Background: an optimization exercise with open tools, aiming at small area, a short achievable clock period and few clock cycles. Do not read the settings as production practice.
At most, simulation tests tie the RTL to the original design; equivalence was not proved.
The series may have gaps, and a smaller design here may also do less where the tests do not look.
Function not checked in run 9: the RTL went through the layout flow alone.

`flow/config.mk`:
```
export PLATFORM = sky130hd
export DESIGN_NAME = rsa_core
export DESIGN_NICKNAME = rsa_core
export VERILOG_FILES = /design/flow/design.v
export SDC_FILE = /design/flow/constraint.sdc
export NUM_CORES = 8
export LEC_CHECK = 0
export CAP_MARGIN = 30
export CORE_MARGIN = 2
export CORE_UTILIZATION = 40
export SETUP_SLACK_MARGIN = 5
export SLEW_MARGIN = 30
```
`flow/constraint.sdc`:
```
create_clock -name core_clock -period 375.0 [get_ports {clk}]
set_input_delay 75.0000 -clock core_clock [delete_from_list [all_inputs] [get_ports {clk}]]
set_output_delay 75.0000 -clock core_clock [all_outputs]
set_load 0.01 [all_outputs]
```
`flow/design.v`:
```
`timescale 1ns/1ps
module rsa_core #(
    parameter WIDTH = 32
)(
    input  wire                 clk,
    input  wire                 rst,
    input  wire                 start,     
    input  wire [WIDTH-1:0]     m_in,      
    input  wire [WIDTH-1:0]     e_in,      
    input  wire [WIDTH-1:0]     n_in,      
    output reg  [WIDTH-1:0]     out,       
    output reg                  busy,
    output reg                  done
);
reg [WIDTH-1:0] base;
reg [WIDTH-1:0] exp;
reg [WIDTH-1:0] result;
reg [WIDTH-1:0] n_r;   
reg [7:0] state;  
localparam IDLE = 0, RUN = 1, FIN = 2;
wire [2*WIDTH-1:0] n_ext   = {{WIDTH{1'b0}}, n_r};
wire [2*WIDTH-1:0] prod_rb = result * base;
wire [2*WIDTH-1:0] prod_bb = base * base;
wire [2*WIDTH-1:0] mod_rb  = prod_rb % n_ext;
wire [2*WIDTH-1:0] mod_bb  = prod_bb % n_ext;
always @(posedge clk) begin
    if (rst) begin
        state <= IDLE;
        busy <= 0;
        done <= 0;
        out <= 0;
    end else begin
        case (state)
            IDLE: begin
                done <= 0;
                busy <= 0;
                if (start) begin
                    n_r <= n_in;
                    base <= m_in % n_in;
                    exp <= e_in;
                    result <= 1 % n_in;
                    busy <= 1;
                    state <= RUN;
                end
            end
            RUN: begin
                if (exp == 0) begin
                    out <= result;
                    busy <= 0;
                    done <= 1;
                    state <= FIN;
                end else begin
                    if (exp[0]) begin
                        result <= mod_rb[WIDTH-1:0];
                    end
                    base <= mod_bb[WIDTH-1:0];
                    exp <= exp >> 1;
                end
            end
            FIN: begin
                if (!start) begin
                    done <= 0;
                    state <= IDLE;
                end
            end
            default: state <= IDLE;
        endcase
    end
end
endmodule
```
`flow/run.sh`:
```
#!/bin/bash
# synth_recipe.tcl (not shown) runs the flow's synth.tcl, then flattens the netlist and writes it again
# the make line also repeats each setting of config.mk as NAME=value (left out here)
make -C /OpenROAD-flow-scripts/flow DESIGN_CONFIG=/design/flow/config.mk WORK_HOME=/design/flow/orfs CLKGATE_MAP_FILE= SYNTH_SCRIPT=/design/flow/synth_recipe.tcl finish
```
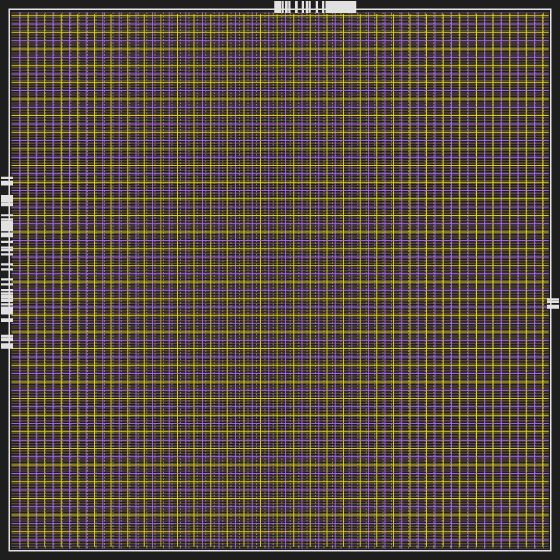
Run 1: floorplan with the power grid
Pins as bars on the die edge. Tap cells in grey.
- VDD: yellow
- VSS: purple
- met5 straps: 64
- met4 straps: 64
core area: 769000 um^2
Die Ht: 882 um
Die Wd: 882 um

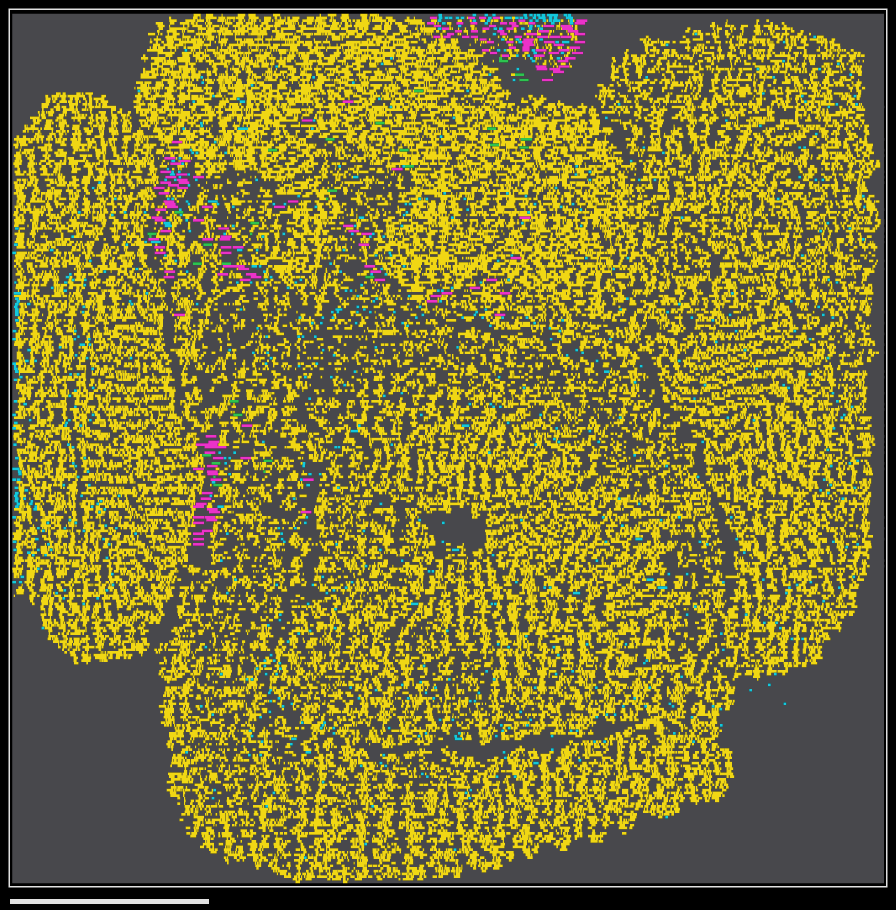
Run 1: placement by cell class
Bar = 200 um. Fill, decap, tap and diode cells in grey.
- clock drivers and dummy loads: green (cells 33; share of their area 0.23%)
- combinational and other logic: yellow (cells 40880; share of their area 96%)
- remaining buffers and delay cells: cyan (cells 804; share of their area 2.1%)
- sequential cells: magenta (cells 164; share of their area 1.5%)
final core utilization: 0.420
row cnt: 322
Design Area, Final: 323000 um^2
Seq area share: 0.0141

==> run summary, run 1 <==
clkbuf count 26; hold path cells 2; Tmin final 347070 ps; Setup Buffers After CTS 0; Fmax achieved 0.00288 GHz; Layout non-clock buf frac 0.0204; number of antenna violations at the first check in global routing 81; wire per inst 24.1 um; TritonCTS buffer count 25; placed cell count 52100; Post-CTS Hold Buffers 0; Top FF cell, synth edfxtp_1; pin count of the biggest net entering global routing 110; nonclk buf count 804; yosys warns 1; crit path DAT 347330 ps; Via-to-Cell Ratio 6.14; top cell family by delay on the critical path compound AO/OA/AOI/OAI gates; DR vias 320000; crit-path max FO 57; CP startpoint base[4]; syn avg cell area 7.26 um^2; initial DRC count 26600; CP Capture Point result[21]; invs w/o clock 3140; DRC Markers 0; final setup fails 0; GRT busiest layer met2; worst r2r src base[4]; share of layout cells above drive strength 1 0.0818; Port Buffer Count 132; Multi-In Gates 37700; Initial Utilization 0.401; Clock H-tree levels 4; Slew @ Worst Pin 1260 ps; Biggest Area Class multi-input combinational cells; area grow syn2layout 4.65%; Yosys reg bits 164; Post-Route WL 1260000 um; reg-to-reg setup timing slack 27930 ps; FF-to-FF path depth 1458; Clock Pin Slew Worst Setup and Hold Paths 80 ps; I/O Pins 133; capturing point of the worst reg2reg path result[21]; # clock sinks 164; Clk Tree Root Cell clkbuf_16; routed wl met2 559000 um; met3 WL post-DR 91800 um; Worst EP required 375250 ps; async set or reset register ratio after synthesis 0; grt met2 use 0.505; clock-cell share of area 0.00220; number of synthesized flops with an enable pin 128; most used cell, CP o21a_1; Final Wtd Congestion 1.03; Relative slew margins 0.161; Max Cap Violations 0; hold path start out[4]; worst hold margin 455 ps; Worst Hold Class flop to flop; antenna cells 52; CP startpoint kind flop; Post-DP HPWL 1030000 um; CTS tree built; Hold Vio Cnt, Final 0; crit-path max cell delay 1030 ps; fin crit share 0.926; multi-input combinational area share 0.886; Mapped Cells 42500; first-pass GRT wire length 1880000 um; Slowest cell on crit path mux2i_2; TAP cells 10200; Fill cells 79100; Setup WS pre-CTS 36230 ps; Worst setup EP type flop; RSZ-0062 raised after global routing false; hold path endpoint out[4]; register area 4560 um^2; M1 WL 529000 um; DR pass1 iterations 6; highest-count cells in the layout ignoring fill and taps ha_1, nor2_1, nand2_1; post-synthesis cell type count 214; CP Depth 756; Post-DP Area 322000 um^2; post-route insts no fill 52100; nets@finish 48400; grt total ovfl 0; register area share after synthesis 0.0148; vias in the first global route 310000; final setup TNS 0 ps; mapped cell area 309000 um^2; met1 Use GR 0.398; seq_cells 164; status no timing/DRC/antenna violations; post-route ant nets 0; clock buffer depth 3; critical path buffer and inverter count 44; max layer used met5; Final WS setup 27930 ps; area of the multi-input gates 286000 um^2; die area 779000 um^2; CP Class flop to flop; Max Slew Vio Count 0; GR Layer Usage met3 0.0436; most common cell after layout, fill and taps aside ha_1; Tot GR Track Use 0.309
Testbench counts for the RTL of run 1, summed over its fixed seeds: cycles 8,698.
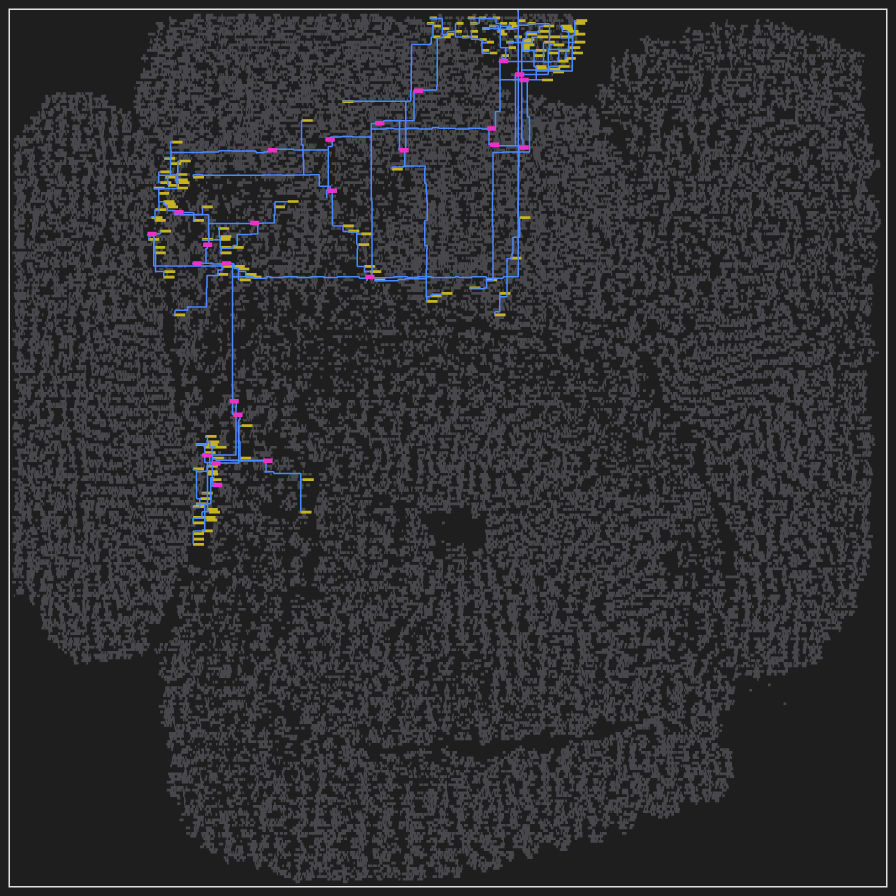
Run 1: clock wires, drivers and flops
- clock wires: blue (length 5710 um)
- flip-flops: yellow (count 164)
- clock drivers: magenta (count 25)
- routed clock nets: 26
skew final: 66.5 ps
Clock Latency Late Sink: 630 ps

## run 1: kinds of logic (layout without fill, tap and decap cells)
logic type,count (synthesis),after routing,synth area share
AO/OA/AOI/OAI,12100,12100,0.262
XOR/XNOR,2537,2537,0.0725
adder cells (fa/ha/maj),6394,6394,0.301
buffers and inverters,4635,3977,0.0633
flip-flops,164,164,0.0148
multiplexers,1034,1034,0.0368
other,1,53,0.0000121
AND/OR/NAND/NOR,15600,15600,0.250
## run 1: repair_timing
item,CTS,global route
resized for setup,0,1
hold endpoints to repair,0,0
setup endpoints to repair,0,1
## run 1: state kept, by name, summed over array words and instances (netlist names), named ones only
signal	flops
done	1
state	2
busy	1
base	31
exp	32
out	32
n_r	32
result	32
## run 1: cells in the mapped netlist, drive strengths merged (378+ instances only)
master  instances  area (um^2)
nor3         2260        11500
and2         1111         7030
nand4         543         3480
o21ai        1803         9110
nand3         799         4110
nor2         4042        15300
o21a         2144        16100
buf           378         2560
fa           1717        34400
o31ai         845         6410
inv          3139        11800
a21oi        3606        18200
ha           4671        58400
or2           729         4560
nand2        3800        14400
a21o          920         6980
clkbuf       1097         4980
nand2b        480         3040
xor2         1189        10500
xnor2        1347        11900
mux2          775         8740
nor2b         445         2780
Run 1, routing congestion map:
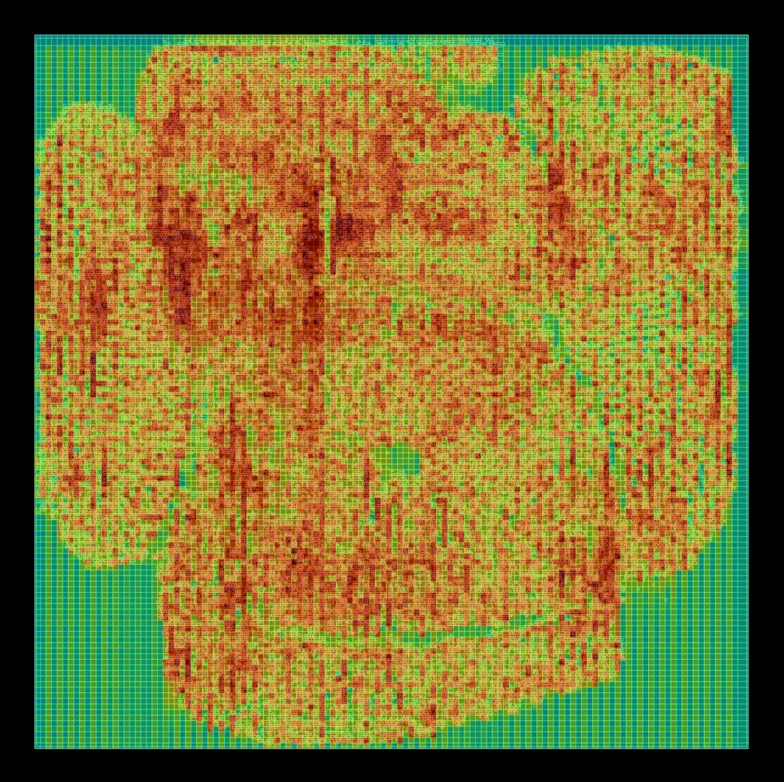

==> run 2: a larger rewrite; changed files in full <==
==> flow/design.v <==
`timescale 1ns/1ps
module rsa_core #(
    parameter WIDTH = 32
)(
    input  wire                 clk,
    input  wire                 rst,
    input  wire                 start,
    input  wire [WIDTH-1:0]     m_in,
    input  wire [WIDTH-1:0]     e_in,
    input  wire [WIDTH-1:0]     n_in,
    output reg  [WIDTH-1:0]     out,
    output reg                  busy,
    output reg                  done
);
localparam [3:0] IDLE = 4'd0, DBL = 4'd1, CHAIN = 4'd2, CONV = 4'd3,
                 SKIP = 4'd4, P1 = 4'd5, P2 = 4'd6, SQ = 4'd7, SQ2 = 4'd8,
                 MUL = 4'd9, MUL3 = 4'd10, FIN = 4'd11;
reg [3:0]  state;
reg [31:0] m3_r;     
reg [31:0] n_r;      
reg [31:0] m_r;      
reg [32:0] ex;       
reg [5:0]  cnt;
wire last = (ex[31:0] == 32'd0);    
wire pair = ex[31] & (ex[30:0] != 31'd0);
wire fin_op = ((state == SQ) | (state == P1)) & last;
wire sel_r = ((state == CHAIN) | (state == SQ) | (state == SQ2) | (state == P1)) & ~fin_op;
wire sel_m = (state == CONV) | (state == MUL) | (state == P2);
wire sel_3 = (state == MUL3);
wire [31:0] A = ({32{sel_r}} & out) | ({32{sel_m}} & m_r) | ({32{sel_3}} & m3_r) |
                {31'd0, fin_op};
wire [31:0] B = out;
wire [31:0] N = n_r;
wire [32:0] D;
wire [32:0] dc;
assign D[0]  = ~B[0];           
assign dc[1] = B[0];
genvar i, j;
generate
    for (j = 1; j < 32; j = j + 1) begin : g_d
        assign D[j]    = B[j] ^ N[j] ^ dc[j];
        assign dc[j+1] = (B[j] & N[j]) | ((B[j] ^ N[j]) & dc[j]);
    end
endgenerate
assign D[32] = dc[32];
wire [32:0] nS [0:32];
assign nS[0] = {33{1'b1}};
generate
    for (i = 0; i < 32; i = i + 1) begin : g_row
        wire q  = ~nS[i][0] ^ (A[i] & B[0]);
        wire sb = A[i] & ~q;
        wire sn = ~A[i] & q;
        wire sd = A[i] & q;
        wire [32:0] nX;
        wire [33:0] nc;
        wire [33:0] nT;
        rsa_sel u_sel (.sb(sb), .sn(sn), .sd(sd), .B(B), .N(N), .D(D), .nX(nX));
        assign nT[0] = 1'b1;
        assign nc[1] = nS[i][0];
        for (j = 1; j < 33; j = j + 1) begin : g_fa
            assign nT[j]   = (nS[i][j] ^ nX[j]) ^ nc[j];
            assign nc[j+1] = (nS[i][j] & nX[j]) | ((nS[i][j] ^ nX[j]) & nc[j]);
        end
        assign nT[33] = nc[33];
        assign nS[i+1] = nT[33:1];
    end
endgenerate
wire [32:0] nV = (state == DBL)  ? ~{out, 1'b0} :
                 (state == SKIP) ? ~33'd1 :
                                   nS[32];
wire [33:0] unc;
wire [32:0] nU;
wire [32:0] Nx = {1'b0, N};
assign unc[0] = 1'b0;
generate
    for (j = 0; j < 33; j = j + 1) begin : g_sub
        assign nU[j]    = nV[j] ^ Nx[j] ^ unc[j];
        assign unc[j+1] = (nV[j] & Nx[j]) | ((nV[j] ^ Nx[j]) & unc[j]);
    end
endgenerate
wire [31:0] red = unc[33] ? ~nV[31:0] : ~nU[31:0];
wire shift_skip = ~ex[32];
always @(posedge clk) begin
    if (rst) begin
        state <= IDLE;
        busy  <= 1'b0;
        done  <= 1'b0;
    end else begin
        case (state)
            IDLE:  if (start) begin
                       busy  <= 1'b1;
                       state <= DBL;
                   end
            DBL:   if (cnt == 6'd0) state <= CHAIN;
            CHAIN: if (cnt == 6'd0) state <= CONV;
            CONV:  state <= (ex[32] && !last) ? P1 : SKIP;
            SKIP:  if (ex[32]) begin
                       if (last) begin
                           busy  <= 1'b0;
                           done  <= 1'b1;
                           state <= FIN;
                       end else begin
                           state <= P1;
                       end
                   end
            P1:    if (last) begin
                       busy  <= 1'b0;
                       done  <= 1'b1;
                       state <= FIN;
                   end else begin
                       state <= P2;
                   end
            P2:    state <= SQ;
            SQ:    if (last) begin
                       busy  <= 1'b0;
                       done  <= 1'b1;
                       state <= FIN;
                   end else if (ex[32]) begin
                       state <= pair ? SQ2 : MUL;
                   end
            SQ2:   state <= MUL3;
            MUL:   state <= SQ;
            MUL3:  state <= SQ;
            FIN:   if (!start) begin
                       done  <= 1'b0;
                       state <= IDLE;
                   end
            default: state <= IDLE;
        endcase
    end
end
always @(posedge clk) begin
    case (state)
        IDLE: begin
            n_r <= n_in;
            m_r <= m_in;
            ex  <= {e_in, 1'b1};
            out <= n_in[31] ? {~n_in[31:1], 1'b1} : 32'd1;
            cnt <= n_in[31] ? 6'd0 : 6'd32;
        end
        DBL: begin
            out <= red;
            if (shift_skip) ex <= {ex[31:0], 1'b0};
            cnt <= (cnt == 6'd0) ? 6'd4 : cnt - 6'd1;
        end
        CHAIN: begin
            out <= red;
            if (shift_skip) ex <= {ex[31:0], 1'b0};
            cnt <= cnt - 6'd1;
        end
        CONV: begin
            out <= red;
            m_r <= red;
            if (shift_skip || !last) ex <= {ex[31:0], 1'b0};
        end
        SKIP: begin
            if (ex[32] && last) out <= red;      
            if (shift_skip || !last) ex <= {ex[31:0], 1'b0};
        end
        P1: begin
            out <= red;
        end
        P2: begin
            m3_r <= red;
            if (ex[32]) out <= red;
            ex <= {ex[31:0], 1'b0};
        end
        SQ: begin
            out <= red;
            if (!ex[32] || pair) ex <= {ex[31:0], 1'b0};
        end
        SQ2: begin
            out <= red;
        end
        MUL, MUL3: begin
            out <= red;
            ex  <= {ex[31:0], 1'b0};
        end
        default: ;
    endcase
end
endmodule
module rsa_sel (
    input  wire        sb,
    input  wire        sn,
    input  wire        sd,
    input  wire [31:0] B,
    input  wire [31:0] N,
    input  wire [32:0] D,
    output wire [32:0] nX
);
assign nX[0] = 1'b1;
genvar j;
generate
    for (j = 1; j < 32; j = j + 1) begin : g_x
        assign nX[j] = ~((sb & B[j]) | (sn & N[j]) | (sd & D[j]));
    end
endgenerate
assign nX[32] = ~(sd & D[32]);
endmodule
==> flow/config.mk <==
export PLATFORM = sky130hd
export DESIGN_NAME = rsa_core
export DESIGN_NICKNAME = rsa_core
export VERILOG_FILES = /design/flow/design.v
export SDC_FILE = /design/flow/constraint.sdc
export NUM_CORES = 8
export LEC_CHECK = 0
export CAP_MARGIN = 30
export CORE_MARGIN = 2
export CORE_UTILIZATION = 40
export SETUP_SLACK_MARGIN = 5
export SLEW_MARGIN = 30
export SYNTH_HIERARCHICAL = 1
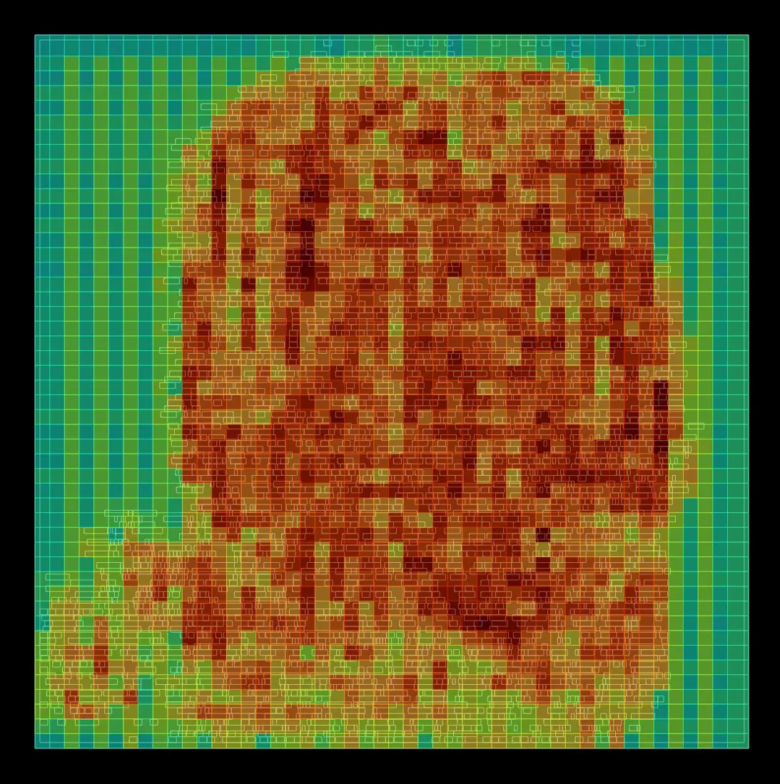
Run 2: routing congestion map
wire per inst: 34.4 um
GRT busiest layer: met2
final core utilization: 0.430
GR Layer Usage met3: 0.0550

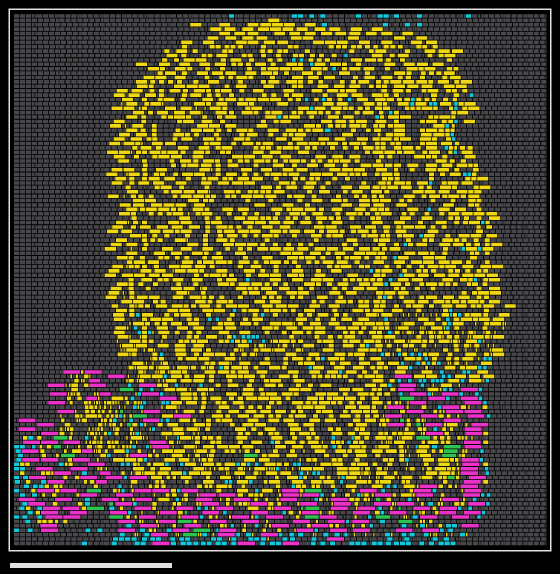
Run 2: placement by cell class
Bar = 100 um. Fill, decap, tap and diode cells in grey.
- remaining buffers and delay cells: cyan (cells 356; share of their area 6.7%)
- sequential cells: magenta (cells 173; share of their area 11%)
- clock drivers and dummy loads: green (cells 32; share of their area 1.4%)
- combinational and other logic: yellow (cells 2838; share of their area 80%)
core area: 109000 um^2
row cnt: 121
Design Area, Final: 46700 um^2
Seq area share: 0.110

==> run 2 against run 1 <==
Effect of this change: critical path depth fell by 754; clock skew fell by 55 ps; core utilization rose by 1.0 points; fmax rose to 4.5 times the previous value; non-clock buffer count fell by 448; die area fell by 86%; register-to-register slack improved by 270000 ps; cell count fell by 91%; first-iteration DRC count fell by 66%; worst hold slack improved by 70 ps; synthesized cell count fell by 92%; critical path type is now flop to output pin; largest cell class unchanged; highest routed layer unchanged.
==> run summary, run 2 <==
initial DRC count 9042 (-66%); post-route ant nets 0 (unchanged); CTS tree built; worst hold margin 525 ps (+70.5 ps); nets@finish 4542 (-91%); DR vias 37500 (-88%); most common cell after layout, fill and taps aside fa_1; post-route insts no fill 4814 (-91%); CP startpoint out[14]; Clock H-tree levels 4 (unchanged); fin crit share 0.206 (-0.720); Post-DP Area 46100 um^2 (-86%); I/O Pins 133 (unchanged); Final Wtd Congestion 0.993 (-3.3%); largest register by flop count ex; RSZ-0062 raised after global routing false; capturing point of the worst reg2reg path m_r[10]; TritonCTS buffer count 17 (-32%); hold path start done; vias in the first global route 40000 (-87%); Initial Utilization 0.402 (about the same); die area 112000 um^2 (-86%); Post-CTS Hold Buffers 0 (unchanged); Hold Vio Cnt, Final 0 (unchanged); final setup TNS 0 ps (unchanged); Post-DP HPWL 120000 um (-88%); Worst Hold Class flop to flop; Die Ht 334 um (-62%); Max Cap Violations 0 (unchanged); Setup Buffers After CTS 0 (unchanged); DR pass1 iterations 20 (+14); Mapped Cells 3362 (-92%); Post-Route WL 166000 um (-87%); yosys warns 7 (+6); pin count of the biggest net entering global routing 66 (-40%); top cell family by delay on the critical path buffers and inverters; final setup fails 0 (unchanged); Worst setup EP type output pin; Tmin final 77160 ps (-269910 ps); highest-count cells in the layout ignoring fill and taps fa_1, a222oi_1, buf_4; grt total ovfl 0 (unchanged); Setup WS pre-CTS 298240 ps (+262010 ps); crit-path max cell delay 690 ps (-340 ps); mapped cell area 43600 um^2 (-86%); Max Slew Vio Count 0 (unchanged); hold path cells 2 (unchanged); syn avg cell area 13.0 um^2 (+79%); placed cell count 4781 (-91%); Clock Latency Late Sink 470 ps (-160 ps); Die Wd 334 um (-62%); number of flip-flops in the largest register 33; Clk Tree Root Cell clkbuf_16; first-pass GRT wire length 251000 um (-87%); Relative slew margins 0.356 (+0.196); reg-to-reg setup timing slack 300580 ps (+272650 ps); Critical Path, Cell by Cell buf_4 -> clkdlybuf4s50_1; Slew @ Worst Pin 964 ps (-294 ps); Port Buffer Count 132 (unchanged); FF-to-FF path depth 174 (-88%); share of layout cells above drive strength 1 0.109 (+0.0268); area grow syn2layout 7.11%; critical path buffer and inverter count 2 (-95%); Fill cells 9972 (-87%); Slowest cell on crit path edfxtp_1; post-CTS resize count 0 (unchanged); CP Class flop to output pin; crit-path max FO 12 (-79%); Via-to-Cell Ratio 7.79 (+27%); clock buffer depth 2 (-1); DRC Markers 0 (unchanged); number of antenna violations at the first check in global routing 2 (-98%); hold path endpoint done; Clock Pin Slew Worst Setup and Hold Paths 70 ps (about the same); CP startpoint kind flop; Worst EP required 300000 ps (-75250 ps); status no timing/DRC/antenna violations; Final WS setup 297840 ps (+269910 ps); crit path DAT 2160 ps (-345170 ps); Tot GR Track Use 0.296 (-0.0130); skew final 11.2 ps (-55.3 ps); worst r2r src state[2]; Fmax achieved 0.0130 GHz (+350%); # clock sinks 173 (+5.5%)
Testbench counts for the RTL of run 2, summed over its fixed seeds: cycles 12,946.
==> run 2: area by class of cell <==
class / instances / area [um^2] / area share
multi-input combinational: 2631 / 35400 / 0.758
antenna: 1 / 2.50 / 0.0000536
tap: 1414 / 1770 / 0.0379
sequential: 173 / 5130 / 0.110
inverter: 207 / 777 / 0.0166
clock inverter: 12 / 180 / 0.00386
clock buffer: 20 / 457 / 0.00978
timing repair buffer: 356 / 2990 / 0.0641
==> run 2: worst max path at each step <==
stage	end	slack (ps)	depth (start not counted)
floorplan	state[1]	299090	5
global placement	m_r[10]	294770	174
detailed placement	state[0]	298240	5
CTS	out[14]	297840	2
global route	m_r[10]	296780	174
finish	out[14]	297840	2
==> run 2: layer usage <==
metal | vias up | global-route usage | routed length [um]
met3 | 627 | 0.0550 | 17200
met2 | 2880 | 0.505 | 83000
li1 | 14400 | - | -
met4 | 2 | 0.190 | 12000
met1 | 19700 | 0.342 | 53600
met5 | - | 0 | 20
==> run 2: tightest hold or removal path, stage by stage, from the launching register on <==
cell and delay, ps:
dfxtp_1 330, nor2_1 100, nor3_1 50
Run 2, clock wires, drivers and flops:
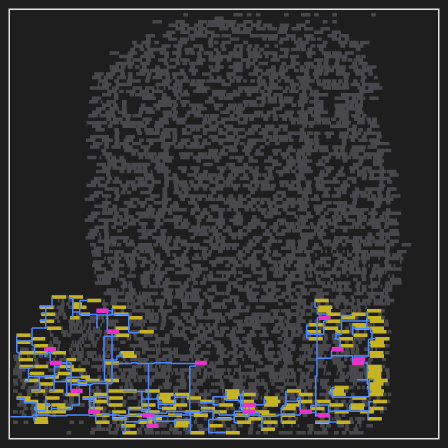

==> run 2 -> run 3 <==
--- a/flow/design.v
+++ b/flow/design.v
@@ -18,3 +18,3 @@
 reg [3:0]  state;
-reg [31:0] m3_r;     
+reg [31:0] r;        
 reg [31:0] n_r;      
@@ -29,5 +29,5 @@
 wire sel_3 = (state == MUL3);
-wire [31:0] A = ({32{sel_r}} & out) | ({32{sel_m}} & m_r) | ({32{sel_3}} & m3_r) |
+wire [31:0] A = ({32{sel_r}} & r) | ({32{sel_m}} & m_r) | ({32{sel_3}} & out) |
                 {31'd0, fin_op};
-wire [31:0] B = out;
+wire [31:0] B = r;
 wire [31:0] N = n_r;
@@ -49,6 +49,3 @@
     for (i = 0; i < 32; i = i + 1) begin : g_row
-        wire q  = ~nS[i][0] ^ (A[i] & B[0]);
-        wire sb = A[i] & ~q;
-        wire sn = ~A[i] & q;
-        wire sd = A[i] & q;
+        wire sb, sn, sd;
         wire [32:0] nX;
@@ -56,3 +53,9 @@
         wire [33:0] nT;
-        rsa_sel u_sel (.sb(sb), .sn(sn), .sd(sd), .B(B), .N(N), .D(D), .nX(nX));
+        rsa_ctl  u_ctl  (.ns0(nS[i][0]), .a(A[i]), .b0(B[0]),
+                         .sb(sb), .sn(sn), .sd(sd));
+        rsa_sel1 u_sel1 (.ns0(nS[i][0]), .a(A[i]), .b0(B[0]),
+                         .b(B[1]), .n(N[1]), .d(D[1]), .nx(nX[1]));
+        rsa_sel  u_sel  (.sb(sb), .sn(sn), .sd(sd), .B(B[31:2]), .N(N[31:2]),
+                         .D(D[32:2]), .nX(nX[32:2]));
+        assign nX[0] = 1'b1;            
         assign nT[0] = 1'b1;
@@ -67,3 +70,3 @@
 endgenerate
-wire [32:0] nV = (state == DBL)  ? ~{out, 1'b0} :
+wire [32:0] nV = (state == DBL)  ? ~{r, 1'b0} :
                  (state == SKIP) ? ~33'd1 :
@@ -131,2 +134,3 @@
 end
+always @(posedge clk) n_r <= n_in;
 always @(posedge clk) begin
@@ -134,6 +138,5 @@
         IDLE: begin
-            n_r <= n_in;
             m_r <= m_in;
             ex  <= {e_in, 1'b1};
-            out <= n_in[31] ? {~n_in[31:1], 1'b1} : 32'd1;
+            r   <= n_in[31] ? {~n_in[31:1], 1'b1} : 32'd1;
             cnt <= n_in[31] ? 6'd0 : 6'd32;
@@ -141,3 +144,3 @@
         DBL: begin
-            out <= red;
+            r <= red;
             if (shift_skip) ex <= {ex[31:0], 1'b0};
@@ -146,3 +149,3 @@
         CHAIN: begin
-            out <= red;
+            r <= red;
             if (shift_skip) ex <= {ex[31:0], 1'b0};
@@ -151,3 +154,3 @@
         CONV: begin
-            out <= red;
+            r <= red;
             m_r <= red;
@@ -156,3 +159,3 @@
         SKIP: begin
-            if (ex[32] && last) out <= red;      
+            if (ex[32] && last) out <= red;    
             if (shift_skip || !last) ex <= {ex[31:0], 1'b0};
@@ -160,7 +163,8 @@
         P1: begin
+            if (last) out <= red;            
+            else      r   <= red;
+        end
+        P2: begin
             out <= red;
-        end
-        P2: begin
-            m3_r <= red;
-            if (ex[32]) out <= red;
+            if (ex[32]) r <= red;
             ex <= {ex[31:0], 1'b0};
@@ -168,3 +172,4 @@
         SQ: begin
-            out <= red;
+            if (last) out <= red;            
+            else      r   <= red;
             if (!ex[32] || pair) ex <= {ex[31:0], 1'b0};
@@ -172,6 +177,6 @@
         SQ2: begin
-            out <= red;
+            r <= red;
         end
         MUL, MUL3: begin
-            out <= red;
+            r <= red;
             ex  <= {ex[31:0], 1'b0};
@@ -181,2 +186,15 @@
 end
+endmodule
+module rsa_ctl (
+    input  wire ns0,    
+    input  wire a,      
+    input  wire b0,     
+    output wire sb,
+    output wire sn,
+    output wire sd
+);
+wire q = ~ns0 ^ (a & b0);
+assign sb = a & ~q;
+assign sn = ~a & q;
+assign sd = a & q;
 endmodule
@@ -186,11 +204,10 @@
     input  wire        sd,
-    input  wire [31:0] B,
-    input  wire [31:0] N,
-    input  wire [32:0] D,
-    output wire [32:0] nX
-);
-assign nX[0] = 1'b1;
+    input  wire [31:2] B,
+    input  wire [31:2] N,
+    input  wire [32:2] D,
+    output wire [32:2] nX
+);
 genvar j;
 generate
-    for (j = 1; j < 32; j = j + 1) begin : g_x
+    for (j = 2; j < 32; j = j + 1) begin : g_x
         assign nX[j] = ~((sb & B[j]) | (sn & N[j]) | (sd & D[j]));
@@ -200 +217,13 @@
 endmodule
+module rsa_sel1 (
+    input  wire ns0,
+    input  wire a,
+    input  wire b0,
+    input  wire b,
+    input  wire n,
+    input  wire d,
+    output wire nx
+);
+wire q = ~ns0 ^ (a & b0);
+assign nx = ~(q ? (a ? d : n) : (a & b));
+endmodule
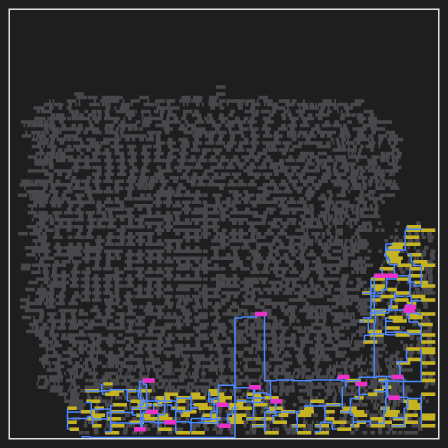
Run 3: clock wires, drivers and flops
- flip-flops: yellow (count 173)
- clock wires: blue (length 2540 um)
- clock drivers: magenta (count 17)
- routed clock nets: 18
Clock Latency Late Sink: 470 ps
skew final: 14.6 ps

==> run 3 against run 2 <==
Effect of this change: register-to-register slack gained 15000 ps; cell count grew 2.8%; first-iteration DRC count shrank 9.6%; highest routed layer is now met4; via count shrank 6.7%; clock skew grew 3.4 ps; area after synthesis shrank 0.47%; flip-flop and latch count is the same; now fails the layout checks on max-slew violations; core utilization grew 0.72 points; non-clock buffer count shrank 4.
==> run summary, run 3 <==
status complete, but fails checks; SO Viols max-slew violations; CP Class flop to output pin; initial DRC count 8173 (-9.6%); Mapped Cells 3497 (+4.0%); Fill cells 10000 (+0.76%); die area 111000 um^2 (-0.46%); commonest cells in the netlist fa_1, a222oi_1, inv_1, buf_2, edfxtp_1; DRC Markers 0 (unchanged); CP Depth 1 (-1); worst hold margin 469 ps (-56.2 ps); RSZ-0062 raised after global routing false; fin crit share 0.204 (-0.00202); post-route ant nets 0 (unchanged); worst r2r src state[3]; met1 Use GR 0.336 (-0.00630); DR pass1 iterations 20 (unchanged); grt total ovfl 0 (unchanged); Worst setup EP type output pin; Hold Vio Cnt, Final 0 (unchanged); Final WS setup 298600 ps (+756 ps); wire per inst 27.1 um (-21%); Post-DP HPWL 109000 um (-9.3%); GRT busiest layer met2; Post-CTS Hold Buffers 0 (unchanged); clock buffer depth 2 (unchanged); post-CTS resize count 0 (unchanged); area leader, netlist fa_1; Post-Route WL 134000 um (-19%); GR Layer Usage met3 0.0328 (-0.0222); M1 WL 54700 um (+2.0%); final setup fails 0 (unchanged); CP startpoint kind flop; hold path start busy; most area-consuming cells after synthesis fa_1, a222oi_1, edfxtp_1; most common cell in the synthesized netlist fa_1; capturing point of the worst reg2reg path m_r[31]; Via-to-Cell Ratio 7.07 (-9.3%); Clock Pin Slew Worst Setup and Hold Paths 80 ps (about the same); Slowest cell on crit path clkdlybuf4s50_1; Relative slew margins -0.774 (-1.13); post-route insts no fill 4947 (+2.8%); Top FF cell, synth edfxtp_1; # clock sinks 173 (unchanged); hold path endpoint busy; most common cell after layout, fill and taps aside fa_1; nets@finish 4686 (+3.2%); Initial Utilization 0.404 (+0.00257); hold path cells 1 (-1); Tot GR Track Use 0.242 (-0.0536); syn avg cell area 12.4 um^2 (-4.3%); largest register by flop count ex; Port Buffer Count 132 (unchanged); Clk Tree Root Cell clkbuf_16; TritonCTS buffer count 17 (unchanged); routed wl met2 63200 um (-24%); vias in the first global route 36800 (-8.1%); area of the multi-input gates 35900 um^2 (+1.5%); Critical Path, Cell by Cell clkdlybuf4s50_1; Design Area, Final 47000 um^2 (+0.55%); I/O Pins 133 (unchanged); final core utilization 0.437 (+0.00720); FF-to-FF path depth 169 (-2.9%); crit-path max cell delay 550 ps (-140 ps); yosys warns 7 (unchanged); Fmax achieved 0.0131 GHz (+0.99%); Die Ht 333 um (-0.23%); final setup TNS 0 ps (unchanged); Max Slew Vio Count 31 (+31); Final Wtd Congestion 0.926 (-6.7%); pin count of the biggest net entering global routing 66 (unchanged); Worst Hold Class flop to flop; Yosys reg bits 173; crit-path max FO 2 (-10); max layer used met4; Clock H-tree levels 4 (unchanged); top cell family by delay on the critical path buffers and inverters; core area 107000 um^2 (-1.1%); critical path buffer and inverter count 1 (-1); Slew @ Worst Pin 2650 ps (+1690 ps); placed cell count 4914 (+2.8%); Setup WS pre-CTS 298500 ps (+258 ps); Worst EP required 300000 ps (about the same); register area share after synthesis 0.111; mapped cell area 43400 um^2 (-0.47%); number of antenna violations at the first check in global routing 3 (+1); crit path DAT 1400 ps (-760 ps); reg-to-reg setup timing slack 315200 ps (+14620 ps); Tmin final 76400 ps (-756 ps); register area 4810 um^2 (-6.2%); CP startpoint out[5]; first-pass GRT wire length 219000 um (-13%); grt met2 use 0.394 (-0.111); Setup Buffers After CTS 0 (unchanged); area grow syn2layout 8.21%; share of layout cells above drive strength 1 0.110 (+0.00123); number of synthesized flops with an enable pin 135; CP Capture Point out[5]; Max Cap Violations 0 (unchanged); met3 WL post-DR 11200 um (-35%); Post-DP Area 46400 um^2 (+0.69%); Synth top area share 0.486; CTS tree built; Die Wd 333 um (-0.23%); async set or reset register ratio after synthesis 0; highest-count cells in the layout ignoring fill and taps fa_1, a222oi_1, inv_1; DR vias 35000 (-6.7%); post-synthesis cell type count 65; number of flip-flops in the largest register 33 (unchanged); row cnt 120 (-0.83%)
Testbench counts for the RTL of run 3, summed over its fixed seeds: cycles 12,946.
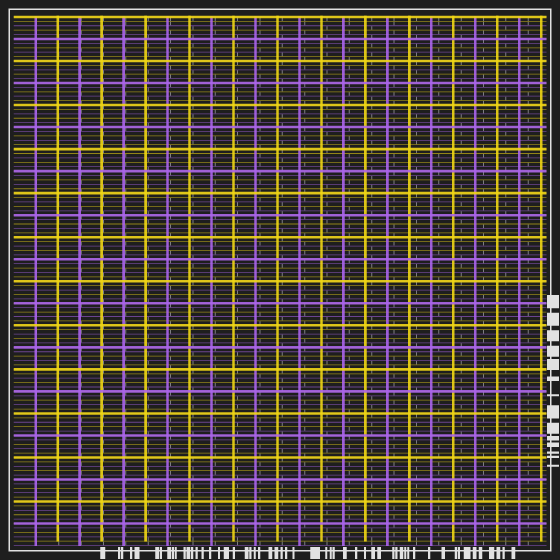
Run 3: floorplan with the power grid
Pins as bars on the die edge. Tap cells in grey.
- VSS: purple
- VDD: yellow
- met1 rails: 121
- met4 straps: 24
- signal pins: 133

## run 3: changes by cell type in the layout (fill, tap and decap cells not counted), moves of 30 or more
cell	previous run	this run
a221oi_1	30	0
a222oi_1	1023	960
a22o_1	31	61
a22oi_1	32	65
dfxtp_1	6	38
edfxtp_1	167	135
inv_1	207	240
mux2_1	0	32
nor2_2	8	57
nor2b_4	39	0
o21ai_0	63	18
o21ai_1	11	57
xor2_1	4	36
## run 3: cell type report
cell class | instances | share of cell area
multi-input cells | 2745 | 0.765
flip-flops and latches | 173 | 0.103
repair buffers | 352 | 0.0633
well taps | 1403 | 0.0374
inverters | 241 | 0.0193
clock buffers | 17 | 0.00906
clock inverters | 15 | 0.00317
diodes | 1 | 0.0000533
## run 3: cell families (layout without fill, tap and decap cells)
kind of cell,after synthesis,count (layout),synth area share
adder cells (fa/ha/maj),1057,1057,0.487
buffers and inverters,582,625,0.0679
multiplexers,65,65,0.0192
other,1,5,0.0000864
AND/OR/NAND/NOR,312,312,0.0340
flip-flops,173,173,0.111
AO/OA/AOI/OAI,1237,1237,0.267
XOR/XNOR,70,70,0.0141
Run 3, routing congestion map:
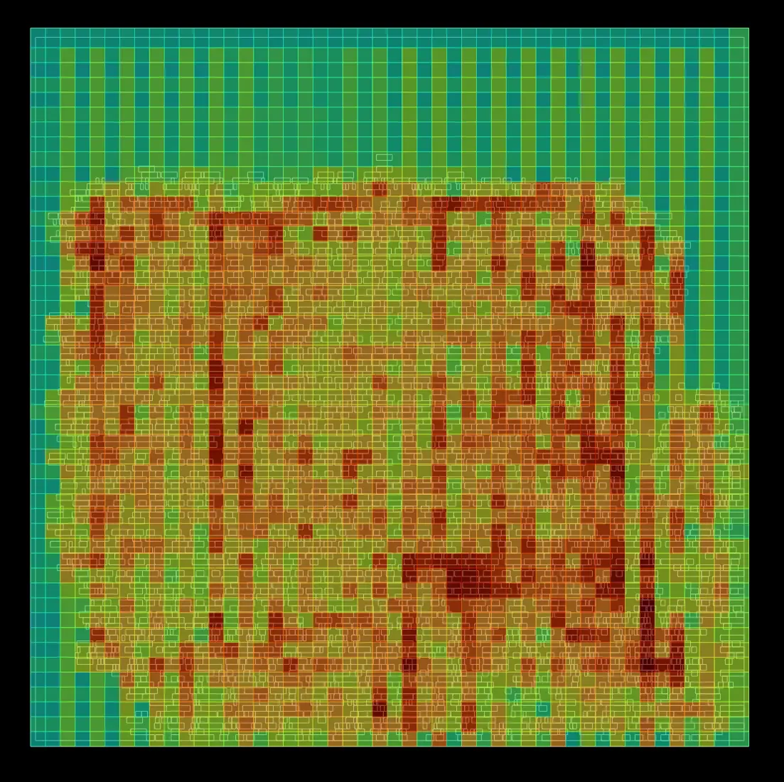

==> run 3 -> run 4 <==
--- a/flow/design.v
+++ b/flow/design.v
@@ -84,2 +84,13 @@
 wire [31:0] red = unc[33] ? ~nV[31:0] : ~nU[31:0];
+wire n_16 = &n_in[31:27];                               
+wire n_4  = n_in[31] & n_in[30] & (n_in[29] | n_in[28]);  
+wire n_2  = n_in[31] & (n_in[30] | n_in[29]);           
+wire n_big = n_2;
+wire [31:0] r_init = n_16 ? {~n_in[27:1], 1'b1, 4'd0} :    
+                     n_4  ? {~n_in[29:1], 1'b1, 2'd0} :    
+                     n_2  ? {~n_in[30:1], 1'b1, 1'b0} :    
+                     n_in[31] ? {~n_in[31:1], 1'b1} :      
+                                32'd1;
+wire [5:0] cnt_init = n_16 ? 6'd2 : n_4 ? 6'd3 : n_2 ? 6'd4 :
+                      n_in[31] ? 6'd0 : 6'd32;
 wire shift_skip = ~ex[32];
@@ -94,3 +105,3 @@
                        busy  <= 1'b1;
-                       state <= DBL;
+                       state <= n_big ? CHAIN : DBL;
                    end
@@ -140,4 +151,4 @@
             ex  <= {e_in, 1'b1};
-            r   <= n_in[31] ? {~n_in[31:1], 1'b1} : 32'd1;
-            cnt <= n_in[31] ? 6'd0 : 6'd32;
+            r   <= r_init;
+            cnt <= cnt_init;
         end
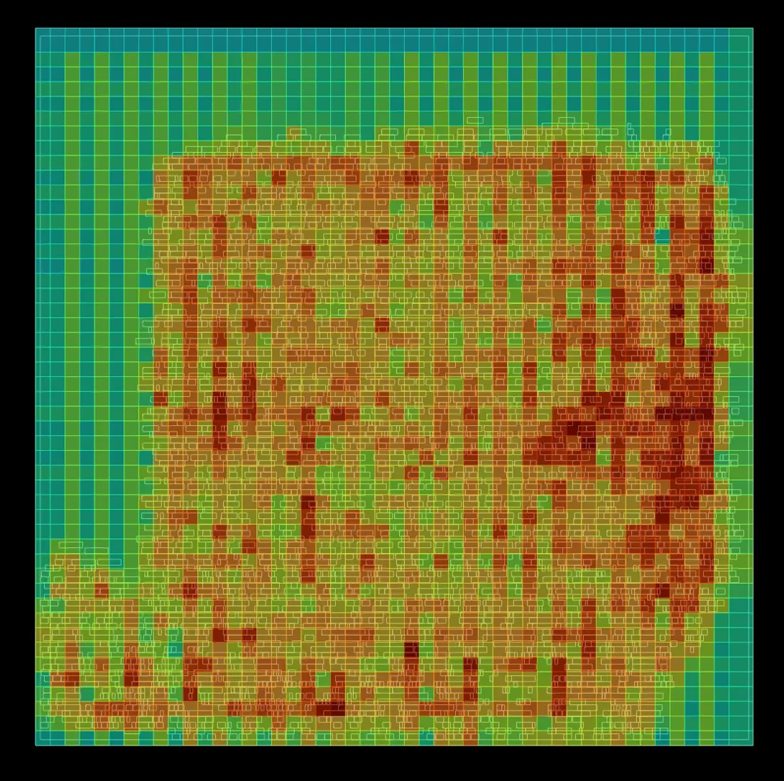
Run 4: routing congestion map
wire per inst: 27.6 um
GR Layer Usage met3: 0.0233
Tot GR Track Use: 0.248
grt met2 use: 0.407

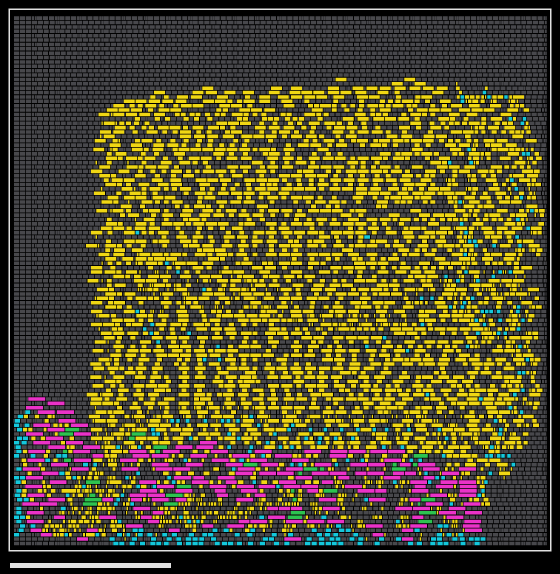
Run 4: placement by cell class
Bar = 100 um. Fill, decap, tap and diode cells in grey.
- remaining buffers and delay cells: cyan (cells 315; share of their area 5.9%)
- combinational and other logic: yellow (cells 3090; share of their area 82%)
- clock drivers and dummy loads: green (cells 32; share of their area 1.4%)
- sequential cells: magenta (cells 173; share of their area 11%)
Seq area share: 0.102
final core utilization: 0.434
core area: 109000 um^2
Design Area, Final: 47300 um^2

==> run 4 against run 3 <==
Effect of this change: the layout still fails its checks (max-slew violations); wire length is 3.5% higher; clock skew decreased by 0.60 ps; critical path depth up 5; via count increased by 2.2%; synthesized cell count is 3.3% higher; cell count increased by 1.6%; die area increased by 1.3%; sequential share of layout area is 0.077 points lower; cell area up 0.76%; core utilization shrank 0.34 points; register-to-register slack improved by 1200 ps; critical path type is now primary input to flop.
==> run summary, run 4 <==
Slew @ Worst Pin 2470 ps (-184 ps); Slowest cell on crit path clkdlybuf4s50_1; DR pass1 iterations 19 (-5.0%); highest-count cells in the layout ignoring fill and taps fa_1, a222oi_1, inv_1; row cnt 121 (+0.83%); GRT busiest layer met2; FF-to-FF path depth 169 (unchanged); Via-to-Cell Ratio 7.12 (+0.63%); Initial Utilization 0.403 (-0.000903); top cell family by delay on the critical path simple AND/OR/NAND/NOR gates; RSZ-0062 raised after global routing false; Setup Buffers After CTS 0 (unchanged); Worst Hold Class flop to flop; worst r2r src state[1]; met1 Use GR 0.350 (+0.0147); die area 113000 um^2 (+1.3%); skew final 14.0 ps (-0.603 ps); Setup WS pre-CTS 297530 ps (-967 ps); Max Cap Violations 0 (unchanged); async set or reset register ratio after synthesis 0 (unchanged); register area 4810 um^2 (unchanged); fin crit share 0.205 (+0.00175); vias in the first global route 37300 (+1.4%); number of synthesized flops with an enable pin 135 (unchanged); Fmax achieved 0.0130 GHz (-0.85%); post-route ant nets 0 (unchanged); Yosys reg bits 173 (unchanged); clock buffer depth 2 (unchanged); simple-gate portion of the synthesized area 0.0419 (+0.00787); Tmin final 77060 ps (+658 ps); Post-CTS Hold Buffers 0 (unchanged); pin count of the biggest net entering global routing 55 (-17%); crit path DAT 77230 ps (+75830 ps); Hold Vio Cnt, Final 0 (unchanged); Post-DP HPWL 111000 um (+2.2%); capturing point of the worst reg2reg path m_r[2]; compound-cell area share of the yosys netlist 0.268 (+0.000785); SO Viols max-slew violations; share of layout cells above drive strength 1 0.100 (-0.00979); mapped cell area 44000 um^2 (+1.3%); mux contribution to synthesized area 0.0200 (+0.000833); most area-consuming cells after synthesis fa_1, a222oi_1, edfxtp_1; CP Class primary input to flop; area leader, netlist fa_1; I/O Pins 133 (unchanged); CP startpoint n_in[29]; main combinational cell family by area after synthesis adder cells; Clock H-tree levels 4 (unchanged); Final WS setup 297940 ps (-658 ps); Post-DP Area 46700 um^2 (+0.66%); Worst setup EP type flop; Max Slew Vio Count 31 (unchanged); worst hold margin 554 ps (+84.6 ps); commonest cells in the netlist fa_1, a222oi_1, inv_1, buf_2, nor2_1; status complete, but fails checks; number of antenna violations at the first check in global routing 2 (-1); # clock sinks 173 (unchanged); hold path cells 2 (+1); CP Capture Point r[6]; Relative slew margins -0.651 (+0.123); grt total ovfl 0 (unchanged); Clock Pin Slew Worst Setup and Hold Paths 70 ps (about the same); Clock Latency Late Sink 450 ps (-20 ps); Synth top area share 0.479 (-0.00629); DRC Markers 0 (unchanged); Critical Path, Cell by Cell clkdlybuf4s50_1 -> or2_2 -> nand3_1 -> o22ai_1 -> a2111oi_0 -> a21oi_1; crit-path max FO 19 (+17); Fill cells 10300 (+2.5%); initial DRC count 8042 (-1.6%); Worst EP required 375170 ps (+75170 ps); placed cell count 4992 (+1.6%); xor/xnor share of the synthesized area 0.0143 (+0.000187)
Testbench counts for the RTL of run 4, summed over its fixed seeds: cycles 12,652.
[run 4: how the worst min path moves through the flow]
stage                   to  slack (ps)
floorplan           ex[13]         540
global placement    ex[29]         550
detailed placement    done         550
CTS                   done         560
global route          done         590
finish                done         550
[run 4: cell type report]
class | instances | share of cell area
multi-input combinational | 2867 | 0.773
sequential | 173 | 0.102
timing repair buffer | 315 | 0.0570
tap | 1414 | 0.0374
inverter | 223 | 0.0177
clock buffer | 18 | 0.00928
clock inverter | 14 | 0.00389
antenna | 1 | 0.0000529
[run 4: per-layer routing]
metal | wire length (um) | vias up
li1 | - | 15000
met1 | 56200 | 18800
met2 | 67000 | 1814
met3 | 11100 | 193
met4 | 4230 | 0
met5 | 0 | -
[run 4: tightest hold or removal path, cell delays in order, from the launching register on]
cell     delay (ps)
dfxtp_1         320
a31oi_1         130
nor3_1           60
Run 4, floorplan with the power grid:
Pins as bars on the die edge. Tap cells in grey.
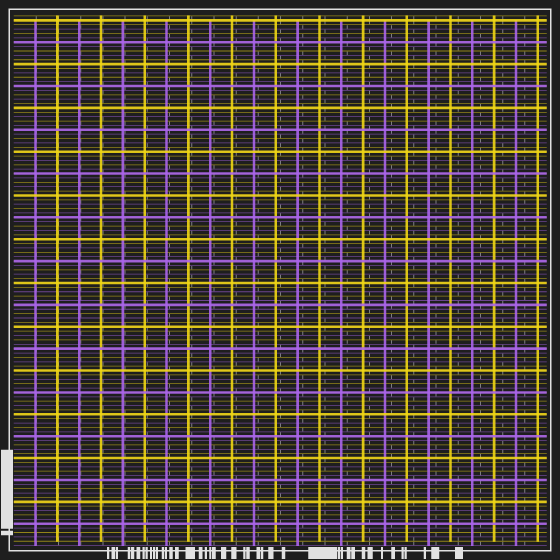

==> run 4 -> run 5 <==
--- a/flow/design.v
+++ b/flow/design.v
@@ -35,3 +35,3 @@
 wire [32:0] dc;
-assign D[0]  = ~B[0];           
+assign D[0]  = ~B[0];
 assign dc[1] = B[0];
@@ -40,4 +40,3 @@
     for (j = 1; j < 32; j = j + 1) begin : g_d
-        assign D[j]    = B[j] ^ N[j] ^ dc[j];
-        assign dc[j+1] = (B[j] & N[j]) | ((B[j] ^ N[j]) & dc[j]);
+        rsa_fa u_fa (.a(B[j]), .b(N[j]), .c(dc[j]), .s(D[j]), .co(dc[j+1]));
     end
@@ -46,5 +45,14 @@
 wire [32:0] nS [0:32];
-assign nS[0] = {33{1'b1}};
-generate
-    for (i = 0; i < 32; i = i + 1) begin : g_row
+generate
+    if (1) begin : g_row0
+        wire sb0 = A[0] & ~B[0];
+        wire sd0 = A[0] & B[0];
+        wire [32:1] nX0;
+        for (j = 1; j < 32; j = j + 1) begin : g_x
+            assign nX0[j] = ~((sb0 & B[j]) | (sd0 & D[j]));
+        end
+        assign nX0[32] = ~(sd0 & D[32]);
+        assign nS[1] = {1'b1, nX0[32:1]};
+    end
+    for (i = 1; i < 32; i = i + 1) begin : g_row
         wire sb, sn, sd;
@@ -60,10 +68,18 @@
         assign nX[0] = 1'b1;            
-        assign nT[0] = 1'b1;
-        assign nc[1] = nS[i][0];
-        for (j = 1; j < 33; j = j + 1) begin : g_fa
-            assign nT[j]   = (nS[i][j] ^ nX[j]) ^ nc[j];
-            assign nc[j+1] = (nS[i][j] & nX[j]) | ((nS[i][j] ^ nX[j]) & nc[j]);
-        end
-        assign nT[33] = nc[33];
-        assign nS[i+1] = nT[33:1];
+        if (1) begin : g_add
+            assign nc[1] = nS[i][0];    
+            for (j = 1; j < 32; j = j + 1) begin : g_fa
+                rsa_fa u_fa (.a(nS[i][j]), .b(nX[j]), .c(nc[j]),
+                             .s(nT[j]), .co(nc[j+1]));
+            end
+            if (i == 1) begin : g_top1
+                assign nT[32] = ~(nX[32] ^ nc[32]);
+                assign nc[33] = nX[32] | nc[32];
+            end else begin : g_top
+                rsa_fa u_fa (.a(nS[i][32]), .b(nX[32]), .c(nc[32]),
+                             .s(nT[32]), .co(nc[33]));
+            end
+            assign nT[33] = nc[33];
+            assign nS[i+1] = nT[33:1];
+        end
     end
@@ -75,10 +91,11 @@
 wire [32:0] nU;
-wire [32:0] Nx = {1'b0, N};
-assign unc[0] = 1'b0;
-generate
-    for (j = 0; j < 33; j = j + 1) begin : g_sub
-        assign nU[j]    = nV[j] ^ Nx[j] ^ unc[j];
-        assign unc[j+1] = (nV[j] & Nx[j]) | ((nV[j] ^ Nx[j]) & unc[j]);
-    end
-endgenerate
+assign nU[0]  = ~nV[0];          
+assign unc[1] = nV[0];
+generate
+    for (j = 1; j < 32; j = j + 1) begin : g_sub
+        rsa_fa u_fa (.a(nV[j]), .b(N[j]), .c(unc[j]), .s(nU[j]), .co(unc[j+1]));
+    end
+endgenerate
+assign nU[32]  = nV[32] ^ unc[32];
+assign unc[33] = nV[32] & unc[32];
 wire [31:0] red = unc[33] ? ~nV[31:0] : ~nU[31:0];
@@ -240 +257,11 @@
 endmodule
+module rsa_fa (
+    input  wire a,
+    input  wire b,
+    input  wire c,
+    output wire s,
+    output wire co
+);
+assign s  = (a ^ b) ^ c;
+assign co = (a & b) | ((a ^ b) & c);
+endmodule
==> flow/flow/run.sh (new file) <==
#!/bin/bash
set -euo pipefail
export BUFFER_PORTS_ARGS="-buffer_cell sky130_fd_sc_hd__buf_1"
bash standard.sh synth > synth.log 2>&1
bash standard.sh finish > layout.log 2>&1
==> flow/standard.sh (new file) <==
#!/bin/bash
# synth_recipe.tcl (not shown) runs the flow's synth.tcl, then flattens the netlist and writes it again
# the make line also repeats each setting of config.mk as NAME=value (left out here)
make -C /OpenROAD-flow-scripts/flow DESIGN_CONFIG=/design/flow/config.mk WORK_HOME=/design/flow/orfs CLKGATE_MAP_FILE= SYNTH_SCRIPT=/design/flow/synth_recipe.tcl "${@:-finish}"
removed: flow/run.sh
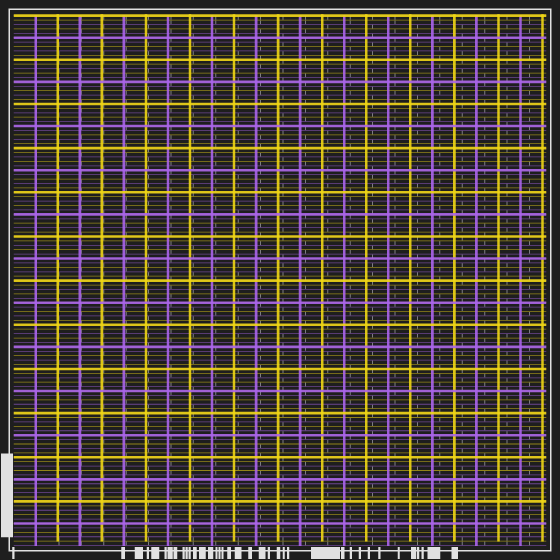
Run 5: floorplan with the power grid
Pins as bars on the die edge. Tap cells in grey.
- VSS: purple
- VDD: yellow
- met1 rails: 121
- rows: 120
- met5 straps: 24
core area: 107000 um^2
Die Ht: 333 um

==> run 5 against run 4 <==
Effect of this change: clock skew fell by 1.5 ps; largest cell class unchanged; worst hold slack got worse by 31 ps; the run now finishes clean; synthesized cell count fell by 4.0%; global-route usage fell by 3.3 points.
==> run summary, run 5 <==
async set or reset register ratio after synthesis 0 (unchanged); CP Class primary input to flop; worst r2r src ex[7]; Post-DP HPWL 107000 um (-3.8%); Final WS setup 297950 ps (+14.0 ps); number of synthesized flops with an enable pin 135 (unchanged); mapped cell area 43200 um^2 (-1.8%); number of antenna violations at the first check in global routing 0 (-2); Max Slew Vio Count 0 (-100%); final core utilization 0.428 (-0.00660); DRC Markers 0 (unchanged); crit-path max FO 24 (+5); mux contribution to synthesized area 0.0180 (-0.00207); status no timing/DRC/antenna violations; area leader, netlist fa_1; Max Cap Violations 0 (unchanged); clock-cell share of area 0.0118 (-0.00133); Fmax achieved 0.0130 GHz (about the same); Clock H-tree levels 4 (unchanged); share of layout cells above drive strength 1 0.102 (+0.00214); fin crit share 0.205 (about the same); die area 111000 um^2 (-1.8%); Worst EP required 375170 ps (about the same); compound-cell area share of the yosys netlist 0.266 (-0.00130); most area-consuming cells after synthesis fa_1, a222oi_1, edfxtp_1; Post-CTS Hold Buffers 0 (unchanged); Tot GR Track Use 0.215 (-0.0332); Slew @ Worst Pin 926 ps (-1540 ps); DR pass1 iterations 15 (-4); largest register by flop count ex; Port Buffer Count 131; Mapped Cells 3468; seq_cells 172 (-0.58%); Yosys reg bits 172 (-0.58%); Seq area share 0.105 (+0.00304); met3 WL post-DR 6530 um (-41%); Setup Buffers After CTS 0 (unchanged); number of flip-flops in the largest register 33; skew final 12.5 ps (-1.46 ps); invs w/o clock 62 (-72%); Relative slew margins 0.381 (+1.03); clkbuf count 25 (+7); multi-input combinational area share 0.798 (+0.0254); wire per inst 25.0 um (-9.4%); Biggest Area Class multi-input combinational cells; simple-gate portion of the synthesized area 0.0490 (+0.00705); # clock sinks 172 (-0.58%); Worst Hold Class flop to flop; Top FF cell, synth edfxtp_1; final setup fails 0; nets@finish 4607; commonest cells in the netlist fa_1, a222oi_1, buf_2, nor2_1, nand2_1; post-route ant nets 0 (unchanged); antenna cells 1 (unchanged); yosys warns 7; I/O Pins 133 (unchanged); area of the multi-input gates 36500 um^2; Tmin final 77050 ps (-14.0 ps); GRT busiest layer met2; main combinational cell family by area after synthesis adder cells; Initial Utilization 0.403 (about the same); most common cell after layout, fill and taps aside fa_1; Synth top area share 0.488 (+0.00868); Hold Vio Cnt, Final 0 (unchanged); hold path start busy; vias in the first global route 34300 (-8.0%); TAP cells 1403 (-0.78%); placed cell count 4837 (-3.1%); M1 WL 48400 um (-14%); met1 Use GR 0.274 (-0.0762); Multi-In Gates 2886 (+0.66%); Worst setup EP type flop; Fill cells 9968 (-3.2%); area grow syn2layout 5.97%; nonclk buf count 314 (-0.32%); GR Layer Usage met3 0.0180 (-0.00532); max layer used met4; row cnt 120 (-0.83%); pin count of the biggest net entering global routing 51 (-7.3%); xor/xnor share of the synthesized area 0.0140 (-0.000320); initial DRC count 6594 (-18%); grt total ovfl 0 (unchanged); register area 4800 um^2 (-0.39%); Layout non-clock buf frac 0.0415 (-0.0155); Clock Pin Slew Worst Setup and Hold Paths 70 ps (about the same); RSZ-0062 raised after global routing false; clock buffer depth 2 (unchanged); routed wl met2 61200 um (-8.7%); crit path DAT 77210 ps (-20 ps); Setup WS pre-CTS 297660 ps (+131 ps); CP startpoint n_in[30]; Clock Latency Late Sink 430 ps (-20 ps); Via-to-Cell Ratio 6.86 (-3.6%); grt met2 use 0.374 (-0.0321); highest-count cells in the layout ignoring fill and taps fa_1, a222oi_1, buf_4
Testbench counts for the RTL of run 5, summed over its fixed seeds: cycles 12,652.
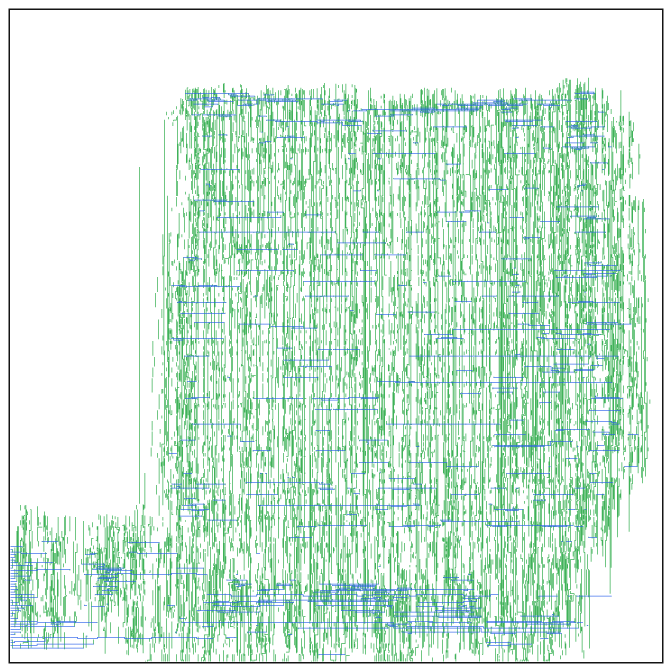
Run 5: signal wires by layer
Two of the layers only.
- metal 3: blue (wire length 6530 um)
- metal 2: green (wire length 61.2 mm)

==> run 5: cell types whose count changed in the layout (fill, tap and decap cells not counted), moves of 14 or more <==
cell	delta
a21o_1	-14
a21oi_1	+16
a222oi_1	-30
a2bb2oi_1	+15
buf_1	+131
clkdlybuf4s50_1	-132
fa_1	-15
fa_2	+15
inv_1	-162
mux2_2	-23
nand2_1	+78
nor2_2	-15
nor2_4	+15
o21ai_0	-35
==> run 5: final timing paths <==
check,endpoint,slack [ps],cells past startpoint
setup reg to reg,m_r[3],315440,168
hold reg to reg,busy,520,2
hold / removal,busy,520,2
setup / recovery,r[5],297950,6
==> run 5: worst max-delay path, cell delays in order <==
cell,delay [ps]
buf_1,560
nor2_1,190
nand2_1,740
o22ai_1,190
nor4_1,450
a21oi_1,70
==> run 5: per-stage QoR <==
| stage | hold WS (ps) | instance area [um^2] |
|---|---|---|
| after floorplan | 504 | 43200 |
| after global placement | 505 | 45000 |
| after detailed placement | 518 | 45200 |
| after CTS | 528 | 45700 |
| after global routing | 564 | 45800 |
| final | 522 | 45800 |
Run 5, placement by cell class:
Bar = 100 um. Fill, decap, tap and diode cells in grey.
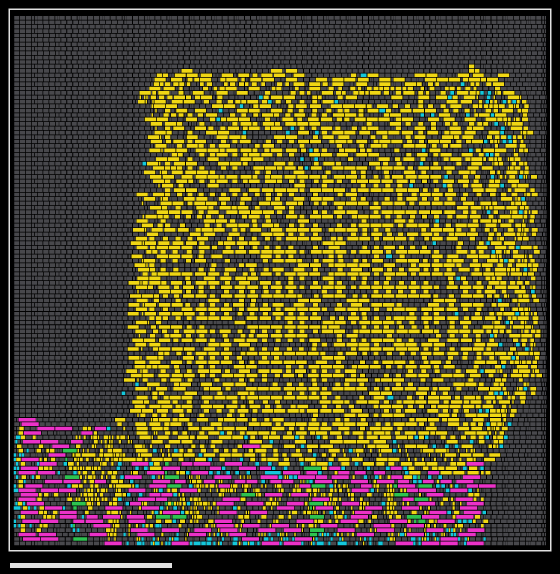

==> run 5 -> run 6 <==
==> flow/run.sh (new file) <==
#!/bin/bash
# synth_recipe.tcl (not shown) runs the flow's synth.tcl, then flattens the netlist and writes it again
# the make line also repeats each setting of config.mk as NAME=value (left out here)
make -C /OpenROAD-flow-scripts/flow DESIGN_CONFIG=/design/flow/config.mk WORK_HOME=/design/flow/orfs CLKGATE_MAP_FILE= SYNTH_SCRIPT=/design/flow/synth_recipe.tcl finish
removed: flow/flow/run.sh
removed: flow/standard.sh
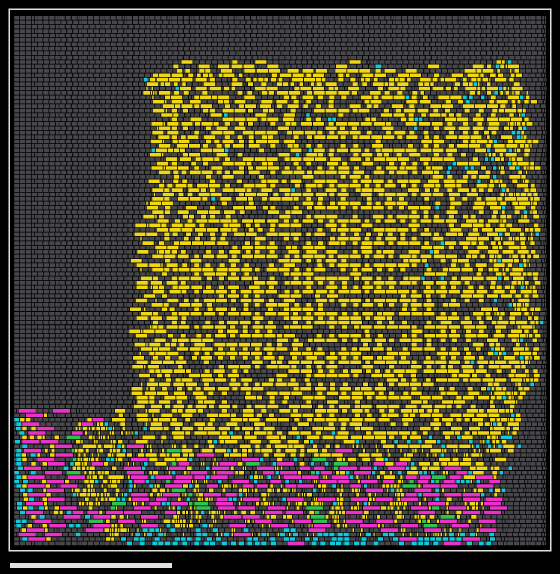
Run 6: placement by cell class
Bar = 100 um. Fill, decap, tap and diode cells in grey.
- sequential cells: magenta (cells 172; share of their area 11%)
- clock drivers and dummy loads: green (cells 32; share of their area 1.3%)
- remaining buffers and delay cells: cyan (cells 311; share of their area 6.0%)
- combinational and other logic: yellow (cells 2948; share of their area 82%)
row cnt: 120
final core utilization: 0.435

==> run 6 against run 5 <==
Effect of this change: core utilization increased by 0.76 points; cell count about the same; synthesized cell count unchanged; cell area increased by 1.8%; flip-flop and latch count unchanged; via count increased by 0.37%; critical path type unchanged; worst setup slack got worse by 280 ps; register-to-register slack got worse by 60 ps; critical path depth unchanged; area after synthesis unchanged; still clean; clock skew increased by 2.0 ps; highest routed layer is now met5.
==> run summary, run 6 <==
Slowest cell on crit path clkdlybuf4s50_1; met1 Use GR 0.276 (+0.00136); Top FF cell, synth edfxtp_1; Design Area, Final 46600 um^2 (+1.8%); area grow syn2layout 7.85%; DRC Markers 0 (unchanged); Tmin final 77320 ps (+275 ps); Post-DP Area 46000 um^2 (+1.7%); CTS tree built; Clock H-tree levels 4 (unchanged); grt total ovfl 0 (unchanged); DR pass1 iterations 14 (-1); initial DRC count 6722 (+1.9%); final setup fails 0 (unchanged); Yosys reg bits 172 (unchanged); placed cell count 4834 (-0.062%); area leader, netlist fa_1; Max Slew Vio Count 0 (unchanged); Worst Hold Class flop to flop; Clk Tree Root Cell clkbuf_16; Worst setup EP type flop; Worst EP required 375190 ps (+20 ps); most common cell in the synthesized netlist fa_1; CP Class primary input to flop; share of layout cells above drive strength 1 0.104 (+0.00182); Final Wtd Congestion 0.892; commonest cells in the netlist fa_1, a222oi_1, buf_2, nor2_1, nand2_1; Setup WS pre-CTS 297340 ps (-322 ps); Post-CTS Hold Buffers 0 (unchanged); Final WS setup 297680 ps (-275 ps); Hold Vio Cnt, Final 0 (unchanged); I/O Pins 133 (unchanged); post-CTS resize count 0; nets@finish 4604 (-0.065%); register area share after synthesis 0.111; wire per inst 25.2 um (+1.0%); critical path buffer and inverter count 1 (unchanged); crit-path max FO 24 (unchanged); Initial Utilization 0.403 (unchanged); # clock sinks 172 (unchanged); RSZ-0062 raised after global routing false; M1 WL 48300 um (-0.24%); grt met2 use 0.391 (+0.0167); Post-Route WL 123000 um; vias in the first global route 35100 (+2.2%); core area 107000 um^2 (unchanged); Setup Buffers After CTS 0 (unchanged); crit-path max cell delay 860 ps (+120 ps); Critical Path, Cell by Cell clkdlybuf4s50_1 -> nor2_1 -> nand2_1 -> o22ai_1 -> nor4_1 -> a21oi_1; number of synthesized flops with an enable pin 135 (unchanged); Relative slew margins 0.354 (-0.0271); pin count of the biggest net entering global routing 64 (+25%); async set or reset register ratio after synthesis 0 (unchanged); most area-consuming cells after synthesis fa_1, a222oi_1, edfxtp_1; Die Wd 333 um; Mapped Cells 3468 (unchanged); yosys warns 7 (unchanged); final setup TNS 0 ps; Die Ht 333 um (unchanged); status no timing/DRC/antenna violations; most common cell after layout, fill and taps aside fa_1; crit path DAT 77510 ps (+300 ps); Fmax achieved 0.0129 GHz (-0.36%); die area 111000 um^2 (unchanged); largest register by flop count ex; number of antenna violations at the first check in global routing 3 (+3); post-synthesis cell type count 68; Tot GR Track Use 0.220 (+0.00509); worst hold margin 523 ps (+0.930 ps); clock buffer depth 2 (unchanged); mapped cell area 43200 um^2 (unchanged); Clock Pin Slew Worst Setup and Hold Paths 70 ps (about the same); Port Buffer Count 131 (unchanged); DR vias 33500; routed wl met2 62800 um (+2.7%); GRT busiest layer met2; highest-count cells in the layout ignoring fill and taps fa_1, a222oi_1, buf_4; Max Cap Violations 0 (unchanged); Post-DP HPWL 107000 um (+0.23%); post-route insts no fill 4867; max layer used met5; fin crit share 0.206 (+0.000733); Synth top area share 0.488 (unchanged); TritonCTS buffer count 17; GR Layer Usage met3 0.0279 (+0.00985); top cell family by delay on the critical path simple AND/OR/NAND/NOR gates; Slew @ Worst Pin 967 ps (+40.5 ps); post-route ant nets 0 (unchanged); CP startpoint kind primary input; Via-to-Cell Ratio 6.89 (+0.44%); met3 WL post-DR 7440 um (+14%); first-pass GRT wire length 199000 um; syn avg cell area 12.5 um^2; number of flip-flops in the largest register 33 (unchanged)
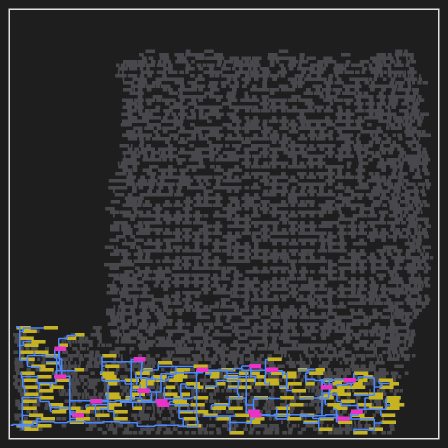
Run 6: clock wires, drivers and flops
- clock wires: blue (length 2460 um)
- flip-flops: yellow (count 172)
- clock drivers: magenta (count 17)
- flops lie: a band across the bottom
- routed clock nets: 18
skew final: 14.5 ps
Clock Latency Late Sink: 460 ps

==> run 6: final cells by class <==
type | instances | area (um^2)
Clock inverter | 13 | 131
Timing Repair Buffer | 311 | 2680
Antenna cell | 1 | 2.50
Sequential cell | 172 | 4790
Fill cell | 9915 | 60500
Multi-Input combinational cell | 2886 | 36500
Clock buffer | 19 | 443
Tap cell | 1403 | 1760
Inverter | 62 | 235
==> run 6: worst paths after layout <==
check	start	to	slack (ps)	cells past startpoint
setup reg to reg	ex[7]	m_r[3]	315380	167
hold / removal	done	done	520	2
setup / recovery	n_in[30]	r[5]	297680	6
hold reg to reg	done	done	520	2
==> run 6: Yosys stat by module, one instance, submodules excluded <==
module,copies in the design,flops+latches,cells inside
rsa_core,1,172,896
rsa_sel,31,0,40
rsa_sel1,31,0,4
rsa_ctl,31,0,5
rsa_fa,1053,0,1
==> run 6: kinds of logic (layout without fill, tap and decap cells) <==
kind of cell,after synthesis,count (layout),synth area share
fa+ha+maj,1055,1055,0.489
mux,68,68,0.0180
buf+inv,410,405,0.0530
compound gates,1229,1229,0.266
flops,172,172,0.111
other cells,0,1,0
simple gates,465,465,0.0490
xor+xnor,69,69,0.0140
Run 6, routing congestion map:
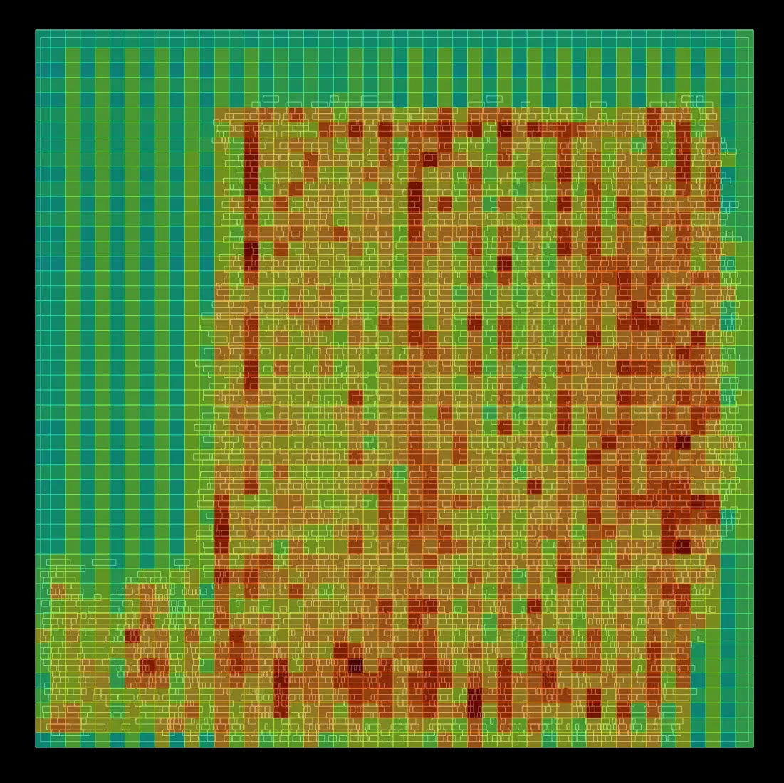

==> run 6 -> run 7 <==
--- a/flow/design.v
+++ b/flow/design.v
@@ -21,6 +21,8 @@
 reg [31:0] m_r;      
-reg [32:0] ex;       
+reg [5:0]  p;
+reg        cb, nb;
 reg [5:0]  cnt;
-wire last = (ex[31:0] == 32'd0);    
-wire pair = ex[31] & (ex[30:0] != 31'd0);
+wire last = p[5];                   
+wire cur  = cb | last;              
+wire pair = nb;                     
 wire fin_op = ((state == SQ) | (state == P1)) & last;
@@ -101,14 +103,24 @@
 wire [31:0] red = unc[33] ? ~nV[31:0] : ~nU[31:0];
-wire n_16 = &n_in[31:27];                               
-wire n_4  = n_in[31] & n_in[30] & (n_in[29] | n_in[28]);  
-wire n_2  = n_in[31] & (n_in[30] | n_in[29]);           
+wire n_16 = &n_in[31:27];                                  
+wire n_4  = n_in[31] & n_in[30] & (n_in[29] | n_in[28]);   
+wire n_2  = n_in[31] & (n_in[30] | n_in[29]);              
 wire n_big = n_2;
-wire [31:0] r_init = n_16 ? {~n_in[27:1], 1'b1, 4'd0} :    
-                     n_4  ? {~n_in[29:1], 1'b1, 2'd0} :    
-                     n_2  ? {~n_in[30:1], 1'b1, 1'b0} :    
-                     n_in[31] ? {~n_in[31:1], 1'b1} :      
-                                32'd1;
+wire s16 = n_16;                     
+wire s4  = n_4 & ~n_in[27] |         
+           n_4 & ~(n_in[29] & n_in[28]);
+wire s2  = n_2 & ~n_4;               
+wire s1  = n_in[31] & ~n_2;          
+wire s0  = ~n_in[31];                
+wire [35:0] cx = {~n_in[31:1], 1'b1, 4'd0};    
+wire [31:0] r_init;
+generate
+    for (j = 0; j < 32; j = j + 1) begin : g_init
+        assign r_init[j] = (s16 & cx[j])     | (s4 & cx[j + 2]) |
+                           (s2 & cx[j + 3])  | (s1 & cx[j + 4]) |
+                           ((j == 0) ? s0 : 1'b0);
+    end
+endgenerate
 wire [5:0] cnt_init = n_16 ? 6'd2 : n_4 ? 6'd3 : n_2 ? 6'd4 :
                       n_in[31] ? 6'd0 : 6'd32;
-wire shift_skip = ~ex[32];
+wire shift_skip = ~cur;
 always @(posedge clk) begin
@@ -126,4 +138,4 @@
             CHAIN: if (cnt == 6'd0) state <= CONV;
-            CONV:  state <= (ex[32] && !last) ? P1 : SKIP;
-            SKIP:  if (ex[32]) begin
+            CONV:  state <= (cur && !last) ? P1 : SKIP;
+            SKIP:  if (cur) begin
                        if (last) begin
@@ -148,3 +160,3 @@
                        state <= FIN;
-                   end else if (ex[32]) begin
+                   end else if (cur) begin
                        state <= pair ? SQ2 : MUL;
@@ -163,2 +175,19 @@
 always @(posedge clk) n_r <= n_in;
+wire shift = ((state == DBL) | (state == CHAIN)) & shift_skip |
+             ((state == CONV) | (state == SKIP)) & (shift_skip | ~last) |
+             (state == P2) | (state == MUL) | (state == MUL3) |
+             (state == SQ) & (shift_skip | pair);
+wire [4:0] p2 = p[4:0] - 5'd2;
+wire nb_next = e_in[p2] & ~p[5] & (p[4:1] != 4'd0);    
+always @(posedge clk) begin
+    if (state == IDLE) begin
+        p  <= 6'd31;
+        cb <= e_in[31];
+        nb <= e_in[30];
+    end else if (shift) begin
+        p  <= p - 6'd1;
+        cb <= nb;
+        nb <= nb_next;
+    end
+end
 always @(posedge clk) begin
@@ -167,3 +196,2 @@
             m_r <= m_in;
-            ex  <= {e_in, 1'b1};
             r   <= r_init;
@@ -173,3 +201,2 @@
             r <= red;
-            if (shift_skip) ex <= {ex[31:0], 1'b0};
             cnt <= (cnt == 6'd0) ? 6'd4 : cnt - 6'd1;
@@ -178,3 +205,2 @@
             r <= red;
-            if (shift_skip) ex <= {ex[31:0], 1'b0};
             cnt <= cnt - 6'd1;
@@ -184,7 +210,5 @@
             m_r <= red;
-            if (shift_skip || !last) ex <= {ex[31:0], 1'b0};
         end
         SKIP: begin
-            if (ex[32] && last) out <= red;    
-            if (shift_skip || !last) ex <= {ex[31:0], 1'b0};
+            if (cur && last) out <= red;    
         end
@@ -196,4 +220,3 @@
             out <= red;
-            if (ex[32]) r <= red;
-            ex <= {ex[31:0], 1'b0};
+            if (cur) r <= red;
         end
@@ -202,3 +225,2 @@
             else      r   <= red;
-            if (!ex[32] || pair) ex <= {ex[31:0], 1'b0};
         end
@@ -209,3 +231,2 @@
             r <= red;
-            ex  <= {ex[31:0], 1'b0};
         end
==> flow/flow/run.sh (new file) <==
#!/bin/bash
set -euo pipefail
export BUFFER_PORTS_ARGS="-buffer_cell sky130_fd_sc_hd__buf_2"
bash standard.sh synth > synth.log 2>&1
bash standard.sh finish > layout.log 2>&1
==> flow/standard.sh (new file) <==
#!/bin/bash
# synth_recipe.tcl (not shown) runs the flow's synth.tcl, then flattens the netlist and writes it again
# the make line also repeats each setting of config.mk as NAME=value (left out here)
make -C /OpenROAD-flow-scripts/flow DESIGN_CONFIG=/design/flow/config.mk WORK_HOME=/design/flow/orfs CLKGATE_MAP_FILE= SYNTH_SCRIPT=/design/flow/synth_recipe.tcl "${@:-finish}"
removed: flow/run.sh
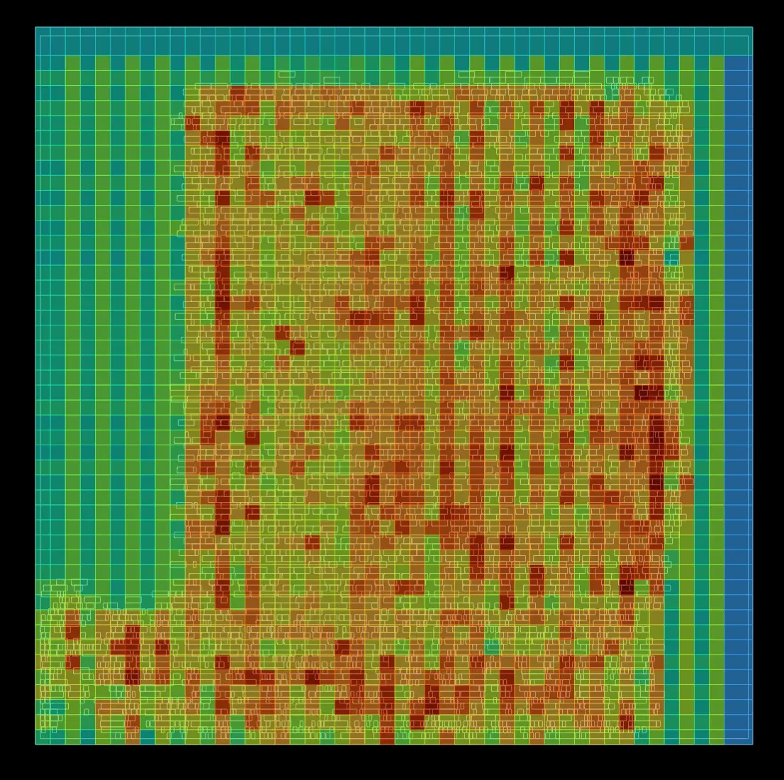
Run 7: routing congestion map
grt met2 use: 0.396
GR Layer Usage met3: 0.0214
wire per inst: 24.2 um
final core utilization: 0.428
Tot GR Track Use: 0.212

==> run 7 against run 6 <==
Effect of this change: still clean; critical path depth did not move; wire length shrank 4.3%; first-iteration DRC count fell by 1.4%; via count decreased by 1.2%; register-to-register slack worse by 790 ps; sequential share of layout area down 1.5 points; largest cell class unchanged.
==> run summary, run 7 <==
post-CTS resize count 0 (unchanged); met3 WL post-DR 5820 um (-22%); Setup WS pre-CTS 298090 ps (+754 ps); post-route insts no fill 4858 (-0.18%); RSZ-0062 raised after global routing false; Largest regs m_r x32, out x32, r x32; first-pass GRT wire length 189000 um (-4.9%); Hold Vio Cnt, Final 0 (unchanged); Worst setup EP type flop; Clock Latency Late Sink 430 ps (-30 ps); Top FF cell, synth edfxtp_1; crit-path max FO 28 (+17%); Yosys reg bits 147 (-15%); area grow syn2layout 5.89%; Post-CTS Hold Buffers 0 (unchanged); Max Slew Vio Count 0 (unchanged); DR pass1 iterations 20 (+6); Max Cap Violations 0 (unchanged); Mapped Cells 3508 (+1.2%); skew final 11.8 ps (-2.61 ps); GRT busiest layer met2; Fmax achieved 0.0131 GHz (+1.0%); crit path DAT 76700 ps (-810 ps); Post-Route WL 118000 um (-4.3%); post-route ant nets 0 (unchanged); Via-to-Cell Ratio 6.82 (-1.0%); Clk Tree Root Cell clkbuf_16; status no timing/DRC/antenna violations; Synth top area share 0.494 (+0.00623); Initial Utilization 0.404 (+0.000530); hold path cells 1 (-1); fin crit share 0.204 (-0.00206); met1 Use GR 0.253 (-0.0226); Port Buffer Count 131 (unchanged); DR vias 33100 (-1.2%); CTS tree built; # clock sinks 147 (-15%); die area 109000 um^2 (-1.2%); number of antenna violations at the first check in global routing 0 (-3); highest-count cells in the layout ignoring fill and taps fa_1, a222oi_1, buf_4; mapped cell area 42600 um^2 (-1.3%); TritonCTS buffer count 17 (unchanged); Design Area, Final 45200 um^2 (-3.1%); CP Class primary input to flop; M1 WL 45300 um (-6.1%); Critical Path, Cell by Cell buf_2 -> o211ai_1 -> or2_2 -> o22ai_1 -> nor4_1 -> a21oi_1; nets@finish 4611 (+0.15%); most common cell after layout, fill and taps aside fa_1; Setup Buffers After CTS 0 (unchanged); final setup TNS 0 ps (unchanged); Worst EP required 375150 ps (-40 ps); most common cell in the synthesized netlist fa_1; Clock Pin Slew Worst Setup and Hold Paths 70 ps (about the same); clock buffer depth 2 (unchanged); Clock H-tree levels 4 (unchanged); crit-path max cell delay 630 ps (-230 ps); DRC Markers 0 (unchanged); most area-consuming cells after synthesis fa_1, a222oi_1, edfxtp_1; area leader, netlist fa_1; Final Wtd Congestion 0.863 (-3.3%); grt total ovfl 0 (unchanged); critical path buffer and inverter count 1 (unchanged); placed cell count 4825 (-0.19%); register area share after synthesis 0.0934 (-0.0176); post-synthesis cell type count 66 (-2.9%); I/O Pins 133 (unchanged); routed wl met2 62200 um (-1.1%); pin count of the biggest net entering global routing 65 (+1.6%); syn avg cell area 12.2 um^2 (-2.4%); Tmin final 76550 ps (-771 ps); top cell family by delay on the critical path simple AND/OR/NAND/NOR gates; number of synthesized flops with an enable pin 104 (-23%); Relative slew margins 0.371 (+0.0170); share of layout cells above drive strength 1 0.132 (+0.0284); Worst Hold Class flop to flop; yosys warns 7 (unchanged); Fill cells 9825 (-0.91%); Slew @ Worst Pin 943 ps (-24.4 ps); FF-to-FF path depth 167 (unchanged); Slowest cell on crit path or2_2; initial DRC count 6629 (-1.4%); CP Depth 6 (unchanged); final setup fails 0 (unchanged); row cnt 119 (-0.83%); CP startpoint kind primary input; commonest cells in the netlist fa_1, a222oi_1, buf_2, nor2_1, nand2_1; vias in the first global route 34800 (-0.77%); max layer used met4; Post-DP HPWL 103000 um (-3.9%); antenna cells 0 (-1); worst hold margin 499 ps (-24.0 ps); Post-DP Area 44500 um^2 (-3.3%); async set or reset register ratio after synthesis 0 (unchanged); Final WS setup 298450 ps (+771 ps)
Testbench counts for the RTL of run 7, summed over its fixed seeds: cycles 12,652.
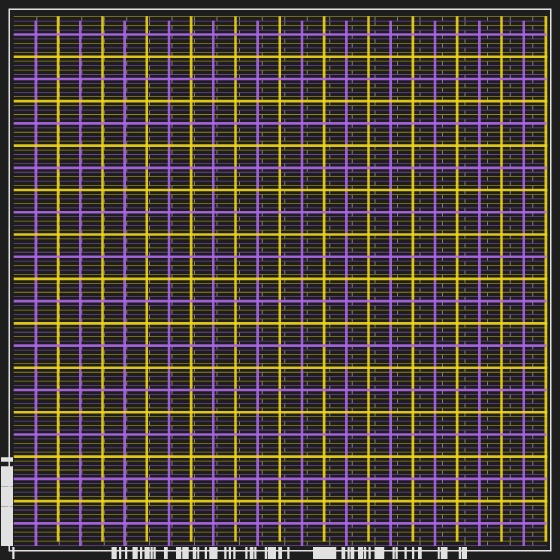
Run 7: floorplan with the power grid
Pins as bars on the die edge. Tap cells in grey.
- VDD: yellow
- VSS: purple
- signal pins: 133
- met1 rails: 120
- rows: 119
Die Wd: 331 um
core area: 106000 um^2

[run 7: path summary, 6_finish.rpt]
| kind | from | to | slack (ps) |
|---|---|---|---|
| setup / recovery | n_in[29] | r[5] | 298450 |
| hold / removal | p[2] | p[2] | 500 |
| setup reg to reg | state[0] | m_r[7] | 314590 |
| hold reg to reg | p[2] | p[2] | 500 |
[run 7: area by class of cell]
type                       instances  area, um^2  area share
multi-input combinational       2869       36500       0.808
tap                             1391        1740      0.0385
clock inverter                     7        77.6     0.00172
clock buffer                      25         561      0.0124
sequential                       147        3990      0.0883
inverter                         138         518      0.0115
timing repair buffer             281        1790      0.0395
[run 7: cell families (layout without fill, tap and decap cells)]
kind of cell | Yosys count | count (layout) | share of synthesized area
flops | 147 | 147 | 0.0934
compound gates | 1241 | 1241 | 0.269
simple gates | 414 | 414 | 0.0429
mux | 84 | 84 | 0.0224
fa+ha+maj | 1058 | 1058 | 0.496
xor+xnor | 72 | 72 | 0.0148
buf+inv | 492 | 451 | 0.0618
Run 7, placement by cell class:
Bar = 100 um. Fill, decap, tap and diode cells in grey.
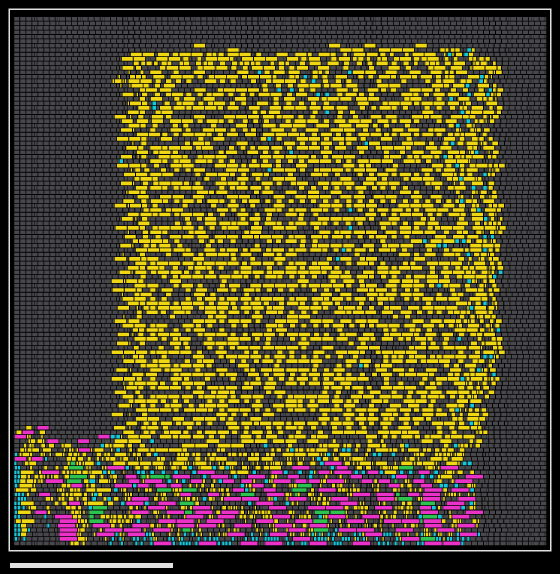

==> run 7 -> run 8 <==
--- a/flow/design.v
+++ b/flow/design.v
@@ -108,4 +108,3 @@
 wire s16 = n_16;                     
-wire s4  = n_4 & ~n_in[27] |         
-           n_4 & ~(n_in[29] & n_in[28]);
+wire s4  = n_4 & ~n_16;              
 wire s2  = n_2 & ~n_4;               
@@ -116,3 +115,3 @@
 generate
-    for (j = 0; j < 32; j = j + 1) begin : g_init
+    for (j = 0; j < 8; j = j + 1) begin : g_init
         assign r_init[j] = (s16 & cx[j])     | (s4 & cx[j + 2]) |
@@ -120,2 +119,7 @@
                            ((j == 0) ? s0 : 1'b0);
+    end
+    for (j = 8; j < 32; j = j + 8) begin : g_init8
+        rsa_init8 u_init (.top(n_in[31:27]), .n0(n_in[j+7:j]),
+                          .n1(n_in[j+6:j-1]), .n2(n_in[j+5:j-2]),
+                          .n4(n_in[j+3:j-4]), .r(r_init[j+7:j]));
     end
@@ -288 +292,19 @@
 endmodule
+module rsa_init8 (
+    input  wire [4:0] top,    
+    input  wire [7:0] n0,
+    input  wire [7:0] n1,
+    input  wire [7:0] n2,
+    input  wire [7:0] n4,
+    output wire [7:0] r
+);
+wire n_16 = &top;
+wire n_4  = top[4] & top[3] & (top[2] | top[1]);
+wire n_2  = top[4] & (top[3] | top[2]);
+wire s16 = n_16;
+wire s4  = n_4 & ~n_16;
+wire s2  = n_2 & ~n_4;
+wire s1  = top[4] & ~n_2;
+assign r = ~(({8{s16}} & n4) | ({8{s4}} & n2) | ({8{s2}} & n1) | ({8{s1}} & n0)) &
+           {8{top[4]}};
+endmodule
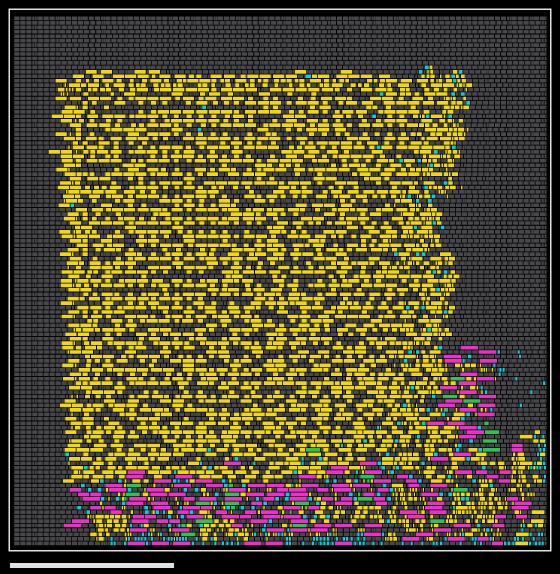
Run 8: placement by cell class
Bar = 100 um. Fill, decap, tap and diode cells in grey.
- sequential cells: magenta (cells 147; share of their area 9.2%)
- clock drivers and dummy loads: green (cells 32; share of their area 1.4%)
- remaining buffers and delay cells: cyan (cells 286; share of their area 4.1%)
- combinational and other logic: yellow (cells 2898; share of their area 85%)

==> run 8 against run 7 <==
Effect of this change: still clean on timing, DRC and antenna; register-to-register slack better by 190 ps; flip-flop and latch count did not move; cell area shrank 0.19%; count of clock-buffer cells in the layout shrank 7; fmax about the same; critical path type unchanged; largest cell class unchanged; area after synthesis fell by 0.20%.
==> run summary, run 8 <==
status no timing/DRC/antenna violations; Synth top area share 0.495 (+0.000988); area grow syn2layout 5.89% (about the same); placed cell count 4720 (-2.2%); area leader, netlist fa_1; Tmin final 76600 ps (+45.0 ps); RSZ-0062 raised after global routing false; crit path DAT 76750 ps (+50 ps); critical path buffer and inverter count 1 (unchanged); Fmax achieved 0.0131 GHz (about the same); final setup fails 0 (unchanged); Largest regs m_r x32, out x32, r x32; Setup Buffers After CTS 0 (unchanged); Post-DP Area 44400 um^2 (about the same); met3 WL post-DR 6010 um (+3.2%); Tot GR Track Use 0.205 (-0.00715); Post-CTS Hold Buffers 0 (unchanged); hold path start p[4]; skew final 10.3 ps (-1.52 ps); Final WS setup 298410 ps (-45.0 ps); Clock H-tree levels 4 (unchanged); post-route insts no fill 4754 (-2.1%); antenna cells 0 (unchanged); routed wl met2 58900 um (-5.2%); Setup WS pre-CTS 297950 ps (-141 ps); FF-to-FF path depth 168 (+0.60%); commonest cells in the netlist fa_1, a222oi_1, buf_2, nor2_1, inv_1; CP Depth 6 (unchanged); Clock Latency Late Sink 440 ps (about the same); Post-DP HPWL 98300 um (-4.7%); Post-Route WL 113000 um (-3.8%); Via-to-Cell Ratio 6.89 (+1.0%); Hold Vio Cnt, Final 0 (unchanged); CP startpoint n_in[29]; post-synthesis cell type count 74 (+12%); Critical Path, Cell by Cell buf_2 -> nor3b_1 -> o21ai_1 -> nor2_1 -> nor4_1 -> a21oi_1; syn avg cell area 12.6 um^2 (+3.6%); CP Capture Point r[5]; Worst EP required 375160 ps (about the same); TritonCTS buffer count 17 (unchanged); post-CTS resize count 0 (unchanged); met1 Use GR 0.269 (+0.0160); most common cell in the synthesized netlist fa_1; worst hold margin 502 ps (+2.66 ps); most area-consuming cells after synthesis fa_1, a222oi_1, edfxtp_1; adder-cell share of the synthesized area 0.497 (+0.000991); Relative slew margins 0.359 (-0.0122); GRT busiest layer met2; initial DRC count 7057 (+6.5%); Final Wtd Congestion 0.900 (+4.3%); most common cell after layout, fill and taps aside fa_1; Max Cap Violations 0 (unchanged); CP Class primary input to flop; reg-to-reg setup timing slack 314780 ps (+190 ps); die area 109000 um^2 (-0.20%); crit-path max cell delay 520 ps (-110 ps); Worst Hold Class flop to flop; grt total ovfl 0 (unchanged); yosys warns 7 (unchanged); Slowest cell on crit path buf_2
Testbench counts for the RTL of run 8, summed over its fixed seeds: cycles 12,652.
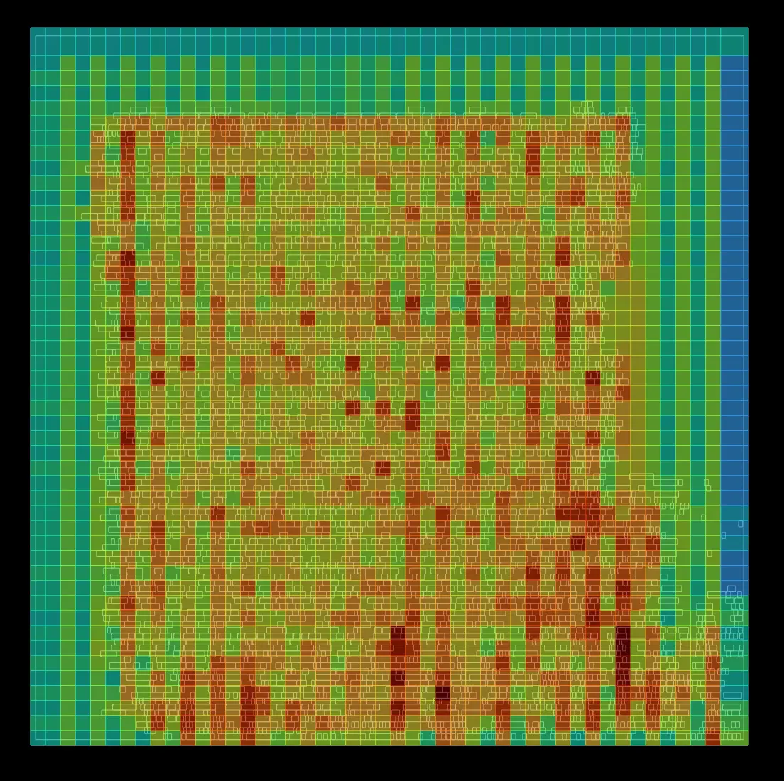
Run 8: routing congestion map
GR Layer Usage met3: 0.0115
grt met2 use: 0.374
wire per inst: 23.8 um

==> run 8: cell types whose count changed in the layout (fill, tap and decap cells not counted), moves of 13 or more <==
cell | before | now
mux2_4 | 0 | 26
nand2_1 | 146 | 107
o22ai_1 | 60 | 9
a221oi_1 | 0 | 21
a221o_1 | 0 | 21
o21ai_1 | 30 | 49
nor4_1 | 24 | 4
inv_1 | 138 | 111
nor2_1 | 100 | 62
a21oi_1 | 37 | 18
mux2i_1 | 46 | 12
a22oi_1 | 93 | 62
buf_2 | 131 | 144
a222oi_1 | 931 | 961
==> run 8: layout make-up <==
cell class                      instances  area [um^2]
Clock buffer                           18          429
Timing Repair Buffer                  286         1790
Inverter                              112          420
Tap cell                             1391         1740
Fill cell                            9799        60300
Sequential cell                       147         3990
Clock inverter                         14          161
Multi-Input combinational cell       2786        36500
==> run 8: worst register-to-register path, delay by kind of cell, from the launching register on <==
kind | cells | cell delay, ps
xor+xnor | 31 | 6900
mux | 31 | 10570
fa+ha+maj | 62 | 30060
buf+inv | 3 | 1080
simple gates | 2 | 690
compound gates | 39 | 9760
flops | 1 | 950
Run 8, signal wires by layer:
Two of the layers only.
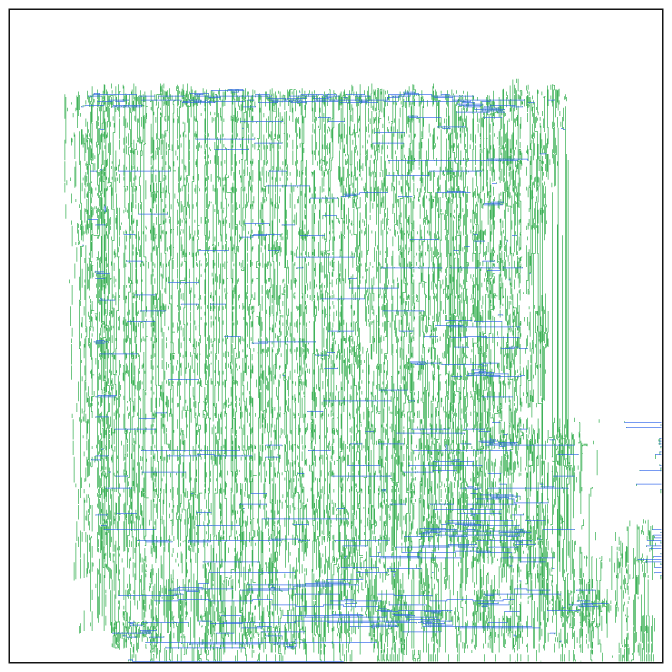

==> run 8 -> run 9 <==
--- a/flow/design.v
+++ b/flow/design.v
@@ -59,3 +59,3 @@
     for (i = 1; i < 32; i = i + 1) begin : g_row
-        wire sb, sn, sd;
+        wire sb, sn, sd, t;
         wire [32:0] nX;
@@ -64,4 +64,4 @@
         rsa_ctl  u_ctl  (.ns0(nS[i][0]), .a(A[i]), .b0(B[0]),
-                         .sb(sb), .sn(sn), .sd(sd));
-        rsa_sel1 u_sel1 (.ns0(nS[i][0]), .a(A[i]), .b0(B[0]),
+                         .sb(sb), .sn(sn), .sd(sd), .t(t));
+        rsa_sel1 u_sel1 (.ns0(nS[i][0]), .a(A[i]), .t(t),
                          .b(B[1]), .n(N[1]), .d(D[1]), .nx(nX[1]));
@@ -246,8 +246,9 @@
     output wire sn,
-    output wire sd
+    output wire sd,
+    output wire t
 );
-wire q = ~ns0 ^ (a & b0);
-assign sb = a & ~q;
-assign sn = ~a & q;
-assign sd = a & q;
+assign t  = ns0 ^ b0;
+assign sb = a & t;
+assign sd = a & ~t;
+assign sn = ~a & ~ns0;
 endmodule
@@ -273,3 +274,3 @@
     input  wire a,
-    input  wire b0,
+    input  wire t,
     input  wire b,
@@ -279,14 +280,3 @@
 );
-wire q = ~ns0 ^ (a & b0);
-assign nx = ~(q ? (a ? d : n) : (a & b));
-endmodule
-module rsa_fa (
-    input  wire a,
-    input  wire b,
-    input  wire c,
-    output wire s,
-    output wire co
-);
-assign s  = (a ^ b) ^ c;
-assign co = (a & b) | ((a ^ b) & c);
+assign nx = ~(a ? (t ? b : d) : (~ns0 & n));
 endmodule
@@ -310 +300,11 @@
 endmodule
+module rsa_fa (
+    input  wire a,
+    input  wire b,
+    input  wire c,
+    output wire s,
+    output wire co
+);
+assign s  = (a ^ b) ^ c;
+assign co = (a & b) | ((a ^ b) & c);
+endmodule
--- a/flow/config.mk
+++ b/flow/config.mk
@@ -10,2 +10,3 @@
 export CORE_UTILIZATION = 40
+export CTS_BUF_LIST = sky130_fd_sc_hd__clkbuf_4 sky130_fd_sc_hd__clkbuf_8
 export SETUP_SLACK_MARGIN = 5
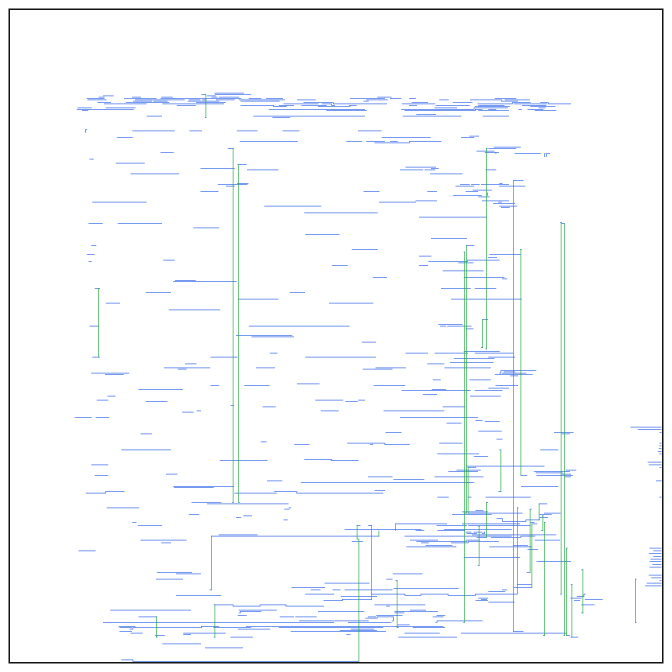
Run 9: signal wires by layer
Two of the layers only.
Tot GR Track Use: 0.208
wire per inst: 24.1 um
Post-Route WL: 114000 um
DR vias: 33000

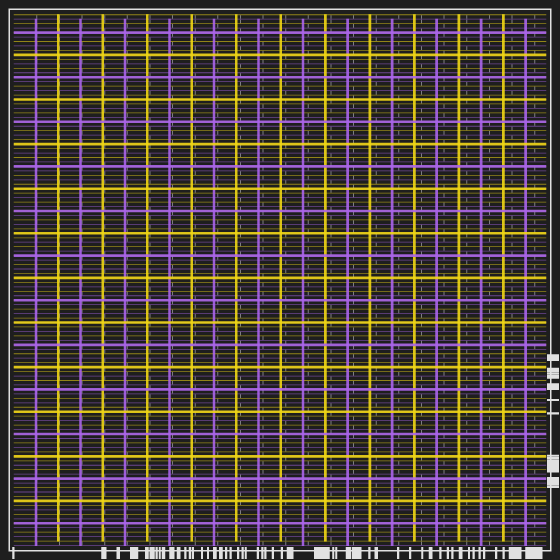
Run 9: floorplan with the power grid
Pins as bars on the die edge. Tap cells in grey.
- VSS: purple
- VDD: yellow
- tap cells: 1391
- met5 straps: 23
- met1 rails: 120
- rows: 119
- signal pins: 133
core area: 105000 um^2
Die Wd: 329 um
Die Ht: 329 um

==> run 9 against run 8 <==
Effect of this change: worst hold slack improved by 12 ps; count of clock-buffer cells in the layout did not move; synthesized cell count decreased by 0.92%; critical path depth stayed put; cell count decreased by 0.59%; non-clock buffer count increased by 3; fmax hardly changed; highest routed layer is now met5.
==> run summary, run 9 <==
status no timing/DRC/antenna violations; met1 Use GR 0.273 (+0.00445); Tmin final 76530 ps (-63.0 ps); Clock H-tree levels 4 (unchanged); commonest cells in the netlist fa_1, a222oi_1, buf_2, inv_1, nand2_1; post-synthesis cell type count 74 (unchanged); Biggest Area Class multi-input combinational cells; CP Capture Point r[4]; Post-DP Area 44200 um^2 (-0.46%); mapped cell area 42300 um^2; clock-cell share of area 0.00871 (-0.00439); clkbuf count 18 (unchanged); Setup WS pre-CTS 298060 ps (+109 ps); first-pass GRT wire length 188000 um; crit-path max FO 30; Initial Utilization 0.403; Post-DP HPWL 98500 um (+0.23%); Setup Buffers After CTS 0 (unchanged); Top FF cell, synth edfxtp_1; reg-to-reg setup timing slack 313760 ps (-1020 ps); most common cell in the synthesized netlist fa_1; DR pass1 iterations 19; Fmax achieved 0.0131 GHz (about the same); register area 3980 um^2 (about the same); CP startpoint n_in[29]; grt met2 use 0.376 (+0.00207); antenna cells 0 (unchanged); RSZ-0062 raised after global routing false; hold path start p[2]; share of layout cells above drive strength 1 0.152; area grow syn2layout 5.49%; Worst Hold Class flop to flop; most area-consuming cells after synthesis fa_1, a222oi_1, edfxtp_1; area of the multi-input gates 36300 um^2 (-0.72%); number of synthesized flops with an enable pin 104; Layout non-clock buf frac 0.0412 (+0.00149); CP Class primary input to flop; TritonCTS buffer count 17 (unchanged); placed cell count 4693 (-0.57%); die area 108000 um^2 (-0.54%); post-CTS resize count 0 (unchanged); invs w/o clock 112 (unchanged); Clock Latency Late Sink 490 ps (+50 ps); Synth top area share 0.498 (+0.00272); post-route ant nets 0; skew final 19.2 ps (+8.86 ps); Via-to-Cell Ratio 6.97 (+1.2%); nonclk buf count 289 (+1.0%); TAP cells 1391 (unchanged); register area share after synthesis 0.0941; Clock Pin Slew Worst Setup and Hold Paths 100 ps; Post-CTS Hold Buffers 0 (unchanged); Worst setup EP type flop; hold path endpoint p[2]; crit path DAT 76720 ps (-30 ps); final setup fails 0 (unchanged); GRT busiest layer met2; Max Cap Violations 0 (unchanged); Worst EP required 375190 ps (+30 ps); FF-to-FF path depth 169 (+0.60%); GR Layer Usage met3 0.0155 (+0.00401); Final Wtd Congestion 0.897 (-0.32%); Seq area share 0.0892 (+0.000769); Hold Vio Cnt, Final 0 (unchanged); Max Slew Vio Count 0; Clk Tree Root Cell clkbuf_8; area leader, netlist fa_1; worst hold margin 514 ps (+12.4 ps); vias in the first global route 34700; Multi-In Gates 2755 (-1.1%); met3 WL post-DR 6500 um (+8.2%); Largest regs m_r x32, out x32, r x32; Relative slew margins 0.326 (-0.0327); yosys warns 7 (unchanged); row cnt 119; syn avg cell area 12.6 um^2 (+0.37%); seq_cells 147 (unchanged); routed wl met2 59000 um (about the same); fin crit share 0.204; post-route insts no fill 4726 (-0.59%); Final WS setup 298470 ps (+63.0 ps); max layer used met5; Yosys reg bits 147; multi-input combinational area share 0.812 (+0.00168); grt total ovfl 0 (unchanged); Fill cells 9818 (+0.19%); final core utilization 0.425; most common cell after layout, fill and taps aside fa_1; initial DRC count 6544 (-7.3%)
[run 9: cell types whose count changed after synthesis, sizes merged]
cell	before	now
xnor2	34	3
a21oi	18	49
a22oi	62	31
nor2	128	97
nor3b	2	33
[run 9: modules after synthesis, one instance, submodules excluded]
module,copies in the design,flops+latches
rsa_sel1,31,0
rsa_core,1,147
rsa_fa,1053,0
rsa_sel,31,0
rsa_ctl,31,0
rsa_init8,3,0
[run 9: kinds of logic (layout without fill, tap and decap cells)]
logic type / count (synthesis) / in the layout / synth area share
AO/OA/AOI/OAI: 1246 / 1246 / 0.276
adder cells (fa/ha/maj): 1058 / 1058 / 0.500
buffers and inverters: 447 / 433 / 0.0583
AND/OR/NAND/NOR: 331 / 331 / 0.0391
flip-flops: 147 / 147 / 0.0941
multiplexers: 80 / 80 / 0.0248
XOR/XNOR: 40 / 40 / 0.00845
[run 9: critical path, stage by stage]
cell and delay, ps:
buf_2 530, nor3b_1 120, o21ai_1 490, nor2_1 80, a211oi_1 390, a21oi_1 80
Run 9, routing congestion map:
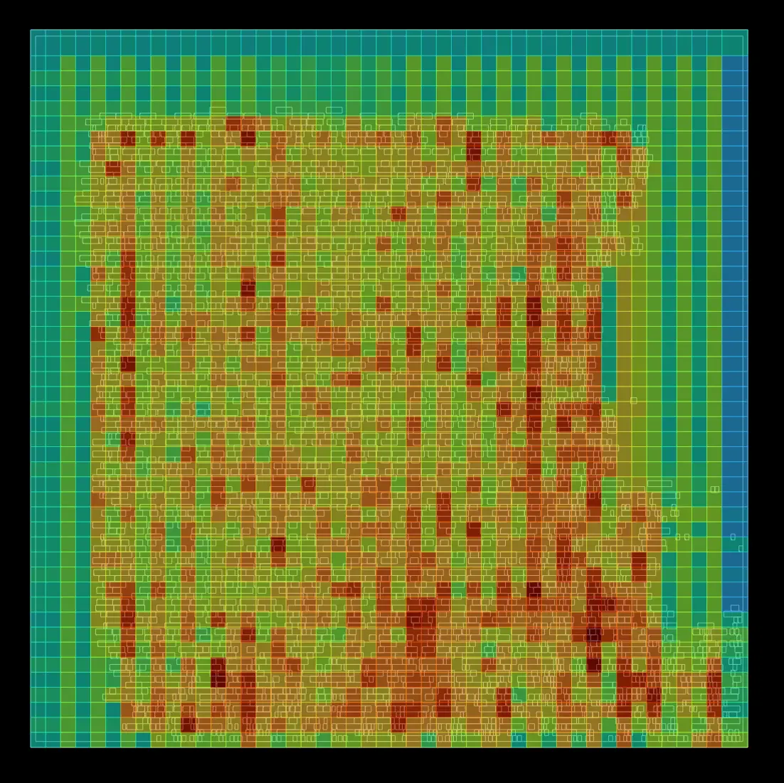

==> run 9 -> run 10 <==
--- a/flow/design.v
+++ b/flow/design.v
@@ -88,4 +88,5 @@
 endgenerate
-wire [32:0] nV = (state == DBL)  ? ~{r, 1'b0} :
-                 (state == SKIP) ? ~33'd1 :
+wire load1 = (state == SKIP) | (state == DBL) & (cnt == 6'd33);
+wire [32:0] nV = load1           ? ~33'd1 :
+                 (state == DBL)  ? ~{r, 1'b0} :
                                    nS[32];
@@ -103,27 +104,18 @@
 wire [31:0] red = unc[33] ? ~nV[31:0] : ~nU[31:0];
-wire n_16 = &n_in[31:27];                                  
 wire n_4  = n_in[31] & n_in[30] & (n_in[29] | n_in[28]);   
 wire n_2  = n_in[31] & (n_in[30] | n_in[29]);              
+wire s4 = n_4;                       
+wire s2 = n_2 & ~n_4;                
+wire s1 = n_in[31] & ~n_2;           
+wire [31:0] r_init;
+assign r_init[0] = s1;
+assign r_init[1] = s2 | (s1 & ~n_in[1]);
+assign r_init[2] = ~((s2 & n_in[1]) | (s1 & n_in[2]));
+generate
+    for (j = 3; j < 32; j = j + 1) begin : g_init
+        assign r_init[j] = ~((s4 & n_in[j-2]) | (s2 & n_in[j-1]) | (s1 & n_in[j]));
+    end
+endgenerate
+wire [5:0] cnt_init = n_4 ? 6'd3 : n_2 ? 6'd4 : n_in[31] ? 6'd0 : 6'd33;
 wire n_big = n_2;
-wire s16 = n_16;                     
-wire s4  = n_4 & ~n_16;              
-wire s2  = n_2 & ~n_4;               
-wire s1  = n_in[31] & ~n_2;          
-wire s0  = ~n_in[31];                
-wire [35:0] cx = {~n_in[31:1], 1'b1, 4'd0};    
-wire [31:0] r_init;
-generate
-    for (j = 0; j < 8; j = j + 1) begin : g_init
-        assign r_init[j] = (s16 & cx[j])     | (s4 & cx[j + 2]) |
-                           (s2 & cx[j + 3])  | (s1 & cx[j + 4]) |
-                           ((j == 0) ? s0 : 1'b0);
-    end
-    for (j = 8; j < 32; j = j + 8) begin : g_init8
-        rsa_init8 u_init (.top(n_in[31:27]), .n0(n_in[j+7:j]),
-                          .n1(n_in[j+6:j-1]), .n2(n_in[j+5:j-2]),
-                          .n4(n_in[j+3:j-4]), .r(r_init[j+7:j]));
-    end
-endgenerate
-wire [5:0] cnt_init = n_16 ? 6'd2 : n_4 ? 6'd3 : n_2 ? 6'd4 :
-                      n_in[31] ? 6'd0 : 6'd32;
 wire shift_skip = ~cur;
@@ -196,2 +188,8 @@
 end
+wire r_we = (state == IDLE) | (state == DBL) | (state == CHAIN) |
+            (state == CONV) | ((state == P1) | (state == SQ)) & ~last |
+            (state == P2) & cur | (state == SQ2) | (state == MUL) |
+            (state == MUL3);
+wire [31:0] r_d = (state == IDLE) ? r_init : red;
+always @(posedge clk) if (r_we) r <= r_d;
 always @(posedge clk) begin
@@ -200,3 +198,2 @@
             m_r <= m_in;
-            r   <= r_init;
             cnt <= cnt_init;
@@ -204,3 +201,2 @@
         DBL: begin
-            r <= red;
             cnt <= (cnt == 6'd0) ? 6'd4 : cnt - 6'd1;
@@ -208,3 +204,2 @@
         CHAIN: begin
-            r <= red;
             cnt <= cnt - 6'd1;
@@ -212,3 +207,2 @@
         CONV: begin
-            r <= red;
             m_r <= red;
@@ -220,3 +214,2 @@
             if (last) out <= red;            
-            else      r   <= red;
         end
@@ -224,3 +217,2 @@
             out <= red;
-            if (cur) r <= red;
         end
@@ -228,9 +220,2 @@
             if (last) out <= red;            
-            else      r   <= red;
-        end
-        SQ2: begin
-            r <= red;
-        end
-        MUL, MUL3: begin
-            r <= red;
         end
@@ -282,20 +267,2 @@
 endmodule
-module rsa_init8 (
-    input  wire [4:0] top,    
-    input  wire [7:0] n0,
-    input  wire [7:0] n1,
-    input  wire [7:0] n2,
-    input  wire [7:0] n4,
-    output wire [7:0] r
-);
-wire n_16 = &top;
-wire n_4  = top[4] & top[3] & (top[2] | top[1]);
-wire n_2  = top[4] & (top[3] | top[2]);
-wire s16 = n_16;
-wire s4  = n_4 & ~n_16;
-wire s2  = n_2 & ~n_4;
-wire s1  = top[4] & ~n_2;
-assign r = ~(({8{s16}} & n4) | ({8{s4}} & n2) | ({8{s2}} & n1) | ({8{s1}} & n0)) &
-           {8{top[4]}};
-endmodule
 module rsa_fa (
--- a/flow/config.mk
+++ b/flow/config.mk
@@ -10,3 +10,2 @@
 export CORE_UTILIZATION = 40
-export CTS_BUF_LIST = sky130_fd_sc_hd__clkbuf_4 sky130_fd_sc_hd__clkbuf_8
 export SETUP_SLACK_MARGIN = 5
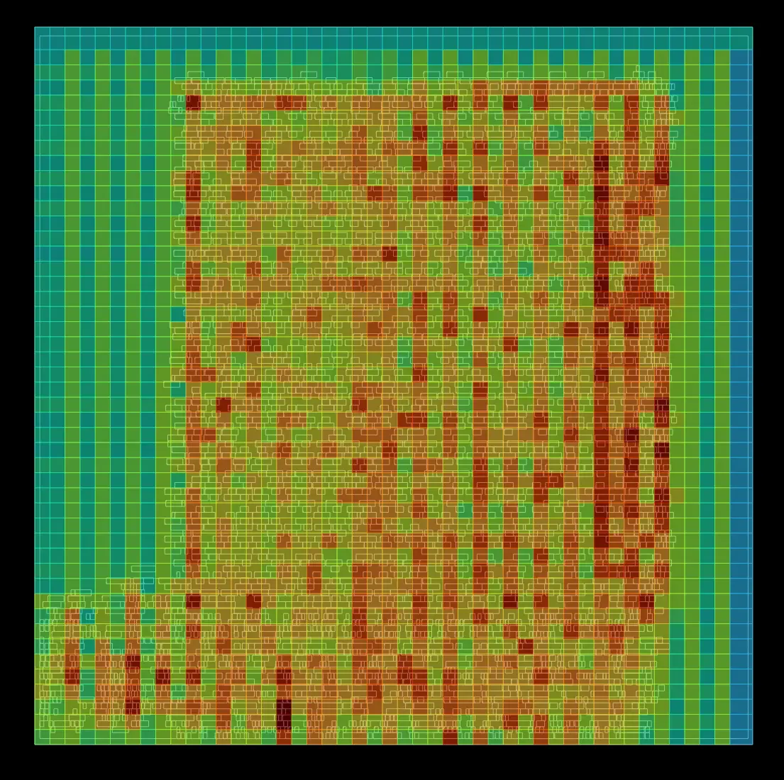
Run 10: routing congestion map
final core utilization: 0.429
GR Layer Usage met3: 0.0153

==> run 10 against run 9 <==
Effect of this change: fmax grew 0.62%; critical path type unchanged; worst setup slack gained 470 ps; critical path depth shrank 1; still clean; highest routed layer is now met4; die area shrank 0.94%; non-clock buffer count grew 16; critical endpoint is now r[15]; worst hold slack lost 24 ps; largest cell class unchanged; cell count grew 1.3%.
==> run summary, run 10 <==
status no timing/DRC/antenna violations; reg-to-reg setup timing slack 313630 ps (-130 ps); Die Wd 328 um (-0.47%); met1 Use GR 0.241 (-0.0323); Hold Vio Cnt, Final 0 (unchanged); Fill cells 9569 (-2.5%); commonest cells in the netlist fa_1, a222oi_1, buf_2, nand2_1, a21oi_1; Yosys reg bits 147 (unchanged); fin crit share 0.203 (-0.00125); most area-consuming cells after synthesis fa_1, a222oi_1, edfxtp_1; DR vias 32700 (-0.84%); multi-input combinational area share 0.806 (-0.00633); number of synthesized flops with an enable pin 104 (unchanged); Top FF cell, synth edfxtp_1; row cnt 118 (-0.84%); Clk Tree Root Cell clkbuf_16; register area 3980 um^2 (unchanged); Largest regs m_r x32, out x32, r x32; Max Slew Vio Count 0 (unchanged); Biggest Area Class multi-input combinational cells; mapped cell area 41900 um^2 (-0.95%); Multi-In Gates 2817 (+2.3%); wire per inst 23.2 um (-3.6%); Worst Hold Class flop to flop; Critical Path, Cell by Cell buf_2 -> o211a_2 -> a221oi_1 -> nand2_1 -> o21ai_0; routed wl met2 59400 um (+0.76%); Tot GR Track Use 0.201 (-0.00655); simple-gate portion of the synthesized area 0.0442 (+0.00509); post-route ant nets 0 (unchanged); TAP cells 1380 (-0.79%); vias in the first global route 34400 (-0.80%); core area 104000 um^2 (-1.3%); Initial Utilization 0.404 (+0.00126); initial DRC count 6144 (-6.1%); most common cell in the synthesized netlist fa_1; clock-cell share of area 0.0123 (+0.00362); antenna cells 0 (unchanged); invs w/o clock 107 (-4.5%); crit-path max cell delay 650 ps (+120 ps); compound-cell area share of the yosys netlist 0.273 (-0.00216); register area share after synthesis 0.0950 (+0.000904); Worst EP required 375170 ps (-20 ps); Post-Route WL 111000 um (-2.3%); Slowest cell on crit path o211a_2; Final WS setup 298940 ps (+469 ps); main combinational cell family by area after synthesis adder cells; yosys warns 7 (unchanged); Layout non-clock buf frac 0.0442 (+0.00302); GRT busiest layer met2; Clock H-tree levels 4 (unchanged); mux contribution to synthesized area 0.0139 (-0.0109); Post-DP Area 43900 um^2 (-0.66%); Worst setup EP type flop; TritonCTS buffer count 17 (unchanged); Fmax achieved 0.0131 GHz (+0.62%); die area 107000 um^2 (-0.94%); Die Ht 328 um (-0.47%); FF-to-FF path depth 169 (unchanged); most common cell after layout, fill and taps aside fa_1; Tmin final 76060 ps (-469 ps); met3 WL post-DR 5790 um (-11%); grt total ovfl 0 (unchanged); Synth top area share 0.503 (+0.00479); grt met2 use 0.384 (+0.00822); CP Class primary input to flop; first-pass GRT wire length 180000 um (-4.4%); Max Cap Violations 0 (unchanged); CP Capture Point r[15]; Setup Buffers After CTS 0 (unchanged); Seq area share 0.0895 (+0.000271); DR pass1 iterations 15 (-4); nets@finish 4554; Relative slew margins 0.391 (+0.0651); RSZ-0062 raised after global routing false; share of layout cells above drive strength 1 0.144 (-0.00825); adder-cell share of the synthesized area 0.505 (+0.00540); Clock Pin Slew Worst Setup and Hold Paths 70 ps (-30 ps)
Testbench counts for the RTL of run 10, summed over its fixed seeds: cycles 12,664.
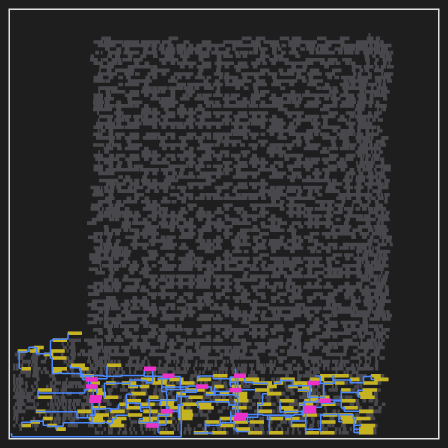
Run 10: clock wires, drivers and flops
Clock Latency Late Sink: 430 ps
skew final: 17.8 ps

[run 10: per-module statistics from Yosys (local to each module, per instance)]
module | cell area [um^2] | cells inside | times used | flip-flops and latches
rsa_sel1 | 23.8 | 3 | 31 | 0
rsa_fa | 20.0 | 1 | 1053 | 0
rsa_core | 8120 | 883 | 1 | 147
rsa_sel | 360 | 40 | 31 | 0
rsa_ctl | 26.3 | 5 | 31 | 0
[run 10: how the worst min path moves through the flow]
stage                     startpoint  cells after the start  slack (ps)    to
after global routing            done                      2         520  done
after detailed placement        done                      2         480  done
after floorplan                 p[4]                      1         460  p[4]
after CTS                       done                      2         490  done
after global placement          done                      2         470  done
final                           done                      2         490  done
[run 10: critical path, delay by kind of cell]
family          cells  cell delay (ps)
compound gates      3              930
buf+inv             1              170
simple gates        1              100
Run 10, signal wires by layer:
Two of the layers only.
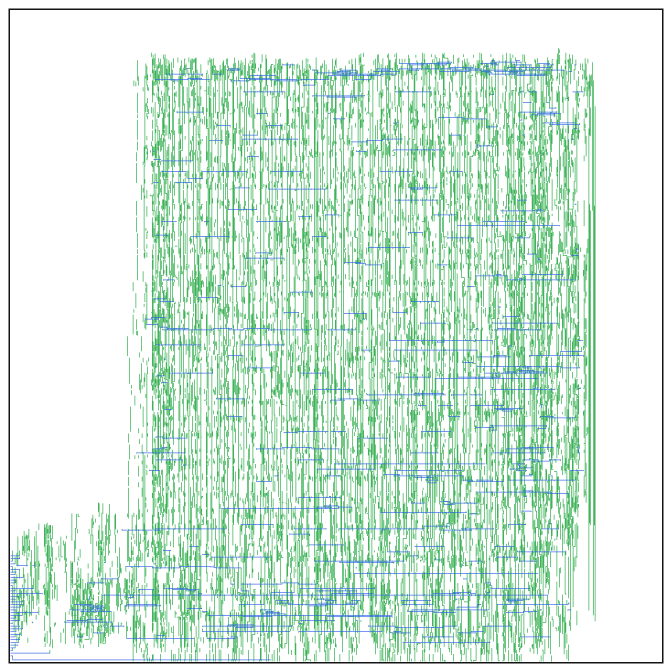

==> run 10 -> run 11 <==
--- a/flow/config.mk
+++ b/flow/config.mk
@@ -10,2 +10,3 @@
 export CORE_UTILIZATION = 40
+export CTS_BUF_LIST = sky130_fd_sc_hd__clkbuf_4 sky130_fd_sc_hd__clkbuf_8
 export SETUP_SLACK_MARGIN = 5
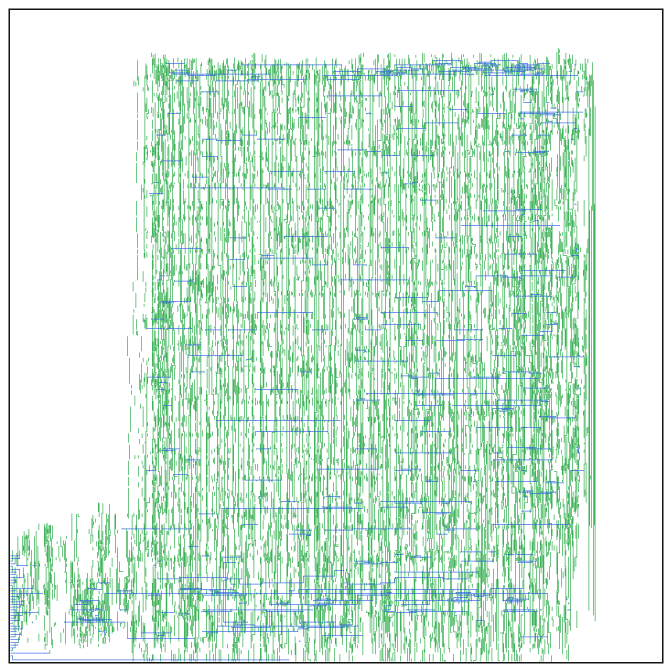
Run 11: signal wires by layer
Two of the layers only.
Post-Route WL: 111000 um
wire per inst: 23.2 um
DR vias: 32600

==> run 11 against run 10 <==
Effect of this change: still clean; worst setup slack worse by 11 ps; die area stayed put; clock skew is 9.3 ps higher; count of clock-buffer cells in the layout stayed put; register-to-register slack hardly changed; critical path type is now flop to output pin; critical endpoint is now out[0].
==> run summary, run 11 <==
Setup Buffers After CTS 0 (unchanged); commonest cells in the netlist fa_1, a222oi_1, buf_2, nand2_1, a21oi_1; Hold Vio Cnt, Final 0 (unchanged); Tmin final 76070 ps (+11.0 ps); critical path buffer and inverter count 1 (unchanged); Synth top area share 0.503 (unchanged); Slowest cell on crit path edfxtp_1; status no timing/DRC/antenna violations; Critical Path, Cell by Cell buf_2; CP Depth 1 (-4); Clk Tree Root Cell clkbuf_8; nets@finish 4554 (unchanged); Die Ht 328 um (unchanged); Clock Pin Slew Worst Setup and Hold Paths 100 ps (+30 ps); Worst Hold Class flop to flop; Final WS setup 298930 ps (-11.0 ps); vias in the first global route 34300 (-0.21%); top cell family by delay on the critical path flip-flops; final core utilization 0.427 (-0.00184); CP Class flop to output pin; register area share after synthesis 0.0950 (unchanged); hold path cells 2 (unchanged); Largest regs m_r x32, out x32, r x32; Max Slew Vio Count 0 (unchanged); Worst setup EP type output pin; fin crit share 0.203 (about the same); die area 107000 um^2 (unchanged); hold path start done; first-pass GRT wire length 179000 um (-0.13%); Tot GR Track Use 0.201 (-0.000251); RSZ-0062 raised after global routing false; initial DRC count 6272 (+2.1%); row cnt 118 (unchanged); Yosys reg bits 147 (unchanged); most area-consuming cells after synthesis fa_1, a222oi_1, edfxtp_1; Die Wd 328 um (unchanged); most common cell after layout, fill and taps aside fa_1; FF-to-FF path depth 169 (unchanged); core area 104000 um^2 (unchanged); grt total ovfl 0 (unchanged); Clock H-tree levels 4 (unchanged); GR Layer Usage met3 0.0136 (-0.00163); mapped cell area 41900 um^2 (unchanged); GRT busiest layer met2; Worst EP required 300000 ps (-75170 ps); reg-to-reg setup timing slack 313630 ps (about the same); post-route insts no fill 4788; post-route ant nets 0 (unchanged); Fmax achieved 0.0131 GHz (about the same); Post-DP Area 43900 um^2 (unchanged); most common cell in the synthesized netlist fa_1; crit-path max cell delay 450 ps (-200 ps); Top FF cell, synth edfxtp_1; met1 Use GR 0.242 (+0.000955); Relative slew margins 0.384 (-0.00675); share of layout cells above drive strength 1 0.144 (unchanged); CP Capture Point out[0]; grt met2 use 0.384 (about the same); number of synthesized flops with an enable pin 104 (unchanged)
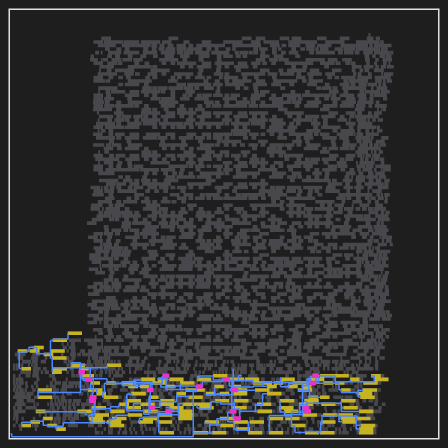
Run 11: clock wires, drivers and flops
skew final: 27.1 ps
Clock Latency Late Sink: 470 ps

==> run 11: cell type report <==
class / instances / area (um^2)
clock buffers: 17 / 234
clock inverters: 15 / 124
fillers: 9586 / 59500
inverters: 107 / 402
multi-input cells: 2817 / 35900
flip-flops and latches: 147 / 3980
well taps: 1380 / 1730
repair buffers: 305 / 1970
==> run 11: cell families after synthesis <==
group                      after synthesis  synth area share
buffers and inverters                  460            0.0595
DFF                                    147            0.0950
and+or+nand+nor                        407            0.0442
AOI/OAI and AO/OA                     1260             0.273
muxes                                   47            0.0139
adders and majority gates             1060             0.505
xor gates and xnor gates                43           0.00898
==> run 11: per-module statistics from Yosys (local to each module, per instance) <==
module	times used	cells	area, um^2
rsa_sel1	31	3	23.8
rsa_core	1	883	8120
rsa_ctl	31	5	26.3
rsa_fa	1053	1	20.0
rsa_sel	31	40	360
==> run 11: layer usage <==
layer  vias up  share of wire
met5         -              0
met4         0          0.027
met3        62          0.047
met2      1025           0.53
met1     17100           0.39
li1      14300              -
==> run 11: worst reg2reg max path: cells and delay by family (launching register included) <==
family,cells,cell delay [ps]
buf+inv,3,950
simple gates,6,1570
fa+ha+maj,62,29140
flops,1,850
compound gates,36,7740
mux,30,10580
xor+xnor,32,10290

==> re-timing with driven ports <==
No port has a modelled driver above. Below, the same layouts with a new extraction and two added sets of constraints. Step 1 sets driving cells, clkbuf_16 on the clock port and buf_2 on the other inputs (assumed; they add their load-dependent delay and slew). Step 2 adds t to the input delays and takes it off the output delays; t is the mean of the earliest and latest rising clock arrival at the registers after step 1. Input paths then give back, and output paths get back, about the clock's delay inside the block. Slacks: no drivers / after step 1 / after step 2; pairs: no drivers / after step 1.
| run | t, ns | slack for setup (ns) | hold slack, ns | worst setup path after step 2 | clock arrival spread, ns |
|---|---|---|---|---|---|
| run 1 | 0.695 | 27.928 / 27.928 / 27.928 | 0.455 / 0.455 / 0.455 | register to register | 0.067 / 0.067 |
| run 2 | 0.516 | 297.842 / 297.787 / 298.239 | 0.525 / 0.525 / 0.525 | input to register | 0.012 / 0.011 |
| run 3 | 0.517 | 298.598 / 298.542 / 298.409 | 0.469 / 0.469 / 0.469 | input to register | 0.014 / 0.014 |
| run 4 | 0.500 | 297.940 / 297.975 / 297.475 | 0.554 / 0.554 / 0.554 | input to register | 0.014 / 0.014 |
| run 5 | 0.480 | 297.954 / 297.974 / 297.494 | 0.522 / 0.522 / 0.522 | input to register | 0.013 / 0.012 |
| run 6 | 0.506 | 297.679 / 297.706 / 297.200 | 0.523 / 0.523 / 0.523 | input to register | 0.015 / 0.014 |
| run 7 | 0.479 | 298.450 / 298.482 / 298.002 | 0.499 / 0.499 / 0.499 | input to register | 0.012 / 0.013 |
| run 8 | 0.488 | 298.405 / 298.433 / 297.945 | 0.502 / 0.502 / 0.502 | input to register | 0.011 / 0.010 |
| run 9 | 0.522 | 298.468 / 298.488 / 297.965 | 0.514 / 0.514 / 0.514 | input to register | 0.019 / 0.019 |
| run 10 | 0.473 | 298.937 / 298.903 / 298.475 | 0.491 / 0.491 / 0.491 | input to register | 0.018 / 0.018 |
| run 11 | 0.496 | 298.926 / 298.885 / 298.485 | 0.497 / 0.497 / 0.497 | input to register | 0.027 / 0.027 |
The setup slack of run 9, which loses most, moves by +0.020 ns with the drivers and by -0.503 ns with both steps.
